What follows belongs to an exercise in optimizing a design on an open flow for a short achievable clock period and few clock cycles; a production flow would make more cautious choices.
Only simulation tests tie the RTL to the original design; equivalence was not proved.
Some runs may be left out. An edit can pass the tests and still lose a function that they never use.
Power is estimated from default activity; no workload was simulated.

### Routed metal, one colour a layer, run 1

Drawn at 2 px/um.
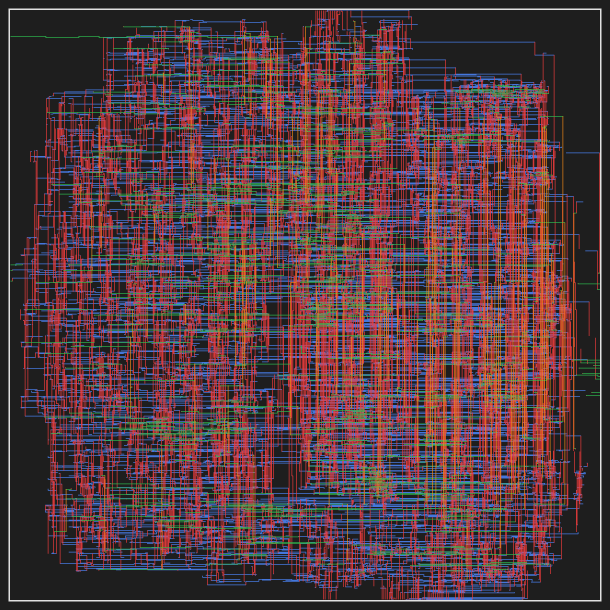
### Layout detail, run 1

Window x 59 to 89, y 206 to 236 um. Cells in grey, sequential cells in the stronger grey; small squares are vias.
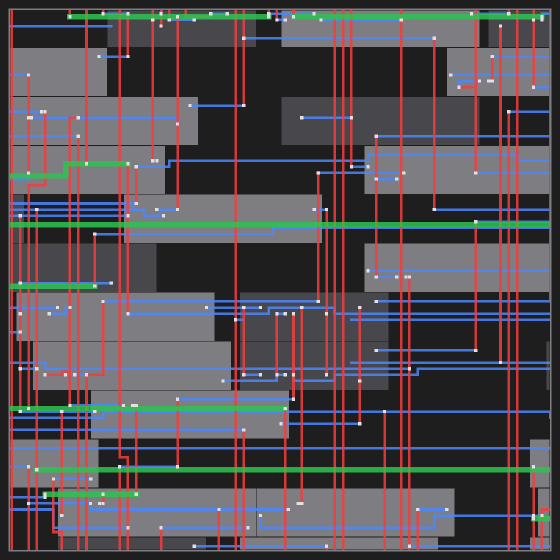
### Metal 3, run 1

Drawn at 1 px/um.
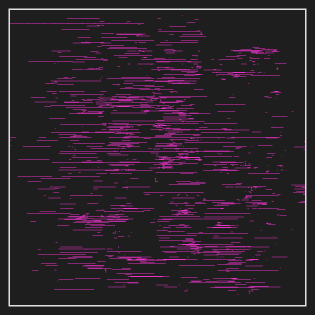
### Routing congestion map, run 1

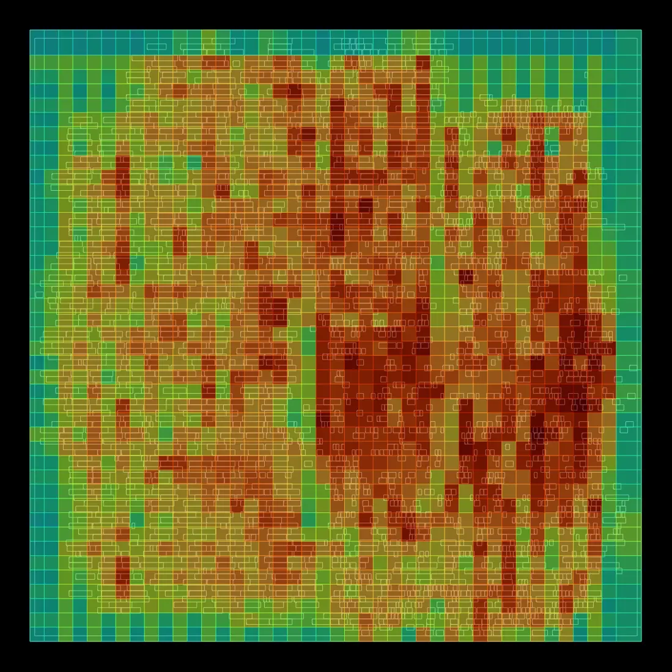
==> flow/design.v <==
module sign_extend #(
  parameter IW = 12,
  parameter OW = 32
)(
  input [IW - 1:0] data_in,
  output wire [OW - 1:0] data_out
);
  localparam DIFF = OW - IW;
  assign data_out = {{DIFF{data_in[IW - 1]}}, data_in};
endmodule
module alu #(parameter W = 32)(
  a, b, s, op, cout
);
  input [W-1:0] a, b;
  input [1:0] op;
  output reg [W-1:0] s;
  output reg cout;
  always @ (*) begin 
    casez(op)
      2'b00: begin   
        s <= a ^ b;
        cout <= 1'b0;
      end 
      2'b01 : begin   
        {cout, s} <= a + b;
      end 
      2'b10 : begin   
        cout <= 1'b0;
        s <= ~b;
      end
      default: {cout, s} <={(W + 1){1'b0}};
    endcase
  end
endmodule
module data_reverser #(parameter W = 32)(
  input [W-1:0] x, 
  output wire [W-1:0] y
);
genvar i;
generate 
  if(W % 2)
    assign y[(W / 2) + 1] = x[(W / 2) + 1];
  for(i = 0; i < W/2; i = i + 1) begin : gen
    assign y[i] = x[W - 1 - i];
    assign y[W - 1 - i] = x[i];
  end
endgenerate
endmodule
module conditional_data_reverser #(parameter W = 32) (
  input [W-1:0] x,
  input rev,
  output wire [W-1:0] y
);
  wire [W-1:0] reversed;
  data_reverser #(.W(W)) rev_mod(
    .x(x), .y(reversed)
  );
  assign y = rev ? reversed : x;
endmodule
module barrel_shift #(parameter W = 32)(
  data_in, data_out, shamt, op 
);
  localparam SHAMT_W = $clog2(W);
  input [W-1:0] data_in;
  input [SHAMT_W-1:0] shamt;
  input [2:0] op;
  output wire [W-1:0] data_out;
  wire [W - 1:0] layers[0:SHAMT_W];
  wire rotate, right, arithmetic;
  wire sign, fill_sign;
  assign {rotate, right, arithmetic} = op;
  assign sign = data_in[W - 1];
  assign fill_sign = arithmetic & right & sign;
  conditional_data_reverser #(.W(W)) reverser1(
    .x(data_in), .rev(right), .y(layers[0])
  );
  conditional_data_reverser #(.W(W)) reverser2(
    .x(layers[SHAMT_W]), .rev(right), .y(data_out)
  );
  genvar i, j;
  generate
    for(i = 0; i < SHAMT_W; i = i + 1) begin : layer_gen
      for(j = 0; j < W; j = j + 1) begin : mux_gen 
        localparam LAYER_SHIFT = 2 ** i;
        localparam NORMAL_IDX = j - LAYER_SHIFT;
        localparam ROTATE_IDX = W + NORMAL_IDX;
        wire temp;
        if(j >= LAYER_SHIFT) begin 
          assign temp = layers[i][j - LAYER_SHIFT];
        end else begin 
          assign temp = rotate ? layers[i][W + NORMAL_IDX] : fill_sign;
        end
        assign layers[i + 1][j] = shamt[i] ? temp : layers[i][j];
      end
    end
  endgenerate
endmodule
module register_file(
  clk, write,
  src_sel, dest_sel, 
  dest_in,
  src_out, dest_out
);
  localparam W = 32;
  localparam NUM_REG = 16;
  localparam SEL_SIZE = $clog2(NUM_REG);
  input clk, write;
  input [SEL_SIZE-1:0] src_sel, dest_sel;
  input [W-1:0] dest_in;
  output wire [W-1:0] dest_out, src_out;
  reg [W - 1:0] registers[0:NUM_REG - 1];
  assign src_out = registers[src_sel];
  assign dest_out = registers[dest_sel];
  always @ (posedge clk) begin 
    if(write) begin 
      registers[dest_sel] <= dest_in;
    end
  end
endmodule
`default_nettype wire
module cpu #(
  parameter PC_INITIAL = 12'h0F
)
(
  input clk,
  input rst,
  output reg mem_write,
  output reg [31:0] to_mem,
  output reg [11:0] mem_addr,
  input [31:0] from_mem,
  output reg halted
);
  localparam A = 12;
  localparam W = 32;
  localparam CARRY_BIT = 0;
  localparam PARITY_BIT = 1;
  localparam EVEN_BIT = 2;
  localparam NEGATIVE_BIT = 3;
  localparam ZERO_BIT = 4;
  localparam S_FETCH = 2'd0;
  localparam S_DECODE = 2'd1;
  localparam S_EXEC = 2'd2;
  localparam S_LOAD = 2'd3;
  reg [A - 1:0] pc;
  reg [4:0] PSR;
  reg halt;
  reg [W - 1:0] instruction;
  reg [1:0] state;
  wire [A - 1:0] branch_destination;
  wire [7:0] PSR_branch_vector;
  wire [3:0] opcode, CC;
  wire src_type, dest_type;
  wire [11:0] src_addr, dest_addr;
  wire alu_use_imm;
  reg rf_write;
  reg [1:0] writeback_sel;
  reg set_psr, clear_psr, clear_psr_carry;
  reg branch_op;
  reg shift_rotate;
  reg [1:0] alu_op;
  reg store_op;
  wire branch_vector_sel;
  wire in_exec = (state == S_EXEC);
  wire in_load = (state == S_LOAD);
  wire mem_load = (opcode == 4'b0001) & !src_type;
  wire commit = (in_exec & !mem_load) | in_load;
  always @ (posedge clk) begin
    if(rst) begin
      state <= S_FETCH;
      pc <= PC_INITIAL;
      halted <= 1'b0;
    end else begin
      case(state)
        S_FETCH: state <= S_DECODE;
        S_DECODE: begin
          instruction <= from_mem;
          state <= S_EXEC;
        end
        S_EXEC: begin
          if(halt) begin
            halted <= 1'b1;
          end else begin
            if(branch_op & branch_vector_sel) begin
              pc <= branch_destination;
            end else begin
              pc <= pc + 12'b1;
            end
            state <= mem_load ? S_LOAD : S_FETCH;
          end
        end
        S_LOAD: state <= S_FETCH;
      endcase
    end
  end
  assign branch_vector_sel = PSR_branch_vector[CC[2:0]];
  assign branch_destination = dest_addr;
  assign PSR_branch_vector[0] = 1'b1;
  assign PSR_branch_vector[1] = PSR[1];
  assign PSR_branch_vector[2] = PSR[2];
  assign PSR_branch_vector[3] = PSR[0];
  assign PSR_branch_vector[4] = PSR[3];
  assign PSR_branch_vector[5] = PSR[4];
  assign PSR_branch_vector[6] = !PSR[0];
  assign PSR_branch_vector[7] = !PSR[3];
  wire [W-1:0] immediate_ext;
  wire [W - 1:0] alu_b_selected;
  always @ (*) begin
    if(in_exec & store_op) begin  
      mem_addr = dest_addr;
      to_mem = alu_b_selected;
      mem_write = 1'b1;
    end else if(in_exec) begin  
      mem_addr = src_addr;
      to_mem = 32'b0;
      mem_write = 1'b0;
    end else begin  
      mem_addr = pc;
      to_mem = 32'b0;
      mem_write = 1'b0;
    end
  end
  assign {opcode, CC, src_addr, dest_addr} = instruction;
  assign src_type = instruction[27];
  assign dest_type = instruction[26];
  sign_extend #(.IW(12), .OW(32)) imm_extender(
    .data_in(src_addr), .data_out(immediate_ext)
  );
  always @ (*) begin 
    casez(opcode)
      4'b0000: begin  
        halt = 1'b0;
        rf_write = 1'b0;
        set_psr = 1'b0;
        clear_psr_carry = 1'b0;
        clear_psr = 1'b0;
        branch_op = 1'b0;
        shift_rotate = 1'b0;
        store_op = 1'b0;
        writeback_sel = 2'b00;
        alu_op = 2'b00;
      end
      4'b0001: begin  
        halt = 1'b0;
        rf_write = 1'b1;
        set_psr = 1'b1;
        clear_psr_carry = 1'b1;
        clear_psr = 1'b0;
        branch_op = 1'b0;
        shift_rotate = 1'b0;
        store_op = 1'b0;
        if(src_type) begin   
          writeback_sel = 2'b10;
        end else begin   
          writeback_sel = 2'b11;
        end
        alu_op = 2'b00;
      end
      4'b0010: begin  
        halt = 1'b0;
        rf_write = 1'b0;
        set_psr = 1'b0;
        clear_psr_carry = 1'b0;
        clear_psr = 1'b1;
        branch_op = 1'b0;
        shift_rotate = 1'b0;
        store_op = 1'b1;
        writeback_sel = 2'b00;
        alu_op = 2'b00;
      end
      4'b0011: begin  
        halt = 1'b0;
        rf_write = 1'b0;
        set_psr = 1'b0;
        clear_psr_carry = 1'b0;
        clear_psr = 1'b0;
        branch_op = 1'b1;
        shift_rotate = 1'b0;
        store_op = 1'b0;
        writeback_sel = 2'b00;
        alu_op = 2'b00;
      end
      4'b0100: begin  
        halt = 1'b0;
        rf_write = 1'b1;
        set_psr = 1'b1;
        clear_psr_carry = 1'b1;
        clear_psr = 1'b0;
        branch_op = 1'b0;
        shift_rotate = 1'b0;
        store_op = 1'b0;
        writeback_sel = 2'b00;
        alu_op = 2'b00; 
      end 
      4'b0101: begin  
        halt = 1'b0;
        rf_write = 1'b1;
        set_psr = 1'b1;
        clear_psr_carry = 1'b0;
        clear_psr = 1'b0;
        branch_op = 1'b0;
        shift_rotate = 1'b0;
        store_op = 1'b0;
        writeback_sel = 2'b00;
        alu_op = 2'b01;
      end
      4'b0110 : begin  
        halt = 1'b0;
        rf_write = 1'b1;
        set_psr = 1'b1;
        clear_psr_carry = 1'b1;
        clear_psr = 1'b0;
        branch_op = 1'b0;
        shift_rotate = 1'b1;
        store_op = 1'b0;
        writeback_sel = 2'b01;
        alu_op = 2'b00;
      end
      4'b0111 : begin  
        halt = 1'b0;
        rf_write = 1'b1;
        set_psr = 1'b1;
        clear_psr_carry = 1'b1;
        clear_psr = 1'b0;
        branch_op = 1'b0;
        shift_rotate = 1'b0;
        store_op = 1'b0;
        writeback_sel = 2'b01;  
        alu_op = 2'b00;
      end
      4'b1001 : begin   
        halt = 1'b0;
        rf_write = 1'b1;
        set_psr = 1'b1;
        clear_psr_carry = 1'b1;
        clear_psr = 1'b0;
        branch_op = 1'b0;
        shift_rotate = 1'b0;
        store_op = 1'b0;
        writeback_sel = 2'b00;
        alu_op = 2'b10;  
      end
      4'b1000 : begin   
        halt = 1'b1;
        rf_write = 1'b0;
        set_psr = 1'b0;
        clear_psr_carry = 1'b0;
        clear_psr = 1'b0;
        branch_op = 1'b0;
        shift_rotate = 1'b0;
        store_op = 1'b0;
        writeback_sel = 2'b00;
        alu_op = 2'b00;
      end
      default : begin 
        halt = 1'b0;
        rf_write = 1'b0;
        set_psr = 1'b0;
        clear_psr_carry = 1'b0;
        clear_psr = 1'b0;
        branch_op = 1'b0;
        shift_rotate = 1'b0;
        store_op = 1'b0;
        writeback_sel = 2'b00;
        alu_op = 2'b00;
      end
    endcase
  end
  wire [W-1:0] src_out, dest_out;
  reg [W-1:0] writeback_selected;
  register_file rf(
    .clk(clk), .write(rf_write & commit & !rst), .src_sel(src_addr[3:0]), .dest_sel(dest_addr[3:0]),
    .dest_in(writeback_selected),
    .src_out(src_out), .dest_out(dest_out)
  );
  wire [W-1:0] alu_out, shift_out;
  wire alu_cout;
  assign alu_use_imm = src_type;
  assign alu_b_selected = alu_use_imm ? immediate_ext: src_out;
  alu #(.W(W)) alu(
    .a(dest_out), .b(alu_b_selected), .op(alu_op),
    .cout(alu_cout), .s(alu_out)
  );
  reg shift_right;
  reg [4:0] shamt;
  always @ (*) begin
    if($signed(src_addr) >= 0) begin
      if($signed(src_addr) > 16) begin
        shamt = 5'd16;
      end else begin
        shamt = src_addr[4:0];
      end
      shift_right = 1'b1;
    end else begin
      if($signed(src_addr) < -16) begin
        shamt = 5'd16;
      end else begin
        shamt = (~src_addr[4:0] + 5'b1);
      end
      shift_right = 1'b0;
    end
  end
  barrel_shift #(.W(W)) shifter(
    .data_in(dest_out), .shamt(shamt), .op({shift_rotate, shift_right, 1'b0}),
    .data_out(shift_out)
  );
  always @ (*) begin
    casez(writeback_sel)
      2'b00: writeback_selected = alu_out;
      2'b01: writeback_selected = shift_out;
      2'b10: writeback_selected = immediate_ext;
      2'b11: writeback_selected = from_mem;
    endcase
  end
  always @ (posedge clk) begin
    if(!rst & commit) begin
      if(set_psr) begin
        if(clear_psr_carry) begin
          PSR[CARRY_BIT] <= 1'b0;
        end else begin
          PSR[CARRY_BIT] <= alu_cout;
        end
        PSR[PARITY_BIT] <= ^writeback_selected;
        PSR[EVEN_BIT] <= !writeback_selected[0];
        PSR[NEGATIVE_BIT] <= writeback_selected[W - 1];
        PSR[ZERO_BIT] <= (writeback_selected == {W{1'b0}});
      end else if(clear_psr) begin
        PSR <= 5'b0;
      end
    end
  end
endmodule
==> flow/run.sh <==
#!/bin/bash
# synth_recipe.tcl (not shown) runs the flow's synth.tcl, then flattens the netlist and writes it again
# the make line also repeats each setting of config.mk as NAME=value (left out here)
make -C /OpenROAD-flow-scripts/flow DESIGN_CONFIG=/design/flow/config.mk WORK_HOME=/design/flow/orfs CLKGATE_MAP_FILE= SYNTH_SCRIPT=/design/flow/synth_recipe.tcl finish
==> flow/config.mk <==
export PLATFORM = sky130hd
export DESIGN_NAME = cpu
export DESIGN_NICKNAME = cpu
export VERILOG_FILES = /design/flow/design.v
export SDC_FILE = /design/flow/constraint.sdc
export NUM_CORES = 4
export LEC_CHECK = 0
export CAP_MARGIN = 20
export CORE_MARGIN = 2
export CORE_UTILIZATION = 40
export SLEW_MARGIN = 20
==> flow/constraint.sdc <==
create_clock -name core_clock -period 10.0 [get_ports {clk}]
set_input_delay 2.0000 -clock core_clock [delete_from_list [all_inputs] [get_ports {clk}]]
set_output_delay 2.0000 -clock core_clock [all_outputs]
set_load 0.01 [all_outputs]
==> results list, run 1 <==
- Footprint of the multi-input gates: 16,100 um^2
- After synthesis, the largest family of logic cells by area is multiplexers.
- Largest contributor to cell area by class: flip-flops and latches
- The largest share of the power goes to registers.
* Die width: 295 um
- The register with the most flip-flops in the layout has 512 of them.
- The flow ran to the end and the layout has no timing, DRC or antenna violations.
- Setup violation total in the final timing report: 0
* Clock Buffer Count: 80
- Number of flops mapped to enable cells by yosys: 549
- Mapped cell area: 33,900 um^2
- Across the placement rows, the number of tap cells is 1,134.
- Of the available clock period, the critical path in the final layout requires 76.4%.
- Across the whole layout, storage elements make up 44.5% of the cell area.
* Detailed-route DRC error count: 0
- The count of cells in the finished layout, fillers not included, comes to 3,693.
* Biggest cell delay along the critical path: 0.89 ns
* HPWL reported at the end of detailed placement: 94,700 um
* CP most frequent cell: sky130_fd_sc_hd__xnor2_1
- Summed over all cells, the static leakage comes to 0.0125 uW.
- During synthesis, Yosys emitted a total of 4 warnings.
* Power dissipated in combinational cells: 1670 uW
- At the pin with the least slew margin, the transition time is 1.22 ns.
* Number of DRC violations after detailed-routing iteration 0: 3,419
- Per-instance average area after synthesis: 13.7 um^2
* Clock Latency Late Sink: 0.65 ns
* Total clock sinks: 572
* P_clk: 2140 uW
- Critical path fanouts, max: 66
* Site row count: 106
- Synthesized-area fraction occupied by ao, oa, aoi and oai cells: 12.4%
* Buffers plus inverters on the worst setup path: 2
- The share of total power dissipated in the clock network is 32.3%.
Testbench counts for the RTL of run 1, summed over its fixed seeds: cycles 194,672.
About 'Routed metal, one colour a layer':
legend:
  M3:
    colour: green
    wire_length: 11,900 um
  M1:
    colour: blue
    wire_length: 53.8 mm
  M2:
    colour: red
    wire_length: 62.3 mm
  M4:
    colour: orange
    wire_length: 7,970 um
Vias: 25.4k
all-layer global routing usage: 31.2%

About 'Layout detail':
legend:
  M3:
    colour: green
  M1:
    colour: blue
  M2:
    colour: red
netlist names of flops here include: rf.registers (12)
most frequent: edfxtp_1 (12), mux4_2 (3)
cells with their middle in the window: 17
sequential cells in the window: 12

About 'Metal 3':
main direction: horizontal
share of all routed wire: 8.7%
wire length on this layer: 11,900 um
nets with wire on the layer: 455
longest straight run: 131 um
GR Layer Usage met3: 4.29%
Routed WL: 136,000 um

About 'Routing congestion map':
met1 GRT Util: 43.2%
most utilized layer in the global route result: met2
final core occ: 45.4%

-- run 1: worst register-to-register path, cell delays in order, from the launching register on --
cell                       delay [ns]
sky130_fd_sc_hd__dfxtp_4         0.89
sky130_fd_sc_hd__buf_12          0.50
sky130_fd_sc_hd__mux4_2          0.65
sky130_fd_sc_hd__mux4_2          0.49
sky130_fd_sc_hd__mux2i_1         0.49
sky130_fd_sc_hd__inv_1           0.11
sky130_fd_sc_hd__ha_1            0.37
sky130_fd_sc_hd__and2_1          0.28
sky130_fd_sc_hd__and4_1          0.24
sky130_fd_sc_hd__and3_1          0.16
sky130_fd_sc_hd__nand4_1         0.19
sky130_fd_sc_hd__a21oi_1         0.37
sky130_fd_sc_hd__nor2_1          0.11
sky130_fd_sc_hd__o311ai_0        0.84
sky130_fd_sc_hd__o21ai_0         0.51
sky130_fd_sc_hd__ha_1            0.44
sky130_fd_sc_hd__xnor2_1         0.25
sky130_fd_sc_hd__xnor2_1         0.17
sky130_fd_sc_hd__xnor2_1         0.16
sky130_fd_sc_hd__xnor2_1         0.15
sky130_fd_sc_hd__nor2_1          0.06
### CTS result over the die, run 1

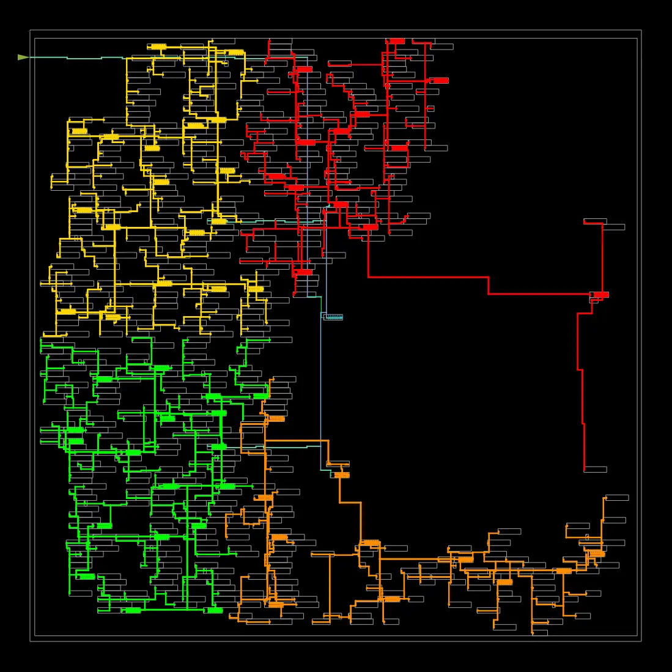

--- run 2 (changed files replaced; the others as in run 1) ---
==> flow/design.v <==
`default_nettype wire
module cpu #(
  parameter PC_INITIAL = 12'h0F
)
(
  input clk,
  input rst,
  output reg mem_write,
  output reg [31:0] to_mem,
  output reg [11:0] mem_addr,
  input [31:0] from_mem,
  output reg halted
);
  reg [31:0] rf [0:15];
  reg [31:0] res;       
  reg        cflag;     
  reg        pk_fetch;  
  reg        pk_load;   
  reg        d_valid;   
  reg        ld_data;   
  reg [11:0] pc_d;      
  reg [11:0] fpc;       
  reg [15:0] ld_rd;     
  reg        ir_valid;
  reg        ir_ldimm, ir_ldmem, ir_st, ir_br, ir_xor, ir_add, ir_rot, ir_shf,
             ir_hlt, ir_cmp, ir_we;
  reg        ir_s;
  reg [2:0]  ir_cc;
  reg [11:0] ir_src, ir_dst;
  reg [15:0] ir_rd, ir_rs;
  reg [4:0]  ir_amt;    
  reg [31:0] ir_mask;   
  wire [3:0]  d_op  = from_mem[31:28];
  wire        d_s   = from_mem[27];
  wire [11:0] d_src = from_mem[23:12];
  wire [11:0] d_dst = from_mem[11:0];
  wire d_is_ld  = (d_op == 4'b0001);
  wire d_is_st  = (d_op == 4'b0010);
  wire d_is_br  = (d_op == 4'b0011);
  wire d_is_xor = (d_op == 4'b0100);
  wire d_is_add = (d_op == 4'b0101);
  wire d_is_rot = (d_op == 4'b0110);
  wire d_is_shf = (d_op == 4'b0111);
  wire d_is_hlt = (d_op == 4'b1000);
  wire d_is_cmp = (d_op == 4'b1001);
  wire [15:0] d_rd1h = 16'b1 << d_dst[3:0];
  wire [15:0] d_rs1h = 16'b1 << d_src[3:0];
  wire        d_right = !d_src[11];
  wire [11:0] d_neg   = -d_src;
  wire [11:0] d_mag   = d_right ? d_src : d_neg;
  wire [4:0]  d_k     = (d_mag > 12'd16) ? 5'd16 : d_mag[4:0];
  wire [4:0]  d_amt   = d_right ? d_k : (5'd0 - d_k);
  wire [31:0] d_mask  = d_right ? (32'hFFFFFFFF >> d_k) : (32'hFFFFFFFF << d_k);
  reg [31:0] a_val, rs_val;
  integer k;
  always @(*) begin
    a_val = 32'b0;
    rs_val = 32'b0;
    for (k = 0; k < 16; k = k + 1) begin
      a_val  = a_val  | ({32{ir_rd[k]}} & rf[k]);
      rs_val = rs_val | ({32{ir_rs[k]}} & rf[k]);
    end
  end
  wire [31:0] imm   = {{20{ir_src[11]}}, ir_src};
  wire [31:0] b_val = ir_s ? imm : rs_val;
  wire [31:0] sum;
  wire        carry;
  prefix_add32 adder(.a(a_val), .b(b_val), .s(sum), .co(carry));
  wire [31:0] rot = (a_val >> ir_amt) | (a_val << (6'd32 - {1'b0, ir_amt}));
  wire [31:0] result = ({32{ir_ldimm}} & b_val)
                     | ({32{ir_xor}}   & (a_val ^ b_val))
                     | ({32{ir_add}}   & sum)
                     | ({32{ir_rot}}   & rot)
                     | ({32{ir_shf}}   & rot & ir_mask)
                     | ({32{ir_cmp}}   & ~b_val);
  wire f_p = ^res;
  wire f_e = !res[0];
  wire f_n = res[31];
  wire f_z = (res == 32'b0);
  reg cond;
  always @(*) begin
    case (ir_cc)
      3'd0: cond = 1'b1;
      3'd1: cond = f_p;
      3'd2: cond = f_e;
      3'd3: cond = cflag;
      3'd4: cond = f_n;
      3'd5: cond = f_z;
      3'd6: cond = !cflag;
      default: cond = !f_n;
    endcase
  end
  wire stall   = pk_load | ld_data;            
  wire e_go    = ir_valid & !stall & !halted;
  wire e_taken = e_go & ir_br & cond;
  wire e_store = e_go & ir_st;
  wire e_load  = e_go & ir_ldmem;
  wire e_halt  = e_go & ir_hlt;
  wire squash  = e_taken | e_halt;
  wire d_ok     = d_valid & !halted & !squash;
  wire ir_free  = !ir_valid | e_go;
  wire d_issue  = d_ok & d_is_ld & !d_s & ir_free & !e_store & !e_load & !stall;
  wire d_accept = d_ok & !d_issue & ir_free;
  wire d_replay = d_ok & !d_issue & !ir_free;
  always @(posedge clk) begin
    if (rst) begin
      mem_addr  <= PC_INITIAL;
      mem_write <= 1'b0;
      pk_fetch  <= 1'b1;
      pk_load   <= 1'b0;
      d_valid   <= 1'b0;
      ld_data   <= 1'b0;
      fpc       <= PC_INITIAL + 12'd1;
      ir_valid  <= 1'b0;
      halted    <= 1'b0;
    end else begin
      d_valid <= pk_fetch & !squash & !d_replay & !halted;
      ld_data <= pk_load;
      pc_d    <= mem_addr;
      if (e_halt)
        halted <= 1'b1;
      mem_write <= 1'b0;
      pk_fetch  <= 1'b0;
      pk_load   <= 1'b0;
      if (halted | e_halt) begin
      end else if (e_taken) begin
        mem_addr <= ir_dst;
        fpc      <= ir_dst + 12'd1;
        pk_fetch <= 1'b1;
      end else if (e_store) begin
        mem_addr  <= ir_dst;
        to_mem    <= b_val;
        mem_write <= 1'b1;
      end else if (e_load) begin
        mem_addr <= ir_src;
        pk_load  <= 1'b1;
        ld_rd    <= ir_rd;
      end else if (d_issue) begin
        mem_addr <= d_src;
        pk_load  <= 1'b1;
        ld_rd    <= d_rd1h;
      end else if (d_replay) begin
        mem_addr <= pc_d;
        fpc      <= pc_d + 12'd1;
        pk_fetch <= 1'b1;
      end else begin
        mem_addr <= fpc;
        fpc      <= fpc + 12'd1;
        pk_fetch <= 1'b1;
      end
      if (d_accept) begin
        ir_valid <= 1'b1;
        ir_ldimm <= d_is_ld & d_s;
        ir_ldmem <= d_is_ld & !d_s;
        ir_st    <= d_is_st;
        ir_br    <= d_is_br;
        ir_xor   <= d_is_xor;
        ir_add   <= d_is_add;
        ir_rot   <= d_is_rot;
        ir_shf   <= d_is_shf;
        ir_hlt   <= d_is_hlt;
        ir_cmp   <= d_is_cmp;
        ir_we    <= (d_is_ld & d_s) | d_is_xor | d_is_add | d_is_rot | d_is_shf | d_is_cmp;
        ir_s     <= d_s;
        ir_cc    <= from_mem[26:24];
        ir_src   <= d_src;
        ir_dst   <= d_dst;
        ir_rd    <= d_rd1h;
        ir_rs    <= d_rs1h;
        ir_amt   <= d_amt;
        ir_mask  <= d_mask;
      end else if (ir_free) begin
        ir_valid <= 1'b0;
      end
    end
  end
  always @(posedge clk) begin
    if (!rst) begin
      if (ld_data) begin
        res   <= from_mem;
        cflag <= 1'b0;
      end else if (e_go & ir_we) begin
        res   <= result;
        cflag <= ir_add & carry;
      end else if (e_go & ir_st) begin
        res   <= 32'd3;
        cflag <= 1'b0;
      end
    end
  end
  genvar g;
  generate
    for (g = 0; g < 16; g = g + 1) begin : regs
      always @(posedge clk) begin
        if (!rst) begin
          if (ld_data & ld_rd[g])
            rf[g] <= from_mem;
          else if (e_go & ir_we & ir_rd[g])
            rf[g] <= result;
        end
      end
    end
  endgenerate
endmodule
module prefix_add32(
  input [31:0] a,
  input [31:0] b,
  output [31:0] s,
  output co
);
  wire [31:0] g0 = a & b;
  wire [31:0] p0 = a ^ b;
  wire [31:0] g [0:5];
  wire [31:0] p [0:5];
  assign g[0] = g0;
  assign p[0] = p0;
  genvar i, j;
  generate
    for (i = 0; i < 5; i = i + 1) begin : lvl
      for (j = 0; j < 32; j = j + 1) begin : col
        if (j >= (1 << i)) begin : cmb
          assign g[i+1][j] = g[i][j] | (p[i][j] & g[i][j - (1 << i)]);
          assign p[i+1][j] = p[i][j] & p[i][j - (1 << i)];
        end else begin : pass
          assign g[i+1][j] = g[i][j];
          assign p[i+1][j] = p[i][j];
        end
      end
    end
  endgenerate
  assign s  = p0 ^ {g[5][30:0], 1'b0};
  assign co = g[5][31];
endmodule
==> flow/config.mk <==
export PLATFORM = sky130hd
export DESIGN_NAME = cpu
export DESIGN_NICKNAME = cpu
export VERILOG_FILES = /design/flow/design.v
export SDC_FILE = /design/flow/constraint.sdc
export NUM_CORES = 4
export LEC_CHECK = 0
export ABC_CLOCK_PERIOD_IN_PS = 3000
export CAP_MARGIN = 20
export CORE_MARGIN = 2
export CORE_UTILIZATION = 40
export SETUP_SLACK_MARGIN = 5
export SLEW_MARGIN = 20
### CTS result over the die, run 2

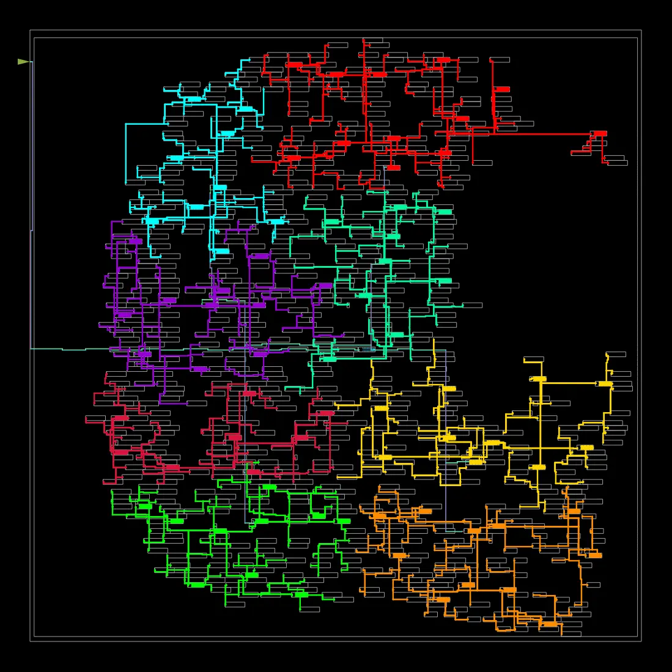
total CTS buffers: 81
sequential cell count: 744

### Routing congestion map, run 2

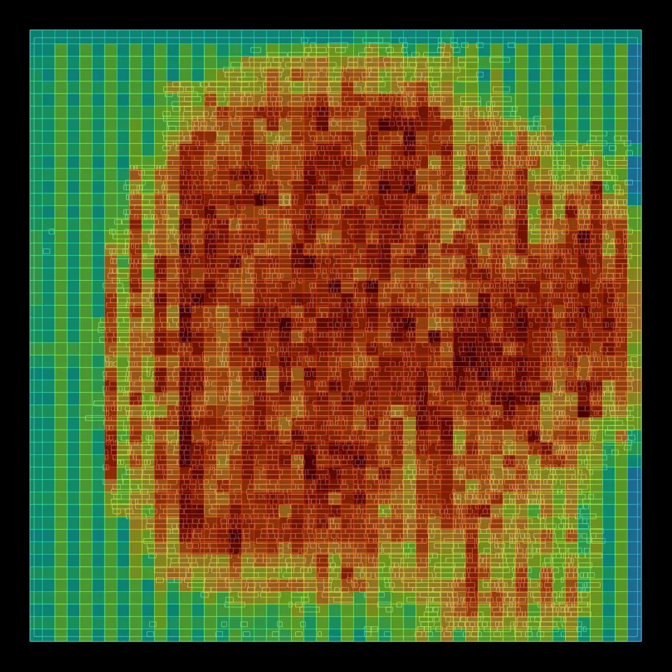
all-layer global routing usage: 34.7%
met1 GRT Util: 43.1%
final core occ: 47.6%
met2 demand-to-capacity share in global routing: 51.1%
post-detailed-route wirelength per cell: 36.7 um

==> results list, run 2 <==
- The number of flops mapped to enable cells by yosys came to 713 (was 549).
- Slowest cell on the critical path: sky130_fd_sc_hd__nand4_1 (was sky130_fd_sc_hd__dfxtp_4)
* Setup violation total in the final timing report: 0 (unchanged)
* Unique cell type count in the Yosys netlist: 101 (was 89)
- The total wire length after detailed routing is 209,000 um (was 136,000 um).
- The static power due to leakage was 0.0179 uW (was 0.0125 uW).
- The maximum resistive drop on vdd came to 0.113 mV (was 0.140 mV).
- The slew at the pin closest to its max-slew limit was 1.22 ns (about the same).
- Count of max-cap constraint violations: 0 (unchanged)
- Hold-fix buffers at CTS: 0 (unchanged)
* IO Count: 80 (unchanged)
* Category of the worst setup path capture point: flop (unchanged)
* Proportion of synthesized chip area in sequential cells: 49.1% (was 50.0%)
- Crit share post-route: 53.6% (was 76.4%)
* Maximum number of pins on one net before global-route repair: 69 (was 129)
* Largest family of logic cells by synthesized area: compound AO/OA/AOI/OAI gates (was multiplexers)
- The mean post-synth cell area came to 10.9 um^2 (was 13.7 um^2).
* Die width: 339 um (was 295 um)
* Synth warnings: 3 (was 4)
* Most instantiated cells after synthesis: sky130_fd_sc_hd__edfxtp_1 (713), sky130_fd_sc_hd__nor2_1 (388), sky130_fd_sc_hd__a21oi_1 (362) (was sky130_fd_sc_hd__edfxtp_1 (549), sky130_fd_sc_hd__mux4_2 (317), sky130_fd_sc_hd__nor2_1 (152))
* Non-Filler Instances: 5,688 (was 3,693)
* Synthesized-area fraction occupied by ao, oa, aoi and oai cells: 20.3% (was 12.4%)
* Biggest cell delay along the critical path: 0.58 ns (was 0.89 ns)
* Worst R2R Start: ir_rs[12]
- The iteration-0 DRC count of the detailed router was 8,395 (was 3,419).
- The worst path buffer plus inverter count was 5 (was 2).
* Clk Tree Root Cell: sky130_fd_sc_hd__clkbuf_16 (unchanged)
- The number of remaining DRC errors came to 0 (unchanged).
- The insertion delay to the later sink of the worst-skew pair was 0.68 ns (was 0.65 ns).
- The area growth from synthesis to layout was 17.7% (was 12.4%).
* Site row count: 122 (was 106)
- The xor and xnor fraction of the mapped netlist area was 1.27% (was 0.439%).
- Total clock sinks: 744 (was 572)
- CP most frequent cell: sky130_fd_sc_hd__buf_4 (was sky130_fd_sc_hd__xnor2_1)
- Critical register-to-register path endpoint: rf[12][29] (was PSR[1])
* Status: complete, no violations (unchanged)
* Most frequent cells in the layout: sky130_fd_sc_hd__edfxtp_1 (713), sky130_fd_sc_hd__nor2_1 (363), sky130_fd_sc_hd__a21oi_1 (328) (was sky130_fd_sc_hd__edfxtp_1 (549), sky130_fd_sc_hd__mux4_2 (317), sky130_fd_sc_hd__nor2_1 (139))
- The detailed-route via count came to 40.6k (was 25.4k).
- Worst relative slew slack: 18.1% (was 18.2%)
* Register-to-Register Path Depth: 18 (was 20)
- Post-Route Setup TNS: 0 ns (unchanged)
- The post-synth design cell area is 44,900 um^2 (was 33,900 um^2).
* HPWL reported at the end of detailed placement: 120,000 um (was 94,700 um)
- The via count of the first global-routing pass is 37.7k (was 24.8k).
* Launching instance or port of the critical path: ir_rs[12]
- The maximum fanout along the worst path was 12 (was 66).
* Number of max-slew violations in the final report: 0 (unchanged)
- Count of port buffers added during placement: 79 (unchanged)
- The CTS tree is yes (unchanged).
* Endpoint arrival time on the critical path: 5.77 ns (was 8.03 ns)
- The number of vias per cell is 7.14 (was 6.88).
- Post-synthesis cell count: 4,117 (was 2,467)
* Max FFs per register: 512 (unchanged)
- The number of detailed-route iterations in the first pass is 10 (was 5).
Testbench counts for the RTL of run 2, summed over its fixed seeds: cycles 89,550.
## run 2: metrics by stage
| step | area (um^2) | util (%) | setup slack [ns] |
|---|---|---|---|
| 3_3_place_gp | 47100 | 42.4 | 3.64 |
| 2_1_floorplan | 44900 | - | 5.05 |
| 3_5_place_dp | 47100 | 42.4 | 3.77 |
| 4_1_cts | 51700 | 46.6 | 4.82 |
| 6_report | 52800 | 47.6 | 4.64 |
| 5_1_grt | 52800 | 47.6 | 4.69 |
## run 2: layout make-up
class                   instances  area (um^2)
flip-flops and latches        744        22000
fillers                      9939        58200
inverters                     104          393
well taps                    1488         1860
repair buffers                372         3840
multi-input cells            2832        22100
diodes                          4         10.0
clock buffers                 102         2180
clock inverters                42          339
## run 2: layer usage
layer,GRT usage (%),vias to the layer above,share of wire (%)
li1,-,16000,-
met1,43.1,19600,34
met2,51.1,3819,42
met3,11.5,1108,15
met4,23.7,8,8.6
met5,0.792,-,0.046
## run 2: power breakdown
| part | leakage, uW | internal [uW] | switching, uW |
|---|---|---|---|
| Sequential | 0.00662 | 3630 | 84.5 |
| Combinational | 0.0100 | 759 | 1260 |
| Clock | 0.00123 | 1630 | 1340 |
### Metal 3, run 2

Drawn at 1 px/um.
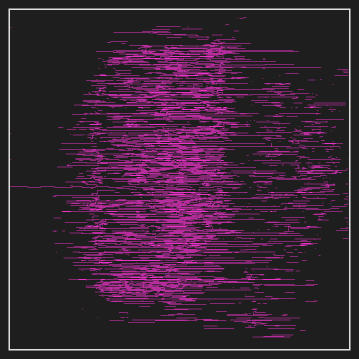

==> inputs of run 3 (changes only) <==
--- a/flow/config.mk
+++ b/flow/config.mk
@@ -9,5 +9,4 @@
 export CAP_MARGIN = 20
 export CORE_MARGIN = 2
 export CORE_UTILIZATION = 40
-export SETUP_SLACK_MARGIN = 5
 export SLEW_MARGIN = 20
### Metal 3, run 3

Drawn at 1 px/um.
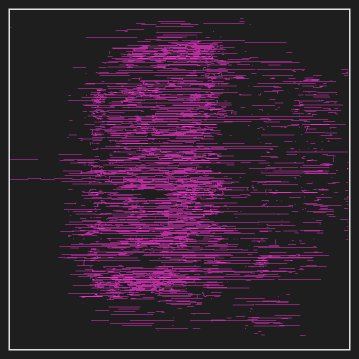
main direction: horizontal
wire length on this layer: 28.4 mm
nets with wire on the layer: 699
share of all routed wire: 14%
longest straight run: 185 um

==> results list, run 3 <==
- Slowest cell on the critical path: sky130_fd_sc_hd__nor3_1 (was sky130_fd_sc_hd__nand4_1)
- Area occupied by registers: 22,000 um^2 (unchanged)
- Most instantiated cells after synthesis: sky130_fd_sc_hd__edfxtp_1 (713), sky130_fd_sc_hd__nor2_1 (388), sky130_fd_sc_hd__a21oi_1 (362) (unchanged).
- Number of max-slew violations in the final report: 0 (unchanged)
* Detailed-route DRC error count: 0 (unchanged)
- The die width was 339 um (unchanged).
* Clock Latency Late Sink: 0.67 ns (was 0.68 ns)
- The mean post-synth cell area is 10.9 um^2 (unchanged).
* Register-to-Register Path Depth: 15 (was 18)
* Number of DRC violations after detailed-routing iteration 0: 7,336 (was 8,395)
- The maximum number of pins on one net before global-route repair was 68 (was 69).
- Status: complete, no violations (unchanged)
- The number of failing setup endpoints in the final timing report was 0 (unchanged).
* 1st-pass router iterations: 9 (was 10)
- Most frequent cells in the layout: sky130_fd_sc_hd__edfxtp_1 (713), sky130_fd_sc_hd__nor2_1 (369), sky130_fd_sc_hd__a21oi_1 (360) (was sky130_fd_sc_hd__edfxtp_1 (713), sky130_fd_sc_hd__nor2_1 (363), sky130_fd_sc_hd__a21oi_1 (328))
- The xor and xnor fraction of the mapped netlist area was 1.27% (unchanged).
- Launching instance or port of the critical path: ir_rs[11] (was ir_rs[12])
* Post-Route Setup TNS: 0 ns (unchanged)
- The area used by multi-input combinational logic was 20,800 um^2 (was 22,100 um^2).
- Placed cell areas: 47,100 um^2 (about the same)
- Least setup slack across all paths after layout: 3.31 ns (was 4.64 ns)
- CTS tree: yes (unchanged)
* Routed WL: 201,000 um (was 209,000 um)
* Total CTS buffers: 82 (was 81)
* Clk Tree Root Cell: sky130_fd_sc_hd__clkbuf_16 (unchanged)
* Synth warnings: 3 (unchanged)
### Layout detail, run 3

Window x 70 to 100, y 239 to 269 um. Cells in grey, sequential cells in the stronger grey; small squares are vias.
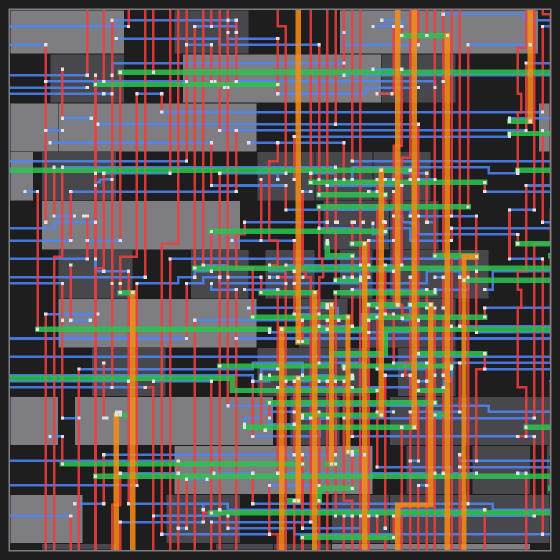
legend:
  M1:
    colour: blue
  M4:
    colour: orange
  M2:
    colour: red
  M3:
    colour: green
most frequent: edfxtp_1 (8), mux2_2 (7), a22oi_1 (6)
cells with their middle in the window: 36
netlist names of flops here include: rf (8)
sequential cells in the window: 8

==> run 3: cell counts after synthesis <==
Identical to the previous run, type by type.
==> run 3: final cells by class <==
| type | instances | area share (%) |
|---|---|---|
| sequential | 744 | 44.0 |
| timing repair buffer | 243 | 4.04 |
| clock buffer | 92 | 4.32 |
| multi-input combinational | 2826 | 41.6 |
| clock inverter | 60 | 1.51 |
| inverter | 104 | 0.780 |
| antenna | 1 | 0.00500 |
| tap | 1488 | 3.72 |
==> run 3: critical path, delay by kind of cell (launching register included) <==
family,cells,cell delay (ns)
adder cells (fa/ha/maj),1,0.39
AND/OR/NAND/NOR,5,2.05
multiplexers,1,0.53
buffers and inverters,1,0.45
flip-flops,1,0.69
AO/OA/AOI/OAI,7,2.32
==> run 3: where the power goes <==
part,leakage (uW),switching [uW],internal [uW],total [uW]
clock,0.00142,1390,1960,3350
combinational,0.00859,1130,592,1720
sequential,0.00662,91.9,3630,3720
total,0.0166,2610,6180,8790
==> run 3: per-layer routing <==
metal	GRT usage (%)	vias up	wire length, um
li1	-	15800	-
met2	51.4	3517	87400
met3	11.1	892	28400
met1	41.8	18900	70700
met5	0	-	13
met4	20.5	2	14900
### Routing congestion map, run 3

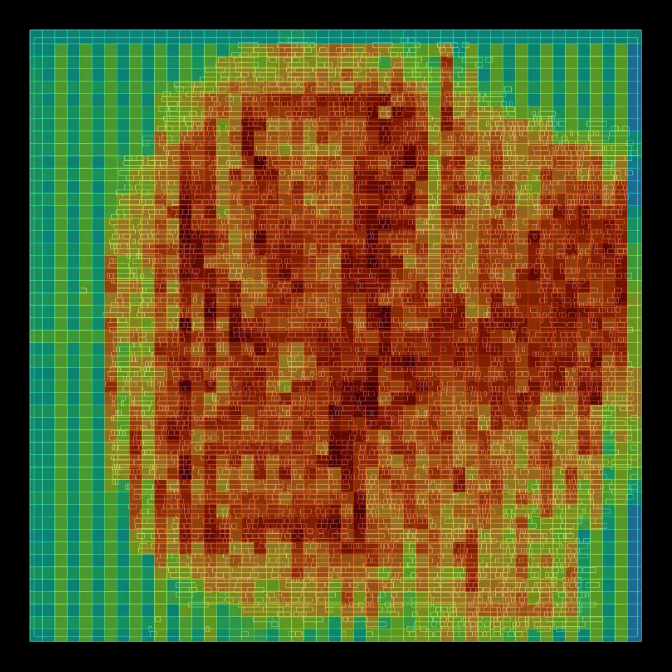

==> run 4: a larger rewrite; changed files in full <==
==> flow/design.v <==
`default_nettype wire
module cpu #(
  parameter PC_INITIAL = 12'h0F
)
(
  input clk,
  input rst,
  output reg mem_write,
  output reg [31:0] to_mem,
  output reg [11:0] mem_addr,
  input [31:0] from_mem,
  output reg halted
);
  reg [31:0] rf [0:15];
  reg [31:0] res;       
  reg        cflag;     
  reg        pk_fetch;  
  reg        pk_load;   
  reg        d_valid;   
  reg        ld_data;   
  reg [11:0] pc_d;      
  reg [11:0] fpc;       
  reg [15:0] ld_rd;     
  reg        r_valid;
  reg        r_ldimm, r_ldmem, r_st, r_br, r_xor, r_add, r_rot, r_shf,
             r_hlt, r_cmp, r_we, r_pred;
  reg        r_s;
  reg [2:0]  r_cc;
  reg [11:0] r_src, r_dst, r_pc;
  reg [15:0] r_rd, r_rs;
  reg        e_valid;
  reg        e_ldimm, e_st, e_br, e_xor, e_add, e_rot, e_shf, e_hlt, e_cmp,
             e_we, e_pred;
  reg [2:0]  e_cc;
  reg [11:0] e_dst, e_fall;
  reg [15:0] e_rd;
  reg [31:0] e_a, e_b;
  reg [4:0]  e_amt;     
  reg [31:0] e_mask;    
  wire [31:0] sum;
  wire        carry;
  prefix_add32 adder(.a(e_a), .b(e_b), .s(sum), .co(carry));
  wire [31:0] rot = (e_a >> e_amt) | (e_a << (6'd32 - {1'b0, e_amt}));
  wire [31:0] result = ({32{e_ldimm}} & e_b)
                     | ({32{e_xor}}   & (e_a ^ e_b))
                     | ({32{e_add}}   & sum)
                     | ({32{e_rot}}   & rot)
                     | ({32{e_shf}}   & rot & e_mask)
                     | ({32{e_cmp}}   & ~e_b);
  wire f_p = ^res;
  wire f_e = !res[0];
  wire f_n = res[31];
  wire f_z = (res == 32'b0);
  reg cond;
  always @(*) begin
    case (e_cc)
      3'd0: cond = 1'b1;
      3'd1: cond = f_p;
      3'd2: cond = f_e;
      3'd3: cond = cflag;
      3'd4: cond = f_n;
      3'd5: cond = f_z;
      3'd6: cond = !cflag;
      default: cond = !f_n;
    endcase
  end
  wire e_go       = e_valid & !halted;
  wire e_redirect = e_go & e_br & (cond != e_pred);
  wire [11:0] e_target = cond ? e_dst : e_fall;
  wire e_store    = e_go & e_st;
  wire e_halt     = e_go & e_hlt;
  wire e_wr       = e_go & e_we;
  wire squash     = e_redirect | e_halt | halted;
  wire stall = pk_load | ld_data;              
  reg [31:0] rd_rf, rs_rf;
  integer k;
  always @(*) begin
    rd_rf = 32'b0;
    rs_rf = 32'b0;
    for (k = 0; k < 16; k = k + 1) begin
      rd_rf = rd_rf | ({32{r_rd[k]}} & rf[k]);
      rs_rf = rs_rf | ({32{r_rs[k]}} & rf[k]);
    end
  end
  wire byp_a = e_wr & |(e_rd & r_rd);
  wire byp_b = e_wr & |(e_rd & r_rs);
  wire [31:0] a_val = byp_a ? result : rd_rf;
  wire [31:0] rs_val = byp_b ? result : rs_rf;
  wire [31:0] imm = {{20{r_src[11]}}, r_src};
  wire [31:0] b_val = r_s ? imm : rs_val;
  wire        r_right = !r_src[11];
  wire [11:0] r_mag   = r_right ? r_src : (12'd0 - r_src);
  wire [4:0]  r_k     = (r_mag > 12'd16) ? 5'd16 : r_mag[4:0];
  wire [4:0]  r_amt   = r_right ? r_k : (5'd0 - r_k);
  wire [31:0] r_mask  = r_right ? (32'hFFFFFFFF >> r_k) : (32'hFFFFFFFF << r_k);
  wire port_e  = e_redirect | e_store | e_halt | halted;
  wire r_issue = r_valid & r_ldmem & !stall & !port_e & !squash;
  wire r_adv   = r_valid & !stall & !r_ldmem & !squash;    
  wire r_free  = !r_valid | r_adv | r_issue;
  wire [3:0]  d_op  = from_mem[31:28];
  wire        d_s   = from_mem[27];
  wire [2:0]  d_cc  = from_mem[26:24];
  wire [11:0] d_src = from_mem[23:12];
  wire [11:0] d_dst = from_mem[11:0];
  wire d_is_ld  = (d_op == 4'b0001);
  wire d_is_st  = (d_op == 4'b0010);
  wire d_is_br  = (d_op == 4'b0011);
  wire d_is_xor = (d_op == 4'b0100);
  wire d_is_add = (d_op == 4'b0101);
  wire d_is_rot = (d_op == 4'b0110);
  wire d_is_shf = (d_op == 4'b0111);
  wire d_is_hlt = (d_op == 4'b1000);
  wire d_is_cmp = (d_op == 4'b1001);
  wire d_ok     = d_valid & !squash;
  wire port_r   = port_e | r_issue;
  wire d_issue  = d_ok & d_is_ld & !d_s & r_free & !port_r & !stall &
                  !(r_valid & r_st);
  wire d_pred   = d_ok & d_is_br & r_free & !port_r &
                  ((d_cc == 3'd0) | (d_dst <= pc_d));
  wire d_accept = d_ok & !d_issue & r_free;
  wire d_drop   = d_ok & !d_issue & !r_free;    
  wire d_replay = d_drop & !port_r;
  always @(posedge clk) begin
    if (rst) begin
      mem_addr  <= PC_INITIAL;
      mem_write <= 1'b0;
      pk_fetch  <= 1'b1;
      pk_load   <= 1'b0;
      d_valid   <= 1'b0;
      ld_data   <= 1'b0;
      fpc       <= PC_INITIAL + 12'd1;
      r_valid   <= 1'b0;
      e_valid   <= 1'b0;
      halted    <= 1'b0;
    end else begin
      d_valid <= pk_fetch & !squash & !d_pred & !d_drop;
      ld_data <= pk_load & !squash;
      pc_d    <= mem_addr;
      if (e_halt)
        halted <= 1'b1;
      mem_write <= 1'b0;
      pk_fetch  <= 1'b0;
      pk_load   <= 1'b0;
      if (halted | e_halt) begin
      end else if (e_redirect) begin
        mem_addr <= e_target;
        fpc      <= e_target + 12'd1;
        pk_fetch <= 1'b1;
      end else if (e_store) begin
        if (d_drop) fpc <= pc_d;
        mem_addr  <= e_dst;
        to_mem    <= e_b;
        mem_write <= 1'b1;
      end else if (r_issue) begin
        if (d_drop) fpc <= pc_d;
        mem_addr <= r_src;
        pk_load  <= 1'b1;
        ld_rd    <= r_rd;
      end else if (d_issue) begin
        mem_addr <= d_src;
        pk_load  <= 1'b1;
        ld_rd    <= 16'b1 << d_dst[3:0];
      end else if (d_pred) begin
        mem_addr <= d_dst;
        fpc      <= d_dst + 12'd1;
        pk_fetch <= 1'b1;
      end else if (d_replay) begin
        mem_addr <= pc_d;
        fpc      <= pc_d + 12'd1;
        pk_fetch <= 1'b1;
      end else begin
        mem_addr <= fpc;
        fpc      <= fpc + 12'd1;
        pk_fetch <= 1'b1;
      end
      if (d_accept) begin
        r_valid <= 1'b1;
        r_ldimm <= d_is_ld & d_s;
        r_ldmem <= d_is_ld & !d_s;
        r_st    <= d_is_st;
        r_br    <= d_is_br;
        r_xor   <= d_is_xor;
        r_add   <= d_is_add;
        r_rot   <= d_is_rot;
        r_shf   <= d_is_shf;
        r_hlt   <= d_is_hlt;
        r_cmp   <= d_is_cmp;
        r_we    <= (d_is_ld & d_s) | d_is_xor | d_is_add | d_is_rot | d_is_shf | d_is_cmp;
        r_pred  <= d_pred;
        r_s     <= d_s;
        r_cc    <= d_cc;
        r_src   <= d_src;
        r_dst   <= d_dst;
        r_pc    <= pc_d;
        r_rd    <= 16'b1 << d_dst[3:0];
        r_rs    <= 16'b1 << d_src[3:0];
      end else if (r_free | squash) begin
        r_valid <= 1'b0;
      end
      e_valid <= r_adv;
      if (r_adv) begin
        e_ldimm <= r_ldimm;
        e_st    <= r_st;
        e_br    <= r_br;
        e_xor   <= r_xor;
        e_add   <= r_add;
        e_rot   <= r_rot;
        e_shf   <= r_shf;
        e_hlt   <= r_hlt;
        e_cmp   <= r_cmp;
        e_we    <= r_we;
        e_pred  <= r_pred;
        e_cc    <= r_cc;
        e_dst   <= r_dst;
        e_fall  <= r_pc + 12'd1;
        e_rd    <= r_rd;
        e_a     <= a_val;
        e_b     <= b_val;
        e_amt   <= r_amt;
        e_mask  <= r_mask;
      end
    end
  end
  always @(posedge clk) begin
    if (!rst) begin
      if (ld_data) begin
        res   <= from_mem;
        cflag <= 1'b0;
      end else if (e_wr) begin
        res   <= result;
        cflag <= e_add & carry;
      end else if (e_store) begin
        res   <= 32'd3;
        cflag <= 1'b0;
      end
    end
  end
  genvar g;
  generate
    for (g = 0; g < 16; g = g + 1) begin : regs
      always @(posedge clk) begin
        if (!rst) begin
          if (ld_data & ld_rd[g])
            rf[g] <= from_mem;
          else if (e_wr & e_rd[g])
            rf[g] <= result;
        end
      end
    end
  endgenerate
endmodule
module prefix_add32(
  input [31:0] a,
  input [31:0] b,
  output [31:0] s,
  output co
);
  wire [31:0] g0 = a & b;
  wire [31:0] p0 = a ^ b;
  wire [31:0] g [0:5];
  wire [31:0] p [0:5];
  assign g[0] = g0;
  assign p[0] = p0;
  genvar i, j;
  generate
    for (i = 0; i < 5; i = i + 1) begin : lvl
      for (j = 0; j < 32; j = j + 1) begin : col
        if (j >= (1 << i)) begin : cmb
          assign g[i+1][j] = g[i][j] | (p[i][j] & g[i][j - (1 << i)]);
          assign p[i+1][j] = p[i][j] & p[i][j - (1 << i)];
        end else begin : pass
          assign g[i+1][j] = g[i][j];
          assign p[i+1][j] = p[i][j];
        end
      end
    end
  endgenerate
  assign s  = p0 ^ {g[5][30:0], 1'b0};
  assign co = g[5][31];
endmodule
==> flow/config.mk <==
export PLATFORM = sky130hd
export DESIGN_NAME = cpu
export DESIGN_NICKNAME = cpu
export VERILOG_FILES = /design/flow/design.v
export SDC_FILE = /design/flow/constraint.sdc
export NUM_CORES = 4
export LEC_CHECK = 0
export ABC_CLOCK_PERIOD_IN_PS = 3000
export CAP_MARGIN = 20
export CORE_MARGIN = 2
export CORE_UTILIZATION = 40
export SETUP_SLACK_MARGIN = 5
export SLEW_MARGIN = 20
### Routing congestion map, run 4

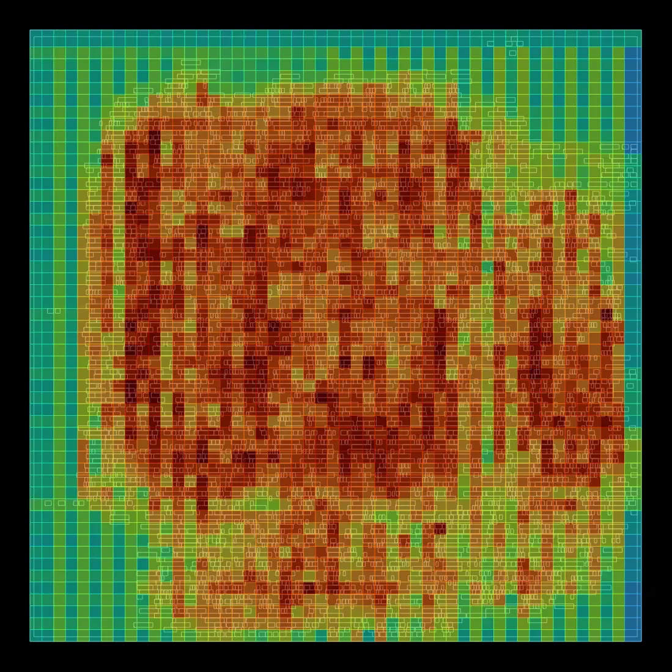
met2 demand-to-capacity share in global routing: 49.1%
all-layer global routing usage: 33.9%
final core occ: 45.5%

==> results list, run 4 <==
- Power dissipated by switching net loads: 2390 uW (was 2610 uW)
- The combinational-cell power consumption came to 1050 uW (was 1720 uW).
- The power group with the highest consumption is registers (unchanged).
- Register-to-Register Path Depth: 14 (was 15)
* Sw Share: 27.0% (was 29.7%)
* Detailed-route DRC error count: 0 (unchanged)
- The insertion delay to the later sink of the worst-skew pair was 0.72 ns (was 0.67 ns).
- The number of tap instances is 1,625 (was 1,488).
- Post-route design area: 55,500 um^2 (was 50,000 um^2)
* Crit share post-route: 49.7% (was 66.9%)
- The static power due to leakage is 0.0185 uW (was 0.0166 uW).
* Count of max-cap constraint violations: 0 (unchanged)
* Setup slack after placement: 3.99 ns (was 3.42 ns)
- The maximum number of pins on one net before global-route repair was 156 (was 68).
- The flip-flop count of the largest register, all copies and words added was 512 (unchanged).
* Worst relative slew slack: 16.5% (was 7.72%)
- Status: complete, no violations (unchanged)
* Critical register-to-register path endpoint: e_a[19] (was rf[5][28])
- Routed WL: 221,000 um (was 201,000 um)
- Proportion of synthesized chip area in sequential cells: 52.8% (was 49.1%)
* Total clock sinks: 876 (was 744)
- Share of cell area taken by multi-input logic gates: 39.4% (was 41.6%)
- The longest individual stage delay on the worst path is 0.46 ns (was 1.05 ns).
* 1st-pass router iterations: 10 (was 9)
- Most utilized layer in the global route result: met2 (unchanged)
- The count of warnings emitted by yosys came to 3 (unchanged).
* Hold-fix buffers at CTS: 0 (unchanged)
- Worst R2R Start: e_a[1] (was ir_rs[11])
* HPWL reported at the end of detailed placement: 125,000 um (was 123,000 um)
- The number of flops mapped to enable cells by yosys is 844 (was 713).
- The compound-cell area share of the yosys netlist is 21.1% (was 20.3%).
- The mean post-synth cell area is 10.6 um^2 (was 10.9 um^2).
- The category of cells accounting for the largest share of critical-path delay is compound AO/OA/AOI/OAI gates (unchanged).
- P_clk: 3620 uW (was 3350 uW)
- Least setup slack across all paths after layout: 5.03 ns (was 3.31 ns)
Testbench counts for the RTL of run 4, summed over its fixed seeds: cycles 92,720.
### CTS result over the die, run 4

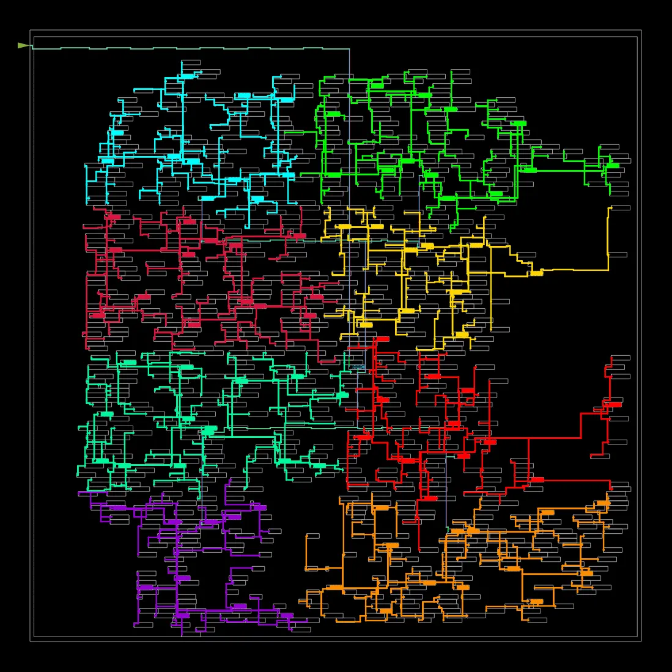
sequential cell count: 876
total CTS buffers: 98

-- run 4: cell count changes in the layout (fill, tap and decap cells not counted), moves of 57 or more --
cell                       change
sky130_fd_sc_hd__a22oi_1      +86
sky130_fd_sc_hd__nor2_1      +167
sky130_fd_sc_hd__o21ai_0      +57
sky130_fd_sc_hd__a21oi_1     +163
sky130_fd_sc_hd__mux2_2      -110
sky130_fd_sc_hd__edfxtp_1    +131
-- run 4: worst reg2reg max path, stage by stage (launching register included) --
cell and delay, ns:
sky130_fd_sc_hd__edfxtp_1 0.60, sky130_fd_sc_hd__ha_1 0.40, sky130_fd_sc_hd__a21o_1 0.17, sky130_fd_sc_hd__a21o_1 0.20, sky130_fd_sc_hd__a21o_1 0.19, sky130_fd_sc_hd__a21o_1 0.20
sky130_fd_sc_hd__a21o_1 0.24, sky130_fd_sc_hd__a221o_1 0.50, sky130_fd_sc_hd__a2111oi_4 0.49, sky130_fd_sc_hd__o21bai_2 0.18, sky130_fd_sc_hd__nor4b_1 0.18, sky130_fd_sc_hd__or4_1 0.52
sky130_fd_sc_hd__buf_4 0.27, sky130_fd_sc_hd__nor2_1 0.14, sky130_fd_sc_hd__a21oi_1 0.18
### Metal 3, run 4

Drawn at 1 px/um.
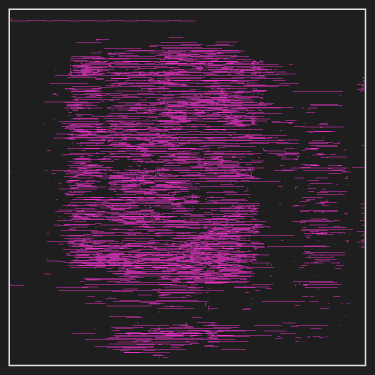

## Run 5: files that changed since run 4, shown whole
removed: flow/run.sh
==> flow/design.v <==
`default_nettype wire
module cpu #(
  parameter PC_INITIAL = 12'h0F
)
(
  input clk,
  input rst,
  output reg mem_write,
  output reg [31:0] to_mem,
  output reg [11:0] mem_addr,
  input [31:0] from_mem,
  output reg halted
);
  reg [31:0] rf [0:15];
  reg [31:0] res;       
  reg        cflag;     
  reg        pk_fetch;  
  reg        pk_load;   
  reg        d_valid;   
  reg        ld_data;   
  reg [11:0] pc_d;      
  reg [11:0] fpc;       
  reg [15:0] ld_rd;     
  reg        d_bpred;   
  reg [15:0] btb_v;
  reg [7:0]  btb_tag [0:15];
  reg [11:0] btb_tgt [0:15];
  reg        r_valid;
  reg        r_ldimm, r_ldmem, r_st, r_br, r_xor, r_add, r_rot, r_shf,
             r_hlt, r_cmp, r_we, r_pred;
  reg        r_s;
  reg [2:0]  r_cc;
  reg [11:0] r_src, r_dst, r_pc;
  reg [15:0] r_rd, r_rs;
  reg        e_valid;
  reg        e_ldimm, e_st, e_br, e_xor, e_add, e_rot, e_shf, e_hlt, e_cmp,
             e_we, e_pred;
  reg [2:0]  e_cc;
  reg [11:0] e_dst, e_fall, e_pc, e_dst1, e_fall1;
  reg [15:0] e_rd;
  reg [31:0] e_a, e_b;
  reg [4:0]  e_amt;     
  reg [31:0] e_mask;    
  wire [31:0] sum;
  wire        carry;
  prefix_add32 adder(.a(e_a), .b(e_b), .s(sum), .co(carry));
  wire [63:0] rot2 = {e_a, e_a} >> e_amt;
  wire [31:0] rot = rot2[31:0];
  wire [31:0] result = ({32{e_ldimm}} & e_b)
                     | ({32{e_xor}}   & (e_a ^ e_b))
                     | ({32{e_add}}   & sum)
                     | ({32{e_rot}}   & rot)
                     | ({32{e_shf}}   & rot & e_mask)
                     | ({32{e_cmp}}   & ~e_b);
  wire f_p = ^res;
  wire f_e = !res[0];
  wire f_n = res[31];
  wire f_z = (res == 32'b0);
  reg cond;
  always @(*) begin
    case (e_cc)
      3'd0: cond = 1'b1;
      3'd1: cond = f_p;
      3'd2: cond = f_e;
      3'd3: cond = cflag;
      3'd4: cond = f_n;
      3'd5: cond = f_z;
      3'd6: cond = !cflag;
      default: cond = !f_n;
    endcase
  end
  wire e_go       = e_valid & !halted;
  wire e_redirect = e_go & e_br & (cond != e_pred);     
  wire [11:0] e_target  = cond ? e_dst : e_fall;
  wire [11:0] e_target1 = cond ? e_dst1 : e_fall1;
  wire e_store    = e_go & e_st;
  wire e_halt     = e_go & e_hlt;
  wire e_wr       = e_go & e_we;
  wire stop       = e_halt | halted;
  wire squash     = e_redirect | stop;
  wire stall = pk_load | ld_data;              
  reg [31:0] rd_rf, rs_rf;
  integer k;
  always @(*) begin
    rd_rf = 32'b0;
    rs_rf = 32'b0;
    for (k = 0; k < 16; k = k + 1) begin
      rd_rf = rd_rf | ({32{r_rd[k]}} & rf[k]);
      rs_rf = rs_rf | ({32{r_rs[k]}} & rf[k]);
    end
  end
  wire byp_a = e_wr & |(e_rd & r_rd);
  wire byp_b = e_wr & |(e_rd & r_rs);
  wire [31:0] a_val = byp_a ? result : rd_rf;
  wire [31:0] rs_val = byp_b ? result : rs_rf;
  wire [31:0] imm = {{20{r_src[11]}}, r_src};
  wire [31:0] b_val = r_s ? imm : rs_val;
  wire        r_right = !r_src[11];
  wire [11:0] r_mag   = r_right ? r_src : (12'd0 - r_src);
  wire [4:0]  r_k     = (r_mag > 12'd16) ? 5'd16 : r_mag[4:0];
  wire [4:0]  r_amt   = r_right ? r_k : (5'd0 - r_k);
  wire [31:0] r_mask  = r_right ? (32'hFFFFFFFF >> r_k) : (32'hFFFFFFFF << r_k);
  wire port_e  = e_store | stop;
  wire r_issue = r_valid & r_ldmem & !stall & !port_e;
  wire r_adv   = r_valid & !stall & !r_ldmem;           
  wire r_free  = !r_valid | r_adv | r_issue;
  wire [3:0]  d_op  = from_mem[31:28];
  wire        d_s   = from_mem[27];
  wire [2:0]  d_cc  = from_mem[26:24];
  wire [11:0] d_src = from_mem[23:12];
  wire [11:0] d_dst = from_mem[11:0];
  wire d_is_ld  = (d_op == 4'b0001);
  wire d_is_st  = (d_op == 4'b0010);
  wire d_is_br  = (d_op == 4'b0011);
  wire d_is_xor = (d_op == 4'b0100);
  wire d_is_add = (d_op == 4'b0101);
  wire d_is_rot = (d_op == 4'b0110);
  wire d_is_shf = (d_op == 4'b0111);
  wire d_is_hlt = (d_op == 4'b1000);
  wire d_is_cmp = (d_op == 4'b1001);
  wire d_ok     = d_valid & !stop;
  wire port_r   = port_e | r_issue;
  wire d_take   = d_ok & r_free;                
  wire d_drop   = d_ok & !r_free;               
  wire d_replay = d_drop & !port_r;
  wire q_issue  = d_take & !port_r & !stall & !(r_valid & r_st);
  wire q_pred   = d_take & !port_r & !d_bpred;
  wire d_issue  = q_issue & (from_mem[31:27] == 5'b00010);
  wire d_le     = (d_dst <= pc_d);
  wire d_pred   = q_pred & d_is_br & ((d_cc == 3'd0) | d_le);
  wire [3:0]  f_idx = mem_addr[3:0];
  wire        f_hit = pk_fetch & btb_v[f_idx] & (btb_tag[f_idx] == mem_addr[11:4]);
  wire [11:0] f_tgt = btb_tgt[f_idx];
  wire [11:0] fpc_p1   = fpc + 12'd1;
  wire [11:0] pcd_p1   = pc_d + 12'd1;
  wire [11:0] ftgt_p1  = f_tgt + 12'd1;
  wire [11:0] ddst_p1  = d_dst + 12'd1;
  reg [11:0] q_addr, q_fpc;
  reg        q_fetch, q_load, q_bpred;
  always @(*) begin
    q_addr  = fpc;
    q_fpc   = fpc;
    q_fetch = 1'b0;
    q_load  = 1'b0;
    q_bpred = 1'b0;
    if (stop) begin
      q_addr = mem_addr;
    end else if (e_store) begin
      q_addr = e_dst;
      if (d_drop) q_fpc = pc_d;
    end else if (r_issue) begin
      q_addr = r_src;
      q_load = 1'b1;
      if (d_drop) q_fpc = pc_d;
    end else if (d_replay) begin
      q_addr  = pc_d;
      q_fpc   = pcd_p1;
      q_fetch = 1'b1;
    end else if (f_hit) begin
      q_addr  = f_tgt;
      q_fpc   = ftgt_p1;
      q_fetch = 1'b1;
      q_bpred = 1'b1;
    end else begin
      q_addr  = fpc;
      q_fpc   = fpc_p1;
      q_fetch = 1'b1;
    end
  end
  wire [11:0] n_addr  = d_issue ? d_src : d_pred ? d_dst : q_addr;
  wire [11:0] n_fpc   = d_issue ? fpc : d_pred ? ddst_p1 : q_fpc;
  wire        n_fetch = !d_issue & (d_pred | q_fetch);
  wire        n_load  = d_issue | q_load;
  wire        n_bpred = !d_issue & !d_pred & q_bpred;
  always @(posedge clk) begin
    if (rst) begin
      mem_addr  <= PC_INITIAL;
      mem_write <= 1'b0;
      pk_fetch  <= 1'b1;
      pk_load   <= 1'b0;
      d_valid   <= 1'b0;
      ld_data   <= 1'b0;
      fpc       <= PC_INITIAL + 12'd1;
      r_valid   <= 1'b0;
      e_valid   <= 1'b0;
      halted    <= 1'b0;
      d_bpred   <= 1'b0;
    end else begin
      d_valid <= pk_fetch & !squash & !d_pred & !d_drop;
      ld_data <= pk_load & !squash;
      pc_d    <= mem_addr;
      if (e_halt)
        halted <= 1'b1;
      mem_write <= e_store;
      if (e_store)
        to_mem <= e_b;
      if (e_redirect) begin
        mem_addr <= e_target;
        fpc      <= e_target1;
        pk_fetch <= 1'b1;
        pk_load  <= 1'b0;
        d_bpred  <= 1'b0;
      end else begin
        mem_addr <= n_addr;
        fpc      <= n_fpc;
        pk_fetch <= n_fetch;
        pk_load  <= n_load;
        d_bpred  <= n_bpred;
      end
      if (!stall)
        ld_rd <= r_issue ? r_rd : (16'b1 << d_dst[3:0]);
      if (d_take) begin
        r_ldimm <= d_is_ld & d_s;
        r_ldmem <= d_is_ld & !d_s;
        r_st    <= d_is_st;
        r_br    <= d_is_br;
        r_xor   <= d_is_xor;
        r_add   <= d_is_add;
        r_rot   <= d_is_rot;
        r_shf   <= d_is_shf;
        r_hlt   <= d_is_hlt;
        r_cmp   <= d_is_cmp;
        r_we    <= (d_is_ld & d_s) | d_is_xor | d_is_add | d_is_rot | d_is_shf | d_is_cmp;
        r_pred  <= d_pred | d_bpred;
        r_s     <= d_s;
        r_cc    <= d_cc;
        r_src   <= d_src;
        r_dst   <= d_dst;
        r_pc    <= pc_d;
        r_rd    <= 16'b1 << d_dst[3:0];
        r_rs    <= 16'b1 << d_src[3:0];
      end
      r_valid <= !squash & ((d_take & !d_issue) | (r_valid & !r_free));
      e_valid <= r_adv & !squash;
      if (r_adv) begin
        e_ldimm <= r_ldimm;
        e_st    <= r_st;
        e_br    <= r_br;
        e_xor   <= r_xor;
        e_add   <= r_add;
        e_rot   <= r_rot;
        e_shf   <= r_shf;
        e_hlt   <= r_hlt;
        e_cmp   <= r_cmp;
        e_we    <= r_we;
        e_pred  <= r_pred;
        e_cc    <= r_cc;
        e_dst   <= r_dst;
        e_dst1  <= r_dst + 12'd1;
        e_fall  <= r_pc + 12'd1;
        e_fall1 <= r_pc + 12'd2;
        e_pc    <= r_pc;
        e_rd    <= r_rd;
        e_a     <= a_val;
        e_b     <= b_val;
        e_amt   <= r_amt;
        e_mask  <= r_mask;
      end
    end
  end
  always @(posedge clk) begin
    if (!rst & e_go & e_br) begin
      btb_tag[e_pc[3:0]] <= e_pc[11:4];
      btb_tgt[e_pc[3:0]] <= e_dst;
    end
  end
  always @(posedge clk) begin
    if (rst)
      btb_v <= 16'b0;
    else if (e_go & e_br)
      btb_v[e_pc[3:0]] <= cond;
  end
  always @(posedge clk) begin
    if (!rst) begin
      if (ld_data) begin
        res   <= from_mem;
        cflag <= 1'b0;
      end else if (e_wr) begin
        res   <= result;
        cflag <= e_add & carry;
      end else if (e_store) begin
        res   <= 32'd3;
        cflag <= 1'b0;
      end
    end
  end
  genvar g;
  generate
    for (g = 0; g < 16; g = g + 1) begin : regs
      always @(posedge clk) begin
        if (!rst) begin
          if (ld_data & ld_rd[g])
            rf[g] <= from_mem;
          else if (e_wr & e_rd[g])
            rf[g] <= result;
        end
      end
    end
  endgenerate
endmodule
module prefix_add32(
  input [31:0] a,
  input [31:0] b,
  output [31:0] s,
  output co
);
  wire [31:0] g0 = a & b;
  wire [31:0] p0 = a ^ b;
  wire [31:0] g [0:5];
  wire [31:0] p [0:5];
  assign g[0] = g0;
  assign p[0] = p0;
  genvar i, j;
  generate
    for (i = 0; i < 5; i = i + 1) begin : lvl
      for (j = 0; j < 32; j = j + 1) begin : col
        if (j >= (1 << i)) begin : cmb
          assign g[i+1][j] = g[i][j] | (p[i][j] & g[i][j - (1 << i)]);
          assign p[i+1][j] = p[i][j] & p[i][j - (1 << i)];
        end else begin : pass
          assign g[i+1][j] = g[i][j];
          assign p[i+1][j] = p[i][j];
        end
      end
    end
  endgenerate
  assign s  = p0 ^ {g[5][30:0], 1'b0};
  assign co = g[5][31];
endmodule
==> flow/flow/run.sh <==
#!/bin/bash
set -euo pipefail
MARGIN=$(cat flow/margin.txt)
bash standard.sh SETUP_SLACK_MARGIN=$MARGIN finish > standard_flow.log 2>&1
==> flow/flow/margin.txt <==
6.5
==> flow/standard.sh <==
#!/bin/bash
# synth_recipe.tcl (not shown) runs the flow's synth.tcl, then flattens the netlist and writes it again
# the make line also repeats each setting of config.mk as NAME=value (left out here)
make -C /OpenROAD-flow-scripts/flow DESIGN_CONFIG=/design/flow/config.mk WORK_HOME=/design/flow/orfs CLKGATE_MAP_FILE= SYNTH_SCRIPT=/design/flow/synth_recipe.tcl "${@:-finish}"
### Metal 3, run 5

Drawn at 1 px/um.
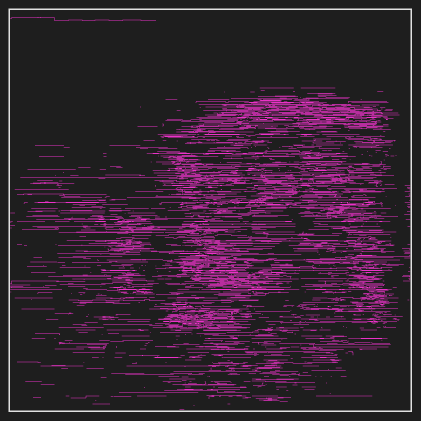
main direction: horizontal
wire length on this layer: 38.0 mm

==> results list, run 5 <==
- Setup violation total in the final timing report: 0 (unchanged)
* Top contributor to total power: registers (unchanged)
- Placed cell areas: 66,100 um^2 (was 52,000 um^2)
* Crit share post-route: 39.9% (was 49.7%)
- The area used by multi-input combinational logic came to 26,900 um^2 (was 21,900 um^2).
* Worst relative slew slack: -2.39% (was 16.5%)
- In this run the layout check failures are capacitance limit, slew limit.
- IO Count: 80 (unchanged)
* Met1 GRT Util: 40.2% (was 43.7%)
* Category of the worst setup path capture point: flop (unchanged)
- The startpoint of the most critical register-to-register path is e_b[0] (was e_a[1]).
- Number of flops mapped to enable cells by yosys: 1,199 (was 844)
- The number of non-filler instances in the completed layout is 7,490 (was 6,252).
- Status: complete, but fails checks (was complete, no violations).
- Power dissipated in combinational cells: 2200 uW (was 1050 uW)
* Synthesis-to-layout area growth: 23.2% (was 12.8%)
- The static power due to leakage is 0.0263 uW (was 0.0185 uW).
* Routed length on met1: 91,100 um (was 78,600 um)
- The maximum resistive drop on vdd came to 0.173 mV (was 0.145 mV).
* Die width: 401 um (was 355 um)
* Count of cell instances traversed by the critical path: 17 (was 15)
- 1st-pass router iterations: 8 (was 10)
- The switching share of total power came to 27.8% (was 27.0%).
- The number of buffers added by the clock tree synthesis step is 135 (was 98).
* Vias in the first global route: 47.8k (was 40.4k)
- Critical register-to-register path endpoint: rf[6][24] (was e_a[19])
* Power dissipated by switching net loads: 3660 uW (was 2390 uW)
- Launching instance or port of the critical path: e_b[0] (was from_mem[1])
- The count of warnings emitted by yosys was 3 (unchanged).
* Post-route design area: 77,500 um^2 (was 55,500 um^2)
* Highest routed metal layer: met5 (unchanged)
* Number of vias per cell: 6.82 (was 6.96)
- The worst path setup slack after routing came to 6.01 ns (was 5.03 ns).
- The flip-flop and latch power came to 6030 uW (was 4190 uW).
- The number of clock sinks came to 1,252 (was 876).
* All-layer global routing usage: 31.4% (was 33.9%)
* Maximum number of pins on one net before global-route repair: 62 (was 156)
- The power share of the clock group was 37.5% (was 40.8%).
- The endpoint arrival time on the critical path was 4.54 ns (was 5.50 ns).
- The count of final max-slew check failures is 7 (was 0).
- Critical path fanouts, max: 5 (was 27)
* Top delay family on crit path: compound AO/OA/AOI/OAI gates (unchanged)
* Fillers: 13.3k (was 11.2k)
- Met2 demand-to-capacity share in global routing: 46.6% (was 49.1%)
- The number of buffers inserted for hold repair after clock tree synthesis is 0 (unchanged).
* Post-detailed-route wirelength per cell: 35.1 um (was 35.3 um)
- The total wire length after detailed routing is 263,000 um (was 221,000 um).
* Post-Route Setup TNS: 0 ns (unchanged)
- The insertion delay to the later sink of the worst-skew pair came to 0.81 ns (was 0.72 ns).
* DR WL met2: 112,000 um (was 91,800 um)
- The number of violations of the max-capacitance limit is 1 (was 0).
- The number of remaining DRC errors came to 0 (unchanged).
- Final core occ: 49.6% (was 45.5%)
- Per-instance average area after synthesis: 12.4 um^2 (was 10.6 um^2)
* Area occupied by registers: 37,100 um^2 (was 26,000 um^2)
- Worst-margin pin slew: 1.52 ns (was 1.24 ns)
Testbench counts for the RTL of run 5, summed over its fixed seeds: cycles 88,592.
### Sizing map, run 5

Drawn at 1.5 px/um.
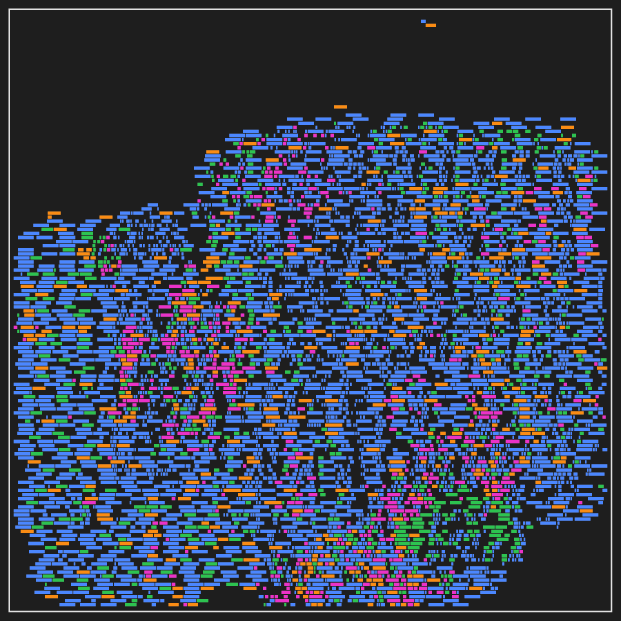
legend:
  x6 and larger:
    colour: orange
    cells: 388
    most_used: clkbuf_16
  x2:
    colour: green
    cells: 714
    most_used: mux2_2
  x1 and smaller:
    colour: blue
    cells: 3,794
    most_used: edfxtp_1
  x3 and x4:
    colour: magenta
    cells: 531
    most_used: buf_4

-- run 5: changes by cell type after synthesis, sizes merged, moves of 17 or more --
cell / change
a21oi: -70
nor2: -28
nor3: -28
nand3: +17
nand2: -20
edfxtp: +355
a211oi: -26
mux4: +93
dfxtp: +21
mux2: +50
xnor2: +20
-- run 5: kinds of logic (layout without fill, tap and decap cells) --
| kind of cell | Yosys count | in the layout | synth area share, % |
|---|---|---|---|
| buffers and inverters | 550 | 902 | 3.45 |
| multiplexers | 485 | 485 | 10.7 |
| AO/OA/AOI/OAI | 1455 | 1458 | 15.8 |
| adder cells (fa/ha/maj) | 82 | 82 | 1.64 |
| other | 0 | 5 | 0 |
| flip-flops | 1252 | 1252 | 58.9 |
| AND/OR/NAND/NOR | 1154 | 1160 | 8.21 |
| XOR/XNOR | 88 | 88 | 1.25 |
-- run 5: cell type report --
cell class	instances	share of cell area, %
repair buffers	571	8.20
flip-flops and latches	1252	47.9
multi-input cells	3273	34.7
well taps	2058	3.32
clock inverters	77	0.859
inverters	86	0.433
diodes	5	0.0161
clock buffers	168	4.58
### Routed metal, one colour a layer, run 5

Drawn at 1.5 px/um.
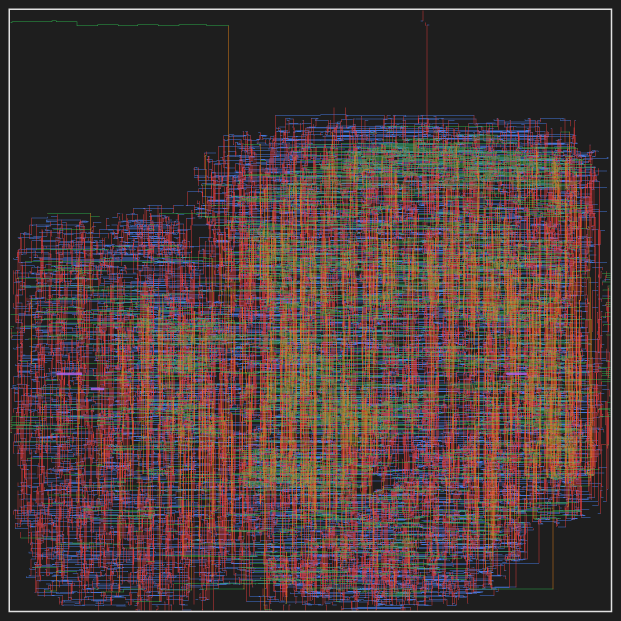

==> inputs of run 6 (changes only) <==
--- a/flow/design.v
+++ b/flow/design.v
@@ -16,7 +16,9 @@
   reg        cflag;     
   reg        pk_fetch;  
   reg        pk_load;   
+  reg        dk_fetch;  
   reg        d_valid;   
+  reg        d_ic;      
   reg        ld_data;   
   reg [11:0] pc_d;      
   reg [11:0] fpc;       
@@ -25,6 +27,11 @@
   reg [15:0] btb_v;
   reg [7:0]  btb_tag [0:15];
   reg [11:0] btb_tgt [0:15];
+  reg [63:0] ic_v;
+  reg [5:0]  ic_tag [0:63];
+  reg [31:0] ic_data [0:63];
+  reg [31:0] ic_q;      
+  reg        ic_hit;    
   reg        r_valid;
   reg        r_ldimm, r_ldmem, r_st, r_br, r_xor, r_add, r_rot, r_shf,
              r_hlt, r_cmp, r_we, r_pred;
@@ -78,7 +85,7 @@
   wire e_wr       = e_go & e_we;
   wire stop       = e_halt | halted;
   wire squash     = e_redirect | stop;
-  wire stall = pk_load | ld_data;              
+  wire stall = pk_load;
   reg [31:0] rd_rf, rs_rf;
   integer k;
   always @(*) begin
@@ -89,10 +96,12 @@
       rs_rf = rs_rf | ({32{r_rs[k]}} & rf[k]);
     end
   end
-  wire byp_a = e_wr & |(e_rd & r_rd);
-  wire byp_b = e_wr & |(e_rd & r_rs);
-  wire [31:0] a_val = byp_a ? result : rd_rf;
-  wire [31:0] rs_val = byp_b ? result : rs_rf;
+  wire byp_a  = e_wr & |(e_rd & r_rd);
+  wire byp_b  = e_wr & |(e_rd & r_rs);
+  wire ldb_a  = ld_data & |(ld_rd & r_rd);
+  wire ldb_b  = ld_data & |(ld_rd & r_rs);
+  wire [31:0] a_val  = ldb_a ? from_mem : byp_a ? result : rd_rf;
+  wire [31:0] rs_val = ldb_b ? from_mem : byp_b ? result : rs_rf;
   wire [31:0] imm = {{20{r_src[11]}}, r_src};
   wire [31:0] b_val = r_s ? imm : rs_val;
   wire        r_right = !r_src[11];
@@ -104,11 +113,12 @@
   wire r_issue = r_valid & r_ldmem & !stall & !port_e;
   wire r_adv   = r_valid & !stall & !r_ldmem;           
   wire r_free  = !r_valid | r_adv | r_issue;
-  wire [3:0]  d_op  = from_mem[31:28];
-  wire        d_s   = from_mem[27];
-  wire [2:0]  d_cc  = from_mem[26:24];
-  wire [11:0] d_src = from_mem[23:12];
-  wire [11:0] d_dst = from_mem[11:0];
+  wire [31:0] d_ins = d_ic ? ic_q : from_mem;
+  wire [3:0]  d_op  = d_ins[31:28];
+  wire        d_s   = d_ins[27];
+  wire [2:0]  d_cc  = d_ins[26:24];
+  wire [11:0] d_src = d_ins[23:12];
+  wire [11:0] d_dst = d_ins[11:0];
   wire d_is_ld  = (d_op == 4'b0001);
   wire d_is_st  = (d_op == 4'b0010);
   wire d_is_br  = (d_op == 4'b0011);
@@ -125,21 +135,47 @@
   wire d_replay = d_drop & !port_r;
   wire q_issue  = d_take & !port_r & !stall & !(r_valid & r_st);
   wire q_pred   = d_take & !port_r & !d_bpred;
-  wire d_issue  = q_issue & (from_mem[31:27] == 5'b00010);
-  wire d_le     = (d_dst <= pc_d);
-  wire d_pred   = q_pred & d_is_br & ((d_cc == 3'd0) | d_le);
+  wire i_issue  = d_ic & q_issue & (ic_q[31:27] == 5'b00010);
+  wire i_pred   = d_ic & q_pred & (ic_q[31:28] == 4'b0011) &
+                  ((ic_q[26:24] == 3'd0) | (ic_q[11:0] <= pc_d));
+  wire m_issue  = !d_ic & q_issue & (from_mem[31:27] == 5'b00010);
+  wire m_pred   = !d_ic & q_pred & (from_mem[31:28] == 4'b0011) &
+                  ((from_mem[26:24] == 3'd0) | (from_mem[11:0] <= pc_d));
+  wire d_issue  = i_issue | m_issue;
+  wire d_pred   = i_pred | m_pred;
   wire [3:0]  f_idx = mem_addr[3:0];
   wire        f_hit = pk_fetch & btb_v[f_idx] & (btb_tag[f_idx] == mem_addr[11:4]);
   wire [11:0] f_tgt = btb_tgt[f_idx];
+  wire [5:0]  c_idx = fpc[5:0];
+  wire        ic_go = (pk_load | mem_write) & !halted & ic_hit;
   wire [11:0] fpc_p1   = fpc + 12'd1;
+  wire [11:0] fpc_p2   = fpc + 12'd2;
   wire [11:0] pcd_p1   = pc_d + 12'd1;
   wire [11:0] ftgt_p1  = f_tgt + 12'd1;
-  wire [11:0] ddst_p1  = d_dst + 12'd1;
+  wire [11:0] idst_p1  = ic_q[11:0] + 12'd1;
+  wire [11:0] mdst_p1  = from_mem[11:0] + 12'd1;
+  wire [11:0] fa       = ic_go ? fpc_p1 : fpc;    
+  wire [11:0] fa_p1    = ic_go ? fpc_p2 : fpc_p1;
+  function hit_next;
+    input [11:0] x;
+    begin
+      if (mem_write && mem_addr[5:0] == x[5:0])
+        hit_next = 1'b0;
+      else if (dk_fetch && pc_d[5:0] == x[5:0])
+        hit_next = (pc_d[11:6] == x[11:6]);
+      else
+        hit_next = ic_v[x[5:0]] && (ic_tag[x[5:0]] == x[11:6]);
+    end
+  endfunction
+  wire hn_pcd  = hit_next(pc_d);
+  wire hn_fpc  = hit_next(fpc);
+  wire hn_fpc1 = hit_next(fpc_p1);
+  wire ic_hit_n = d_drop ? hn_pcd : (ic_go ? hn_fpc1 : hn_fpc);
   reg [11:0] q_addr, q_fpc;
   reg        q_fetch, q_load, q_bpred;
   always @(*) begin
-    q_addr  = fpc;
-    q_fpc   = fpc;
+    q_addr  = fa;
+    q_fpc   = fa;
     q_fetch = 1'b0;
     q_load  = 1'b0;
     q_bpred = 1'b0;
@@ -152,6 +188,13 @@
       q_addr = r_src;
       q_load = 1'b1;
       if (d_drop) q_fpc = pc_d;
+    end else if (i_issue) begin
+      q_addr = ic_q[23:12];
+      q_load = 1'b1;
+    end else if (i_pred) begin
+      q_addr  = ic_q[11:0];
+      q_fpc   = idst_p1;
+      q_fetch = 1'b1;
     end else if (d_replay) begin
       q_addr  = pc_d;
       q_fpc   = pcd_p1;
@@ -162,23 +205,26 @@
       q_fetch = 1'b1;
       q_bpred = 1'b1;
     end else begin
-      q_addr  = fpc;
-      q_fpc   = fpc_p1;
+      q_addr  = fa;
+      q_fpc   = fa_p1;
       q_fetch = 1'b1;
     end
   end
-  wire [11:0] n_addr  = d_issue ? d_src : d_pred ? d_dst : q_addr;
-  wire [11:0] n_fpc   = d_issue ? fpc : d_pred ? ddst_p1 : q_fpc;
-  wire        n_fetch = !d_issue & (d_pred | q_fetch);
-  wire        n_load  = d_issue | q_load;
-  wire        n_bpred = !d_issue & !d_pred & q_bpred;
+  wire [11:0] n_addr  = m_issue ? from_mem[23:12] : m_pred ? from_mem[11:0] : q_addr;
+  wire [11:0] n_fpc   = m_issue ? fa : m_pred ? mdst_p1 : q_fpc;
+  wire        n_fetch = !m_issue & (m_pred | q_fetch);
+  wire        n_load  = m_issue | q_load;
+  wire        n_bpred = !m_issue & !m_pred & q_bpred;
   always @(posedge clk) begin
     if (rst) begin
       mem_addr  <= PC_INITIAL;
       mem_write <= 1'b0;
       pk_fetch  <= 1'b1;
       pk_load   <= 1'b0;
+      dk_fetch  <= 1'b0;
       d_valid   <= 1'b0;
+      d_ic      <= 1'b0;
+      ic_hit    <= 1'b0;
       ld_data   <= 1'b0;
       fpc       <= PC_INITIAL + 12'd1;
       r_valid   <= 1'b0;
@@ -186,9 +232,12 @@
       halted    <= 1'b0;
       d_bpred   <= 1'b0;
     end else begin
-      d_valid <= pk_fetch & !squash & !d_pred & !d_drop;
-      ld_data <= pk_load & !squash;
-      pc_d    <= mem_addr;
+      d_valid  <= (pk_fetch | ic_go) & !squash & !d_pred & !d_drop;
+      d_ic     <= ic_go;
+      ic_hit   <= ic_hit_n;
+      dk_fetch <= pk_fetch;
+      ld_data  <= pk_load & !squash;
+      pc_d     <= ic_go ? fpc : mem_addr;
       if (e_halt)
         halted <= 1'b1;
       mem_write <= e_store;
@@ -259,6 +308,21 @@
     end
   end
   always @(posedge clk) begin
+    ic_q <= ic_data[c_idx];
+    if (dk_fetch) begin
+      ic_tag[pc_d[5:0]]  <= pc_d[11:6];
+      ic_data[pc_d[5:0]] <= from_mem;
+    end
+  end
+  always @(posedge clk) begin
+    if (rst)
+      ic_v <= 64'b0;
+    else if (mem_write)
+      ic_v[mem_addr[5:0]] <= 1'b0;
+    else if (dk_fetch)
+      ic_v[pc_d[5:0]] <= 1'b1;
+  end
+  always @(posedge clk) begin
     if (!rst & e_go & e_br) begin
       btb_tag[e_pc[3:0]] <= e_pc[11:4];
       btb_tgt[e_pc[3:0]] <= e_dst;
--- a/flow/config.mk
+++ b/flow/config.mk
@@ -6,8 +6,8 @@
 export NUM_CORES = 4
 export LEC_CHECK = 0
 export ABC_CLOCK_PERIOD_IN_PS = 3000
-export CAP_MARGIN = 20
+export CAP_MARGIN = 30
 export CORE_MARGIN = 2
 export CORE_UTILIZATION = 40
 export SETUP_SLACK_MARGIN = 5
-export SLEW_MARGIN = 20
+export SLEW_MARGIN = 30
### Routed metal, one colour a layer, run 6

Drawn at 1 px/um.
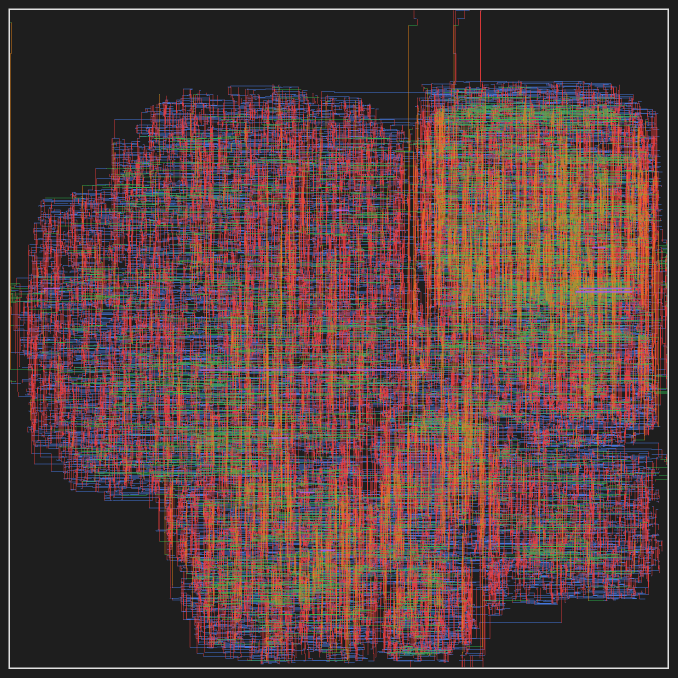
legend:
  M4:
    colour: orange
    wire_length: 40.8 mm
  M5:
    colour: purple
    wire_length: 413 um
  M3:
    colour: green
    wire_length: 80.9 mm
  M1:
    colour: blue
    wire_length: 232 mm
  M2:
    colour: red
    wire_length: 285 mm
Vias: 113k
all-layer global routing usage: 28.4%

### Routing congestion map, run 6

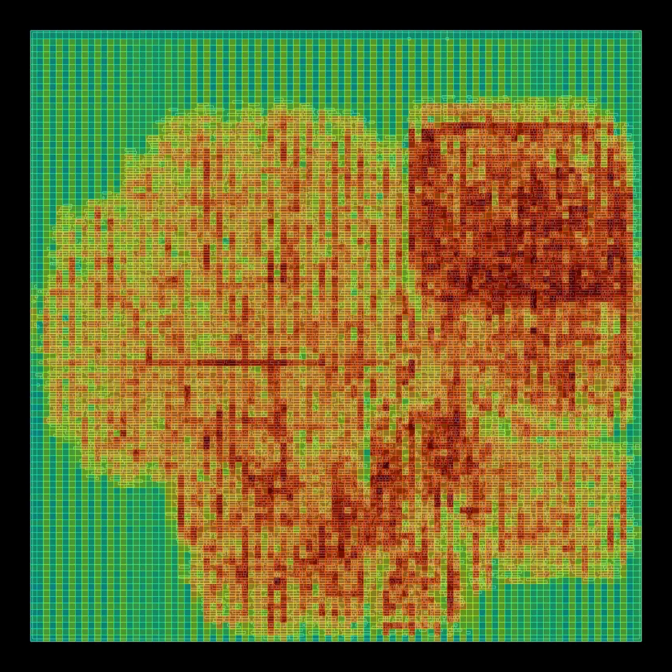
met1 GRT Util: 37.9%
final core occ: 47.2%
met2 demand-to-capacity share in global routing: 43.4%
post-detailed-route wirelength per cell: 37.8 um

==> results list, run 6 <==
* Status: complete, no violations (was complete, but fails checks)
- The number of instances in the synthesized netlist is 10.5k (was 5,066).
* Mapped cell area: 171,000 um^2 (was 62,900 um^2)
* Per-instance average area after synthesis: 16.3 um^2 (was 12.4 um^2)
* Inverters: 127 (was 86)
* Flip-flop and latch share of the layout cell area: 55.8% (was 47.9%)
- The CTS tree is yes (unchanged).
- The number of buffers added by the clock tree synthesis step came to 391 (was 135).
* Area occupied by registers: 112,000 um^2 (was 37,100 um^2)
- Most frequent cells in the layout: sky130_fd_sc_hd__edfxtp_1 (3,631), sky130_fd_sc_hd__mux4_2 (964), sky130_fd_sc_hd__nor2_1 (526) (was sky130_fd_sc_hd__edfxtp_1 (1,199), sky130_fd_sc_hd__nor2_1 (477), sky130_fd_sc_hd__buf_4 (278))
- Count of port buffers added during placement: 79 (unchanged)
- Share of cell area taken by multi-input logic gates: 29.3% (was 34.7%)
* Tap Cells: 5,687 (was 2,058)
- The iteration-0 DRC count of the detailed router was 20.5k (was 8,884).
- HPWL reported at the end of detailed placement: 352,000 um (was 139,000 um)
- The count of final max-slew check failures was 0 (was 7).
* Maximum number of pins on one net before global-route repair: 120 (was 62)
- Synth warnings: 3 (unchanged)
* Reported sequential group power: 17,900 uW (was 6030 uW)
- Clock Buffer Count: 512 (was 168)
* Least setup slack across all paths after layout: 5.96 ns (was 6.01 ns)
- The number of flops mapped to enable cells by yosys is 3,631 (was 1,199).
* Fillers: 35.8k (was 13.3k)
* Sw Share: 25.6% (was 27.8%)
- The post-placement cell area came to 180,000 um^2 (was 66,100 um^2).
- Proportion of synthesized chip area in sequential cells: 65.7% (was 58.9%)
- The global routing met3 resource utilization was 6.60% (was 8.98%).
- The number of violations of the max-capacitance limit came to 0 (was 1).
- The insertion delay to the later sink of the worst-skew pair came to 1.04 ns (was 0.81 ns).
- The combinational-cell power consumption was 4690 uW (was 2200 uW).
- The non-clock buffering overhead in the final layout was 4.69% (was 8.20%).
- Critical path fanouts, max: 8 (was 5)
Testbench counts for the RTL of run 6, summed over its fixed seeds: cycles 83,514.
run 6: per-layer routing:
metal / share of wire, % / vias to the layer above
li1: - / 43600
met1: 36 / 58000
met2: 45 / 8937
met3: 13 / 2143
met4: 6.4 / 18
met5: 0.065 / -
run 6: how the worst max path moves through the flow:
stage            from        to  slack (ns)  cells past startpoint
3_3_place_gp   fpc[0]  ic_q[14]        4.15                      8
6_report       fpc[0]    ic_hit        5.96                     12
5_1_grt        fpc[0]    ic_hit        5.89                     12
4_1_cts          flop    ic_hit        5.88                      8
2_1_floorplan     rst   e_valid        1.30                      3
3_5_place_dp   fpc[1]    ic_hit        4.23                     12
run 6: logic make-up (layout without fill, tap and decap cells):
kind of cell | after synthesis | count (layout) | share of synthesized area (%)
AND/OR/NAND/NOR | 1590 | 1602 | 4.21
flip-flops | 3789 | 3789 | 65.7
adder cells (fa/ha/maj) | 102 | 102 | 0.751
buffers and inverters | 956 | 1674 | 2.28
XOR/XNOR | 211 | 211 | 1.09
other | 0 | 17 | 0
multiplexers | 1784 | 1784 | 18.0
AO/OA/AOI/OAI | 2046 | 2046 | 8.04
### Layout detail, run 6

Window x 149 to 179, y 478 to 508 um. Cells in grey, sequential cells in the stronger grey; small squares are vias.
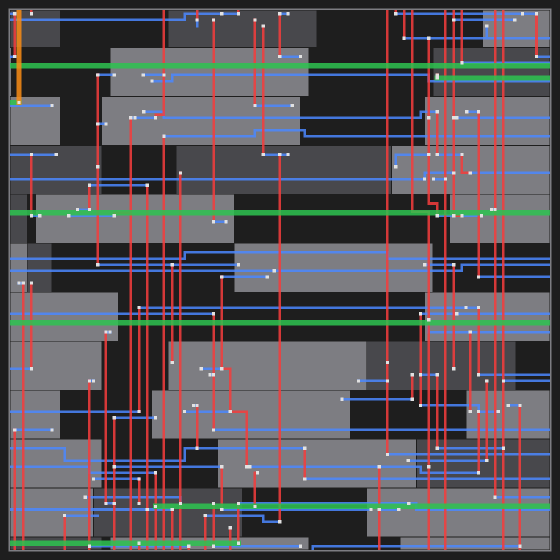

==> inputs of run 7 (changes only) <==
==> flow/flow/margin.txt (replaced) <==
6.0
### Layout detail, run 7

Window x 149 to 179, y 478 to 508 um. Cells in grey, sequential cells in the stronger grey; small squares are vias.
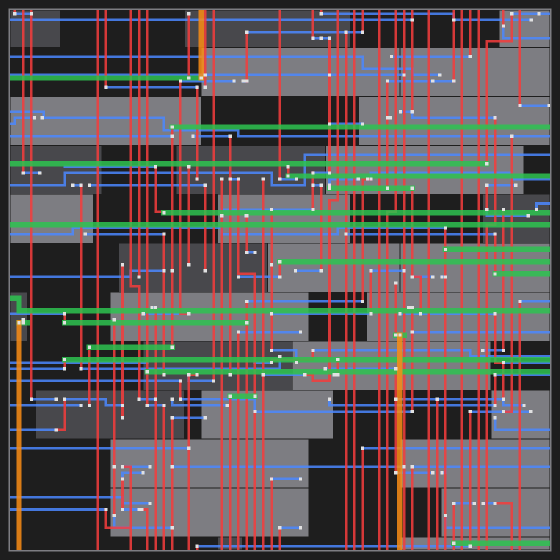
legend:
  M2:
    colour: red
  M1:
    colour: blue
  M4:
    colour: orange
  M3:
    colour: green
most frequent: edfxtp_1 (13), mux4_2 (5), dfxtp_1 (3)
sequential cells in the window: 16
cells with their middle in the window: 22
netlist names of flops here include: ic_data (13), ic_q (3)

==> results list, run 7 <==
- Status: complete, no violations (unchanged)
- Footprint of the multi-input gates: 56,300 um^2 (was 59,000 um^2)
* Worst relative slew slack: 26.5% (was 24.2%)
* Setup violation total in the final timing report: 0 (unchanged)
- The post-synth design cell area was 171,000 um^2 (unchanged).
* Endpoint arrival time on the critical path: 5.13 ns (was 4.96 ns)
* Vias in the first global route: 106k (was 108k)
- The number of flops mapped to enable cells by yosys was 3,631 (unchanged).
* Die width: 658 um (unchanged)
* Power dissipated in combinational cells: 4360 uW (was 4690 uW)
- The total wire length after detailed routing is 624,000 um (was 639,000 um).
- The maximum fanout along the worst path was 25 (was 8).
- The detailed-route via count came to 111k (was 113k).
- Share of cell area taken by multi-input logic gates: 28.9% (was 29.3%)
* Hold-fix buffers at CTS: 0 (unchanged)
- The non-clock inverter total of the final layout came to 128 (was 127).
* Xor and xnor area share after synthesis: 1.09% (unchanged)
* Maximum number of pins on one net before global-route repair: 98 (was 120)
* Top contributor to total power: registers (unchanged)
- Synthesis-to-layout area growth: 14.1% (was 17.7%)
- Power dissipated by switching net loads: 9340 uW (was 9600 uW)
- Number of combinational gates with multiple inputs: 5,733 (was 5,745)
- Synth warnings: 3 (unchanged)
- Number of max-slew violations in the final report: 0 (unchanged)
- The post-synthesis sequential area ratio is 65.7% (unchanged).
* Max FFs per register: 2,048 (unchanged)
- The insertion delay to the later sink of the worst-skew pair is 1.01 ns (was 1.04 ns).
- Most frequent cells in the layout: sky130_fd_sc_hd__edfxtp_1 (3,631), sky130_fd_sc_hd__mux4_2 (962), sky130_fd_sc_hd__nor2_1 (559) (was sky130_fd_sc_hd__edfxtp_1 (3,631), sky130_fd_sc_hd__mux4_2 (964), sky130_fd_sc_hd__nor2_1 (526))
* Largest family of logic cells by synthesized area: multiplexers (unchanged)
* Int Pwr: 27,800 uW (about the same)
- The number of input and output port buffers inserted is 79 (unchanged).
- The number of detailed-route iterations in the first pass is 9 (was 10).
- Number of DRC violations after detailed-routing iteration 0: 19.2k (was 20.5k)
- All-layer global routing usage: 27.9% (was 28.4%)
- The biggest cell category by area in the final layout is flip-flops and latches (unchanged).
- The simple logic cell fraction of the synthesized area is 4.21% (unchanged).
- Clock power share: 40.1% (was 39.6%)
- The CTS tree is yes (unchanged).
- The detailed-route wire length per cell came to 37.5 um (was 37.8 um).
* DR WL met2: 279,000 um (was 285,000 um)
- Clock-cell share of area: 6.60% (was 6.38%)
* Reported sequential group power: 17,900 uW (about the same)
- The number of violations of the max-capacitance limit came to 0 (unchanged).
- The sequential share of cell area is 57.6% (was 55.8%).
- Sw Share: 25.1% (was 25.6%)
* Number of vias per cell: 6.66 (about the same)
- The category of cells accounting for the largest share of critical-path delay is compound AO/OA/AOI/OAI gates (was multiplexers).
- Post-synthesis cell count: 10.5k (unchanged)
* Worst-margin pin slew: 1.10 ns (was 1.14 ns)
- The non-clock buffering overhead in the final layout is 3.03% (was 4.69%).
- Number of ordinary and repair buffers in the finished layout: 579 (was 820)
- Unique cell type count in the Yosys netlist: 93 (unchanged)
* Synthesized-area fraction occupied by ao, oa, aoi and oai cells: 8.04% (unchanged)
- Crit share post-route: 42.4% (was 40.4%)
### CTS result over the die, run 7

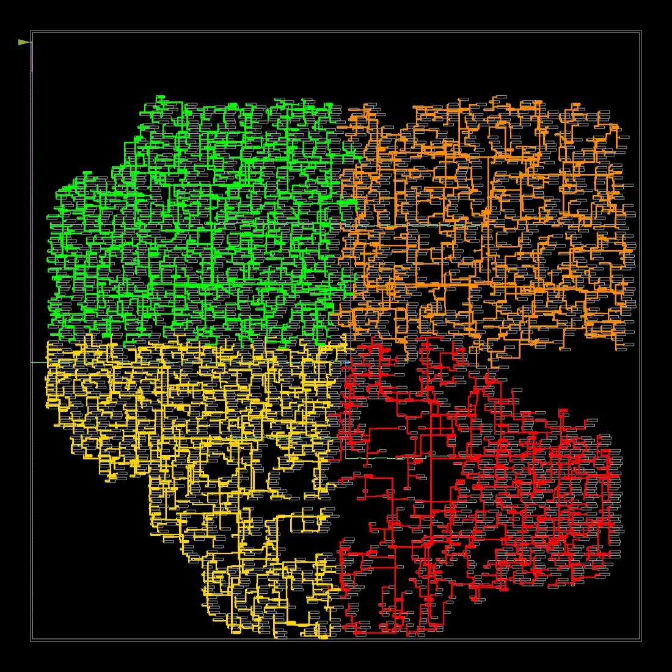
sequential cell count: 3,789
htree depth: 5
Clk Tree Root Cell: sky130_fd_sc_hd__clkbuf_16
total clock sinks: 3,789

==> run 7: cell types whose count changed in the layout (fill, tap and decap cells not counted), sizes merged <==
cell           before  now
clkdlybuf4s15       0    1
nor2              651  641
nand2b             23   22
inv               132  130
dlygate4sd2         0   13
clkinv            154  162
clkbuf            536  519
buf               777  517
clkdlybuf4s50       0   31
diode              17   11
or3b                4    3
bufinv             34   39
clkinvlp           22   13
bufbuf             19    3
==> run 7: layer usage <==
| metal | global-route usage [%] | vias to the layer above |
|---|---|---|
| met5 | 0 | - |
| met4 | 13.1 | 16 |
| met3 | 7.17 | 1928 |
| met2 | 42.7 | 8678 |
| met1 | 37.4 | 57200 |
| li1 | - | 43000 |
==> run 7: per-stage QoR <==
stage                     setup slack (ns)  instances  area, um^2
after floorplan                       1.30      10500      171000
after global placement                4.21      15800      179000
after detailed placement              4.32      15800      179000
after CTS                             5.72      16600      194000
after global routing                  5.79      16600      195000
final                                 5.76      16600      195000
==> run 7: path summary, 6_finish.rpt <==
path,end,startpoint,cells after the start
worst min register to register,e_pred,r_pred,0
worst min-delay path,e_pred,r_pred,0
worst max-delay path,ic_hit,fpc[1],13
worst max register to register,ic_hit,fpc[1],13
### Metal 3, run 7

Drawn at 1 px/um.
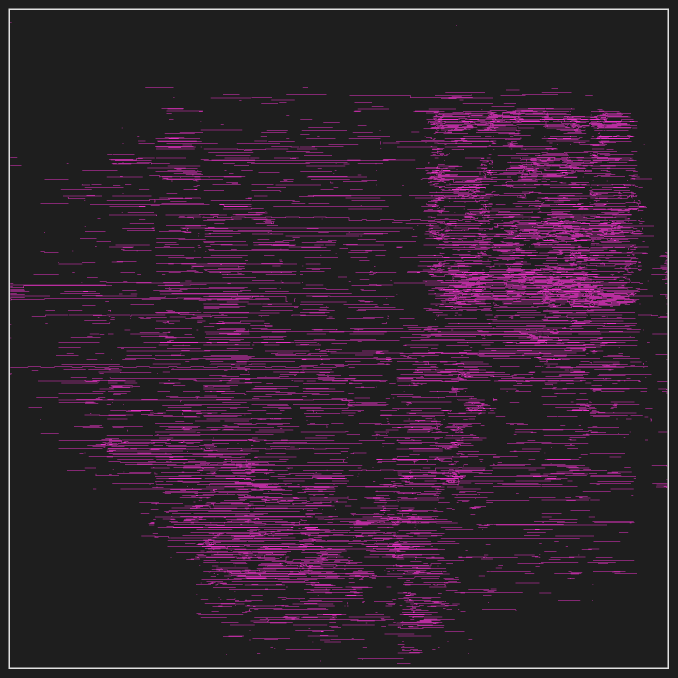

==> inputs of run 8 (changes only) <==
--- a/flow/design.v
+++ b/flow/design.v
@@ -39,6 +39,9 @@
   reg [2:0]  r_cc;
   reg [11:0] r_src, r_dst, r_pc;
   reg [15:0] r_rd, r_rs;
+  reg        w_wr;
+  reg [15:0] w_rd;
+  reg [31:0] w_data;
   reg        e_valid;
   reg        e_ldimm, e_st, e_br, e_xor, e_add, e_rot, e_shf, e_hlt, e_cmp,
              e_we, e_pred;
@@ -53,12 +56,12 @@
   prefix_add32 adder(.a(e_a), .b(e_b), .s(sum), .co(carry));
   wire [63:0] rot2 = {e_a, e_a} >> e_amt;
   wire [31:0] rot = rot2[31:0];
-  wire [31:0] result = ({32{e_ldimm}} & e_b)
+  wire [31:0] other  = ({32{e_ldimm}} & e_b)
                      | ({32{e_xor}}   & (e_a ^ e_b))
-                     | ({32{e_add}}   & sum)
                      | ({32{e_rot}}   & rot)
                      | ({32{e_shf}}   & rot & e_mask)
                      | ({32{e_cmp}}   & ~e_b);
+  wire [31:0] result = e_add ? sum : other;
   wire f_p = ^res;
   wire f_e = !res[0];
   wire f_n = res[31];
@@ -100,8 +103,12 @@
   wire byp_b  = e_wr & |(e_rd & r_rs);
   wire ldb_a  = ld_data & |(ld_rd & r_rd);
   wire ldb_b  = ld_data & |(ld_rd & r_rs);
-  wire [31:0] a_val  = ldb_a ? from_mem : byp_a ? result : rd_rf;
-  wire [31:0] rs_val = ldb_b ? from_mem : byp_b ? result : rs_rf;
+  wire bypw_a = w_wr & |(w_rd & r_rd);
+  wire bypw_b = w_wr & |(w_rd & r_rs);
+  wire [31:0] a_old  = ldb_a ? from_mem : bypw_a ? w_data : rd_rf;
+  wire [31:0] rs_old = ldb_b ? from_mem : bypw_b ? w_data : rs_rf;
+  wire [31:0] a_val  = byp_a ? result : a_old;
+  wire [31:0] rs_val = byp_b ? result : rs_old;
   wire [31:0] imm = {{20{r_src[11]}}, r_src};
   wire [31:0] b_val = r_s ? imm : rs_val;
   wire        r_right = !r_src[11];
@@ -169,8 +176,7 @@
   endfunction
   wire hn_pcd  = hit_next(pc_d);
   wire hn_fpc  = hit_next(fpc);
-  wire hn_fpc1 = hit_next(fpc_p1);
-  wire ic_hit_n = d_drop ? hn_pcd : (ic_go ? hn_fpc1 : hn_fpc);
+  wire ic_hit_n = d_drop ? hn_pcd : (!ic_go & hn_fpc);
   reg [11:0] q_addr, q_fpc;
   reg        q_fetch, q_load, q_bpred;
   always @(*) begin
@@ -199,22 +205,20 @@
       q_addr  = pc_d;
       q_fpc   = pcd_p1;
       q_fetch = 1'b1;
-    end else if (f_hit) begin
-      q_addr  = f_tgt;
-      q_fpc   = ftgt_p1;
-      q_fetch = 1'b1;
-      q_bpred = 1'b1;
     end else begin
       q_addr  = fa;
       q_fpc   = fa_p1;
       q_fetch = 1'b1;
     end
   end
-  wire [11:0] n_addr  = m_issue ? from_mem[23:12] : m_pred ? from_mem[11:0] : q_addr;
-  wire [11:0] n_fpc   = m_issue ? fa : m_pred ? mdst_p1 : q_fpc;
+  wire        q_seq   = !(stop | e_store | r_issue | i_issue | i_pred | d_replay);
+  wire        f_use   = q_seq & f_hit;
+  wire [11:0] n_addr  = m_issue ? from_mem[23:12] : m_pred ? from_mem[11:0] :
+                        f_use ? f_tgt : q_addr;
+  wire [11:0] n_fpc   = m_issue ? fa : m_pred ? mdst_p1 : f_use ? ftgt_p1 : q_fpc;
   wire        n_fetch = !m_issue & (m_pred | q_fetch);
   wire        n_load  = m_issue | q_load;
-  wire        n_bpred = !m_issue & !m_pred & q_bpred;
+  wire        n_bpred = !m_issue & !m_pred & f_use;
   always @(posedge clk) begin
     if (rst) begin
       mem_addr  <= PC_INITIAL;
@@ -229,6 +233,7 @@
       fpc       <= PC_INITIAL + 12'd1;
       r_valid   <= 1'b0;
       e_valid   <= 1'b0;
+      w_wr      <= 1'b0;
       halted    <= 1'b0;
       d_bpred   <= 1'b0;
     end else begin
@@ -281,33 +286,36 @@
       end
       r_valid <= !squash & ((d_take & !d_issue) | (r_valid & !r_free));
       e_valid <= r_adv & !squash;
-      if (r_adv) begin
-        e_ldimm <= r_ldimm;
-        e_st    <= r_st;
-        e_br    <= r_br;
-        e_xor   <= r_xor;
-        e_add   <= r_add;
-        e_rot   <= r_rot;
-        e_shf   <= r_shf;
-        e_hlt   <= r_hlt;
-        e_cmp   <= r_cmp;
-        e_we    <= r_we;
-        e_pred  <= r_pred;
-        e_cc    <= r_cc;
-        e_dst   <= r_dst;
-        e_dst1  <= r_dst + 12'd1;
-        e_fall  <= r_pc + 12'd1;
-        e_fall1 <= r_pc + 12'd2;
-        e_pc    <= r_pc;
-        e_rd    <= r_rd;
-        e_a     <= a_val;
-        e_b     <= b_val;
-        e_amt   <= r_amt;
-        e_mask  <= r_mask;
-      end
+      w_wr    <= e_wr;
     end
   end
   always @(posedge clk) begin
+    w_rd    <= e_rd;
+    w_data  <= result;
+    e_ldimm <= r_ldimm;
+    e_st    <= r_st;
+    e_br    <= r_br;
+    e_xor   <= r_xor;
+    e_add   <= r_add;
+    e_rot   <= r_rot;
+    e_shf   <= r_shf;
+    e_hlt   <= r_hlt;
+    e_cmp   <= r_cmp;
+    e_we    <= r_we;
+    e_pred  <= r_pred;
+    e_cc    <= r_cc;
+    e_dst   <= r_dst;
+    e_dst1  <= r_dst + 12'd1;
+    e_fall  <= r_pc + 12'd1;
+    e_fall1 <= r_pc + 12'd2;
+    e_pc    <= r_pc;
+    e_rd    <= r_rd;
+    e_a     <= a_val;
+    e_b     <= b_val;
+    e_amt   <= r_amt;
+    e_mask  <= r_mask;
+  end
+  always @(posedge clk) begin
     ic_q <= ic_data[c_idx];
     if (dk_fetch) begin
       ic_tag[pc_d[5:0]]  <= pc_d[11:6];
@@ -355,8 +363,8 @@
         if (!rst) begin
           if (ld_data & ld_rd[g])
             rf[g] <= from_mem;
-          else if (e_wr & e_rd[g])
-            rf[g] <= result;
+          else if (w_wr & w_rd[g])
+            rf[g] <= w_data;
         end
       end
     end
==> flow/flow/margin.txt (replaced) <==
6.5
### Metal 3, run 8

Drawn at 1 px/um.
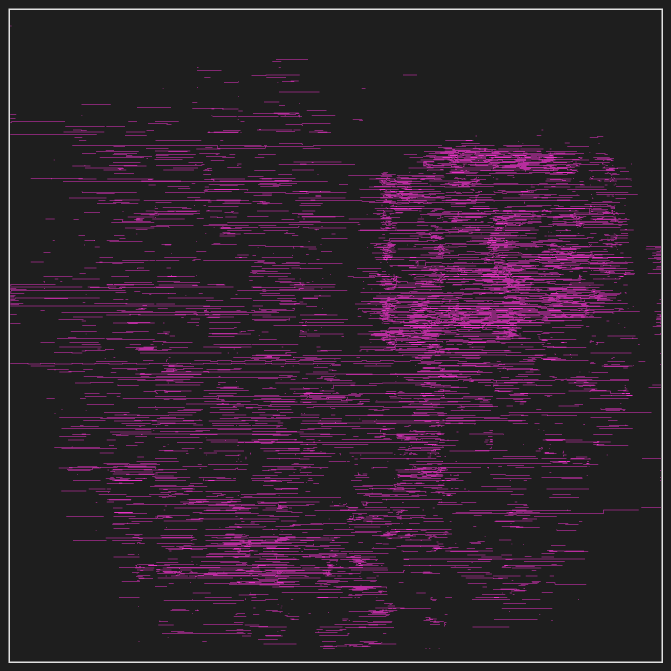
share of all routed wire: 11%
longest straight run: 265 um
main direction: horizontal
nets with wire on the layer: 1,470
wire length on this layer: 67.9 mm

### Routed metal, one colour a layer, run 8

Drawn at 1 px/um.
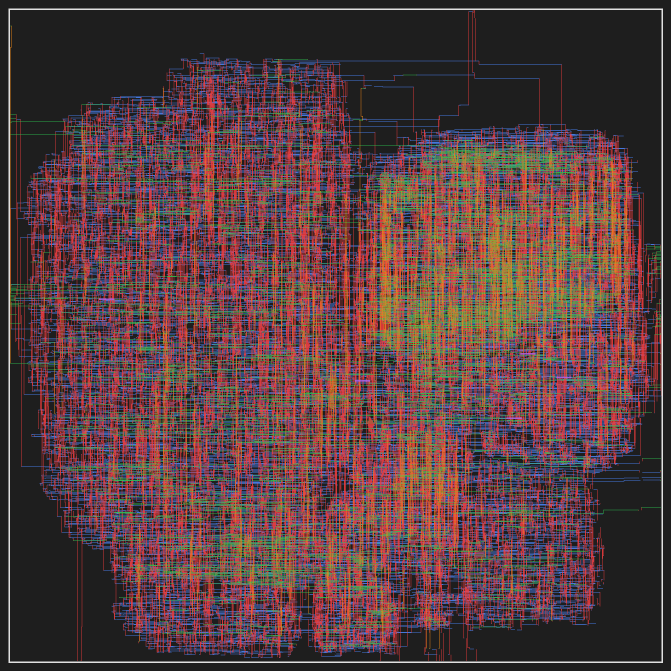
legend:
  M5:
    colour: purple
    wire_length: 69.0 um
  M1:
    colour: blue
    wire_length: 228 mm
  M4:
    colour: orange
    wire_length: 31.2 mm
  M3:
    colour: green
    wire_length: 67.9 mm
  M2:
    colour: red
    wire_length: 272 mm

==> results list, run 8 <==
- The post-route cell area came to 193,000 um^2 (was 195,000 um^2).
- Most frequent cells in the layout: sky130_fd_sc_hd__edfxtp_1 (3,441), sky130_fd_sc_hd__mux4_2 (832), sky130_fd_sc_hd__mux2_2 (606) (was sky130_fd_sc_hd__edfxtp_1 (3,631), sky130_fd_sc_hd__mux4_2 (962), sky130_fd_sc_hd__nor2_1 (559)).
- Total leakage power: 0.0620 uW (was 0.0610 uW)
* Count of port buffers added during placement: 79 (unchanged)
* IO Count: 80 (unchanged)
* Critical register-to-register path endpoint: ic_hit (unchanged)
* Final core occ: 46.2% (was 45.7%)
- The worst-case setup slack after placement came to 4.34 ns (was 4.32 ns).
- Number of vias per cell: 6.58 (was 6.66)
- The area of the placeable core came to 417,000 um^2 (was 426,000 um^2).
- Mapped cell area: 168,000 um^2 (was 171,000 um^2)
- The worst-case headroom to the max-slew limit was 29.6% (was 26.5%).
* HPWL reported at the end of detailed placement: 342,000 um (was 353,000 um)
* Hold path depth: 0 (unchanged)
- Post-Route Setup TNS: 0 ns (unchanged)
* Category of the worst setup path capture point: output pin (was flop)
- Critical path endpoint: to_mem[6] (was ic_hit)
- Setup violation total in the final timing report: 0 (unchanged)
- The detailed-route via count was 107k (was 111k).
- Maximum number of pins on one net before global-route repair: 90 (was 98)
* Number of max-slew violations in the final report: 0 (unchanged)
* Detailed-route DRC error count: 0 (unchanged)
- The remaining global-route overflow was 0 (unchanged).
- The cell with the largest stage delay on the worst path is sky130_fd_sc_hd__edfxtp_1 (was sky130_fd_sc_hd__buf_4).
- 1st-pass router iterations: 9 (unchanged)
- Number of DRC violations after detailed-routing iteration 0: 17.3k (was 19.2k)
- The die width came to 651 um (was 658 um).
- Number of flops mapped to enable cells by yosys: 3,441 (was 3,631)
* All-layer global routing usage: 27.3% (was 27.9%)
- The post-placement cell area came to 176,000 um^2 (was 179,000 um^2).
- The category of cells accounting for the largest share of critical-path delay was flip-flops (was compound AO/OA/AOI/OAI gates).
* Non-Filler Instances: 16.3k (was 16.6k)
- The maximum fanout along the worst path is 1 (was 25).
- Crit share post-route: 37.4% (was 42.4%)
- Max FFs per register: 2,048 (unchanged)
- The insertion delay to the later sink of the worst-skew pair was 1.01 ns (about the same).
* # nets final: 10.6k (was 10.8k)
* Register-to-Register Path Depth: 10 (was 13)
* IR Drop Worst-Case VDD: 0.139 mV (was 0.132 mV)
- Status: complete, no violations (unchanged).
* Number of gates given a new drive strength after cts: 434 (was 183)
- The total wire length after detailed routing is 600,000 um (was 624,000 um).
- The detailed-route wire length per cell came to 36.8 um (was 37.5 um).
- The number of instances in the synthesized netlist is 10.3k (was 10.5k).
- The mean post-synth cell area was 16.3 um^2 (about the same).
- Number of placed instances with taps included: 15.4k (was 15.8k)
- The setup slack on the worst flop-to-flop path was 6.32 ns (was 5.76 ns).
- The total stage count of the critical path came to 1 (was 13).
- The worst path setup slack after routing was 6.26 ns (was 5.76 ns).
* Biggest cell delay along the critical path: 0.54 ns (was 0.62 ns)
- The number of buffers added by the clock tree synthesis step was 395 (was 393).
- Proportion of synthesized chip area in sequential cells: 66.4% (was 65.7%)
- CTS tree: yes (unchanged)
- The worst path buffer plus inverter count came to 1 (was 3).
- The start point of the critical path is to_mem[6] (was fpc[1]).
* Endpoint arrival time on the critical path: 1.74 ns (was 5.13 ns)
- The count of warnings emitted by yosys is 3 (unchanged).
* Most instantiated cells after synthesis: sky130_fd_sc_hd__edfxtp_1 (3,441), sky130_fd_sc_hd__mux4_2 (832), sky130_fd_sc_hd__mux2_2 (608) (was sky130_fd_sc_hd__edfxtp_1 (3,631), sky130_fd_sc_hd__mux4_2 (961), sky130_fd_sc_hd__nor2_1 (641))
- Initial standard-cell utilization of the core: 40.2% (was 40.1%)
- The hold path startpoint is r_cc[2] (was r_pred).
Testbench counts for the RTL of run 8, summed over its fixed seeds: cycles 83,961.
-- run 8: cell families after synthesis --
group / after synthesis / synth area share, %
multiplexers: 1875 / 17.9
adder cells (fa/ha/maj): 103 / 0.773
flip-flops: 3838 / 66.4
AO/OA/AOI/OAI: 1881 / 7.81
buffers and inverters: 927 / 2.20
AND/OR/NAND/NOR: 1467 / 4.05
XOR/XNOR: 173 / 0.904
-- run 8: layout make-up --
class | count | area [um^2]
Antenna cell | 17 | 42.5
Clock buffer | 537 | 11000
Clock inverter | 199 | 1970
Fill cell | 35400 | 224000
Inverter | 124 | 514
Multi-Input combinational cell | 5501 | 54700
Sequential cell | 3838 | 111000
Tap cell | 5497 | 6880
Timing Repair Buffer | 602 | 6150
-- run 8: metal layers --
layer / up-vias / track usage (%) / part of all wire (%)
met5: - / 0 / 0.012
met1: 55800 / 36.9 / 38
met2: 7632 / 42.5 / 45
met4: 10 / 11.7 / 5.2
li1: 42200 / - / -
met3: 1805 / 6.21 / 11
-- run 8: where the power goes --
part / total, uW / switching, uW / internal [uW]
clock network: 14900 / 6390 / 8490
logic: 4990 / 2930 / 2060
registers: 18300 / 541 / 17800
total: 38200 / 9860 / 28400

## Gallery

Routing congestion map.
Plate I
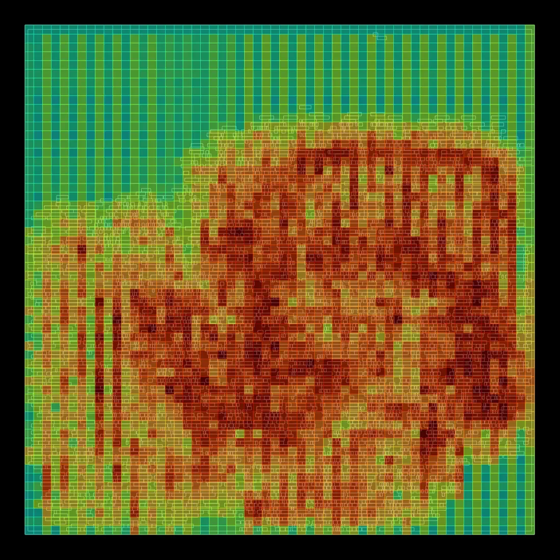
Plate II
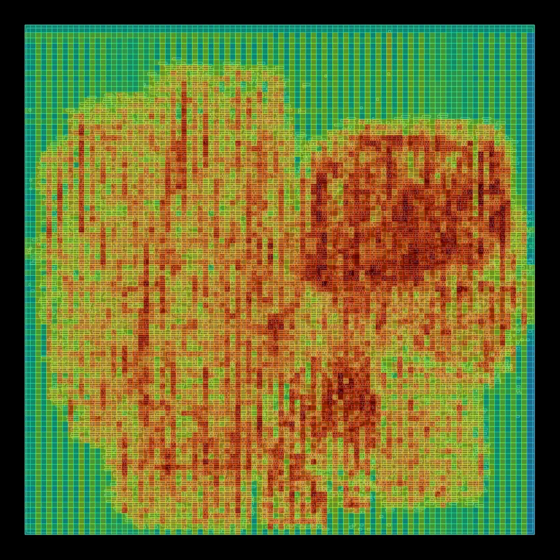
- highest track usage: Plate I
run 5 -> Plate I
run 8 -> Plate II


==> notes/layouts.md <==
Pictures saved along the way, in no particular order.

Layout detail.
picture 1
Window x 148 to 178, y 474 to 504 um. Cells in grey, sequential cells in the stronger grey; small squares are vias.
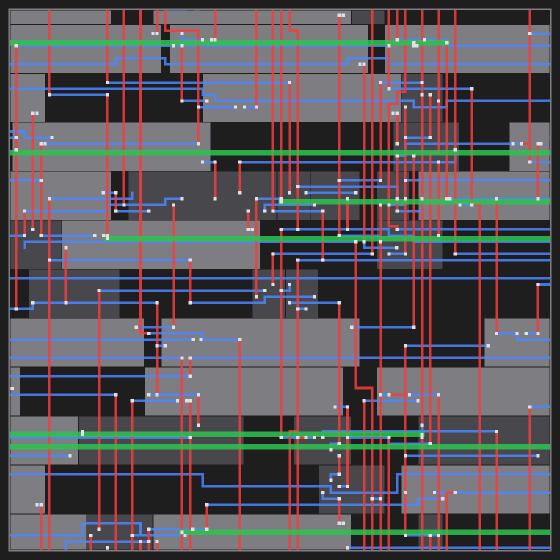
picture 2
Window x 74 to 104, y 251 to 281 um. Cells in grey, sequential cells in the stronger grey; small squares are vias.
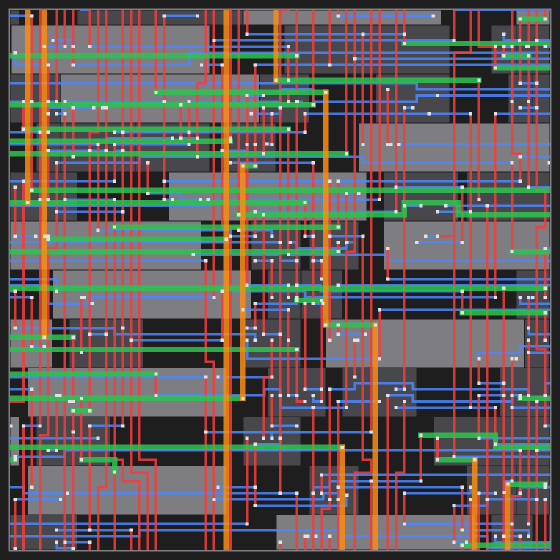
picture 3
Window x 70 to 100, y 239 to 269 um. Cells in grey, sequential cells in the stronger grey; small squares are vias.
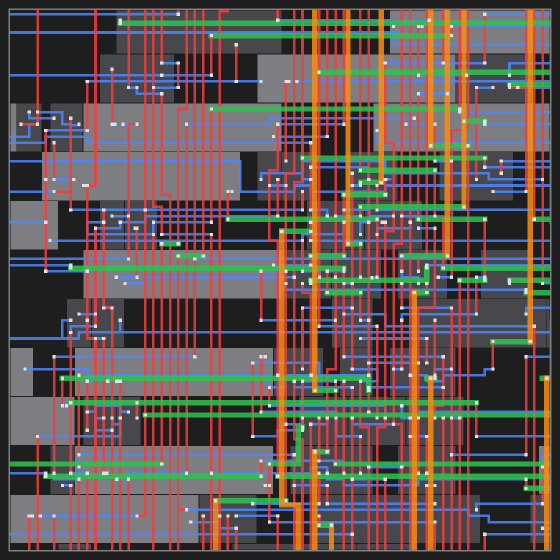
- picture 1 = run 8
- picture 2 = run 4
- picture 3 = run 2

Key to picture 3:
legend:
  M4:
    colour: orange
  M3:
    colour: green
  M2:
    colour: red
  M1:
    colour: blue
sequential cells in the window: 9
netlist names of flops here include: rf (9)
cells with their middle in the window: 44
most frequent: edfxtp_1 (9), a22oi_1 (6), nor2_1 (6)

[re-timing with driven ports]
In the flow no input, the clock included, has a driving cell. The finished layouts below were timed again as built, in two steps. Step 1 sets driving cells, clkbuf_16 on the clock port and buf_2 on the other inputs (assumed; they add their load-dependent delay and slew). Step 2 also shifts input and output timing later by t, the mid clock arrival at the registers, as if the neighbouring blocks saw the same clock. Slacks: ideal / step 1 / step 2; pairs: ideal / step 1.
run | shift t [ns] | setup slack, ns | latest minus earliest clock arrival (ns) | worst register clock-pin slew, ns | worst slew at a driven data input, ns
run 1 | 0.693 | 2.364 / 2.364 / 2.364 | 0.053 / 0.054 | 0.07 / 0.07 | 0.08
run 2 | 0.738 | 4.639 / 4.639 / 4.367 | 0.040 / 0.039 | 0.07 / 0.07 | 0.14
run 3 | 0.725 | 3.305 / 3.305 / 3.305 | 0.035 / 0.036 | 0.08 / 0.08 | 0.15
run 4 | 0.776 | 5.033 / 5.081 / 4.306 | 0.051 / 0.051 | 0.07 / 0.07 | 0.10
run 5 | 0.875 | 6.009 / 6.009 / 5.230 | 0.036 / 0.037 | 0.07 / 0.07 | 0.11
run 6 | 1.109 | 5.960 / 5.960 / 5.044 | 0.088 / 0.088 | 0.07 / 0.07 | 0.27
run 7 | 1.087 | 5.758 / 5.758 / 4.953 | 0.080 / 0.079 | 0.07 / 0.07 | 0.27
run 8 | 1.080 | 6.258 / 6.144 / 5.091 | 0.100 / 0.100 | 0.07 / 0.07 | 0.56
The setup slack of run 8, which loses most, moves by -0.114 ns with the drivers and by -1.167 ns with both steps.
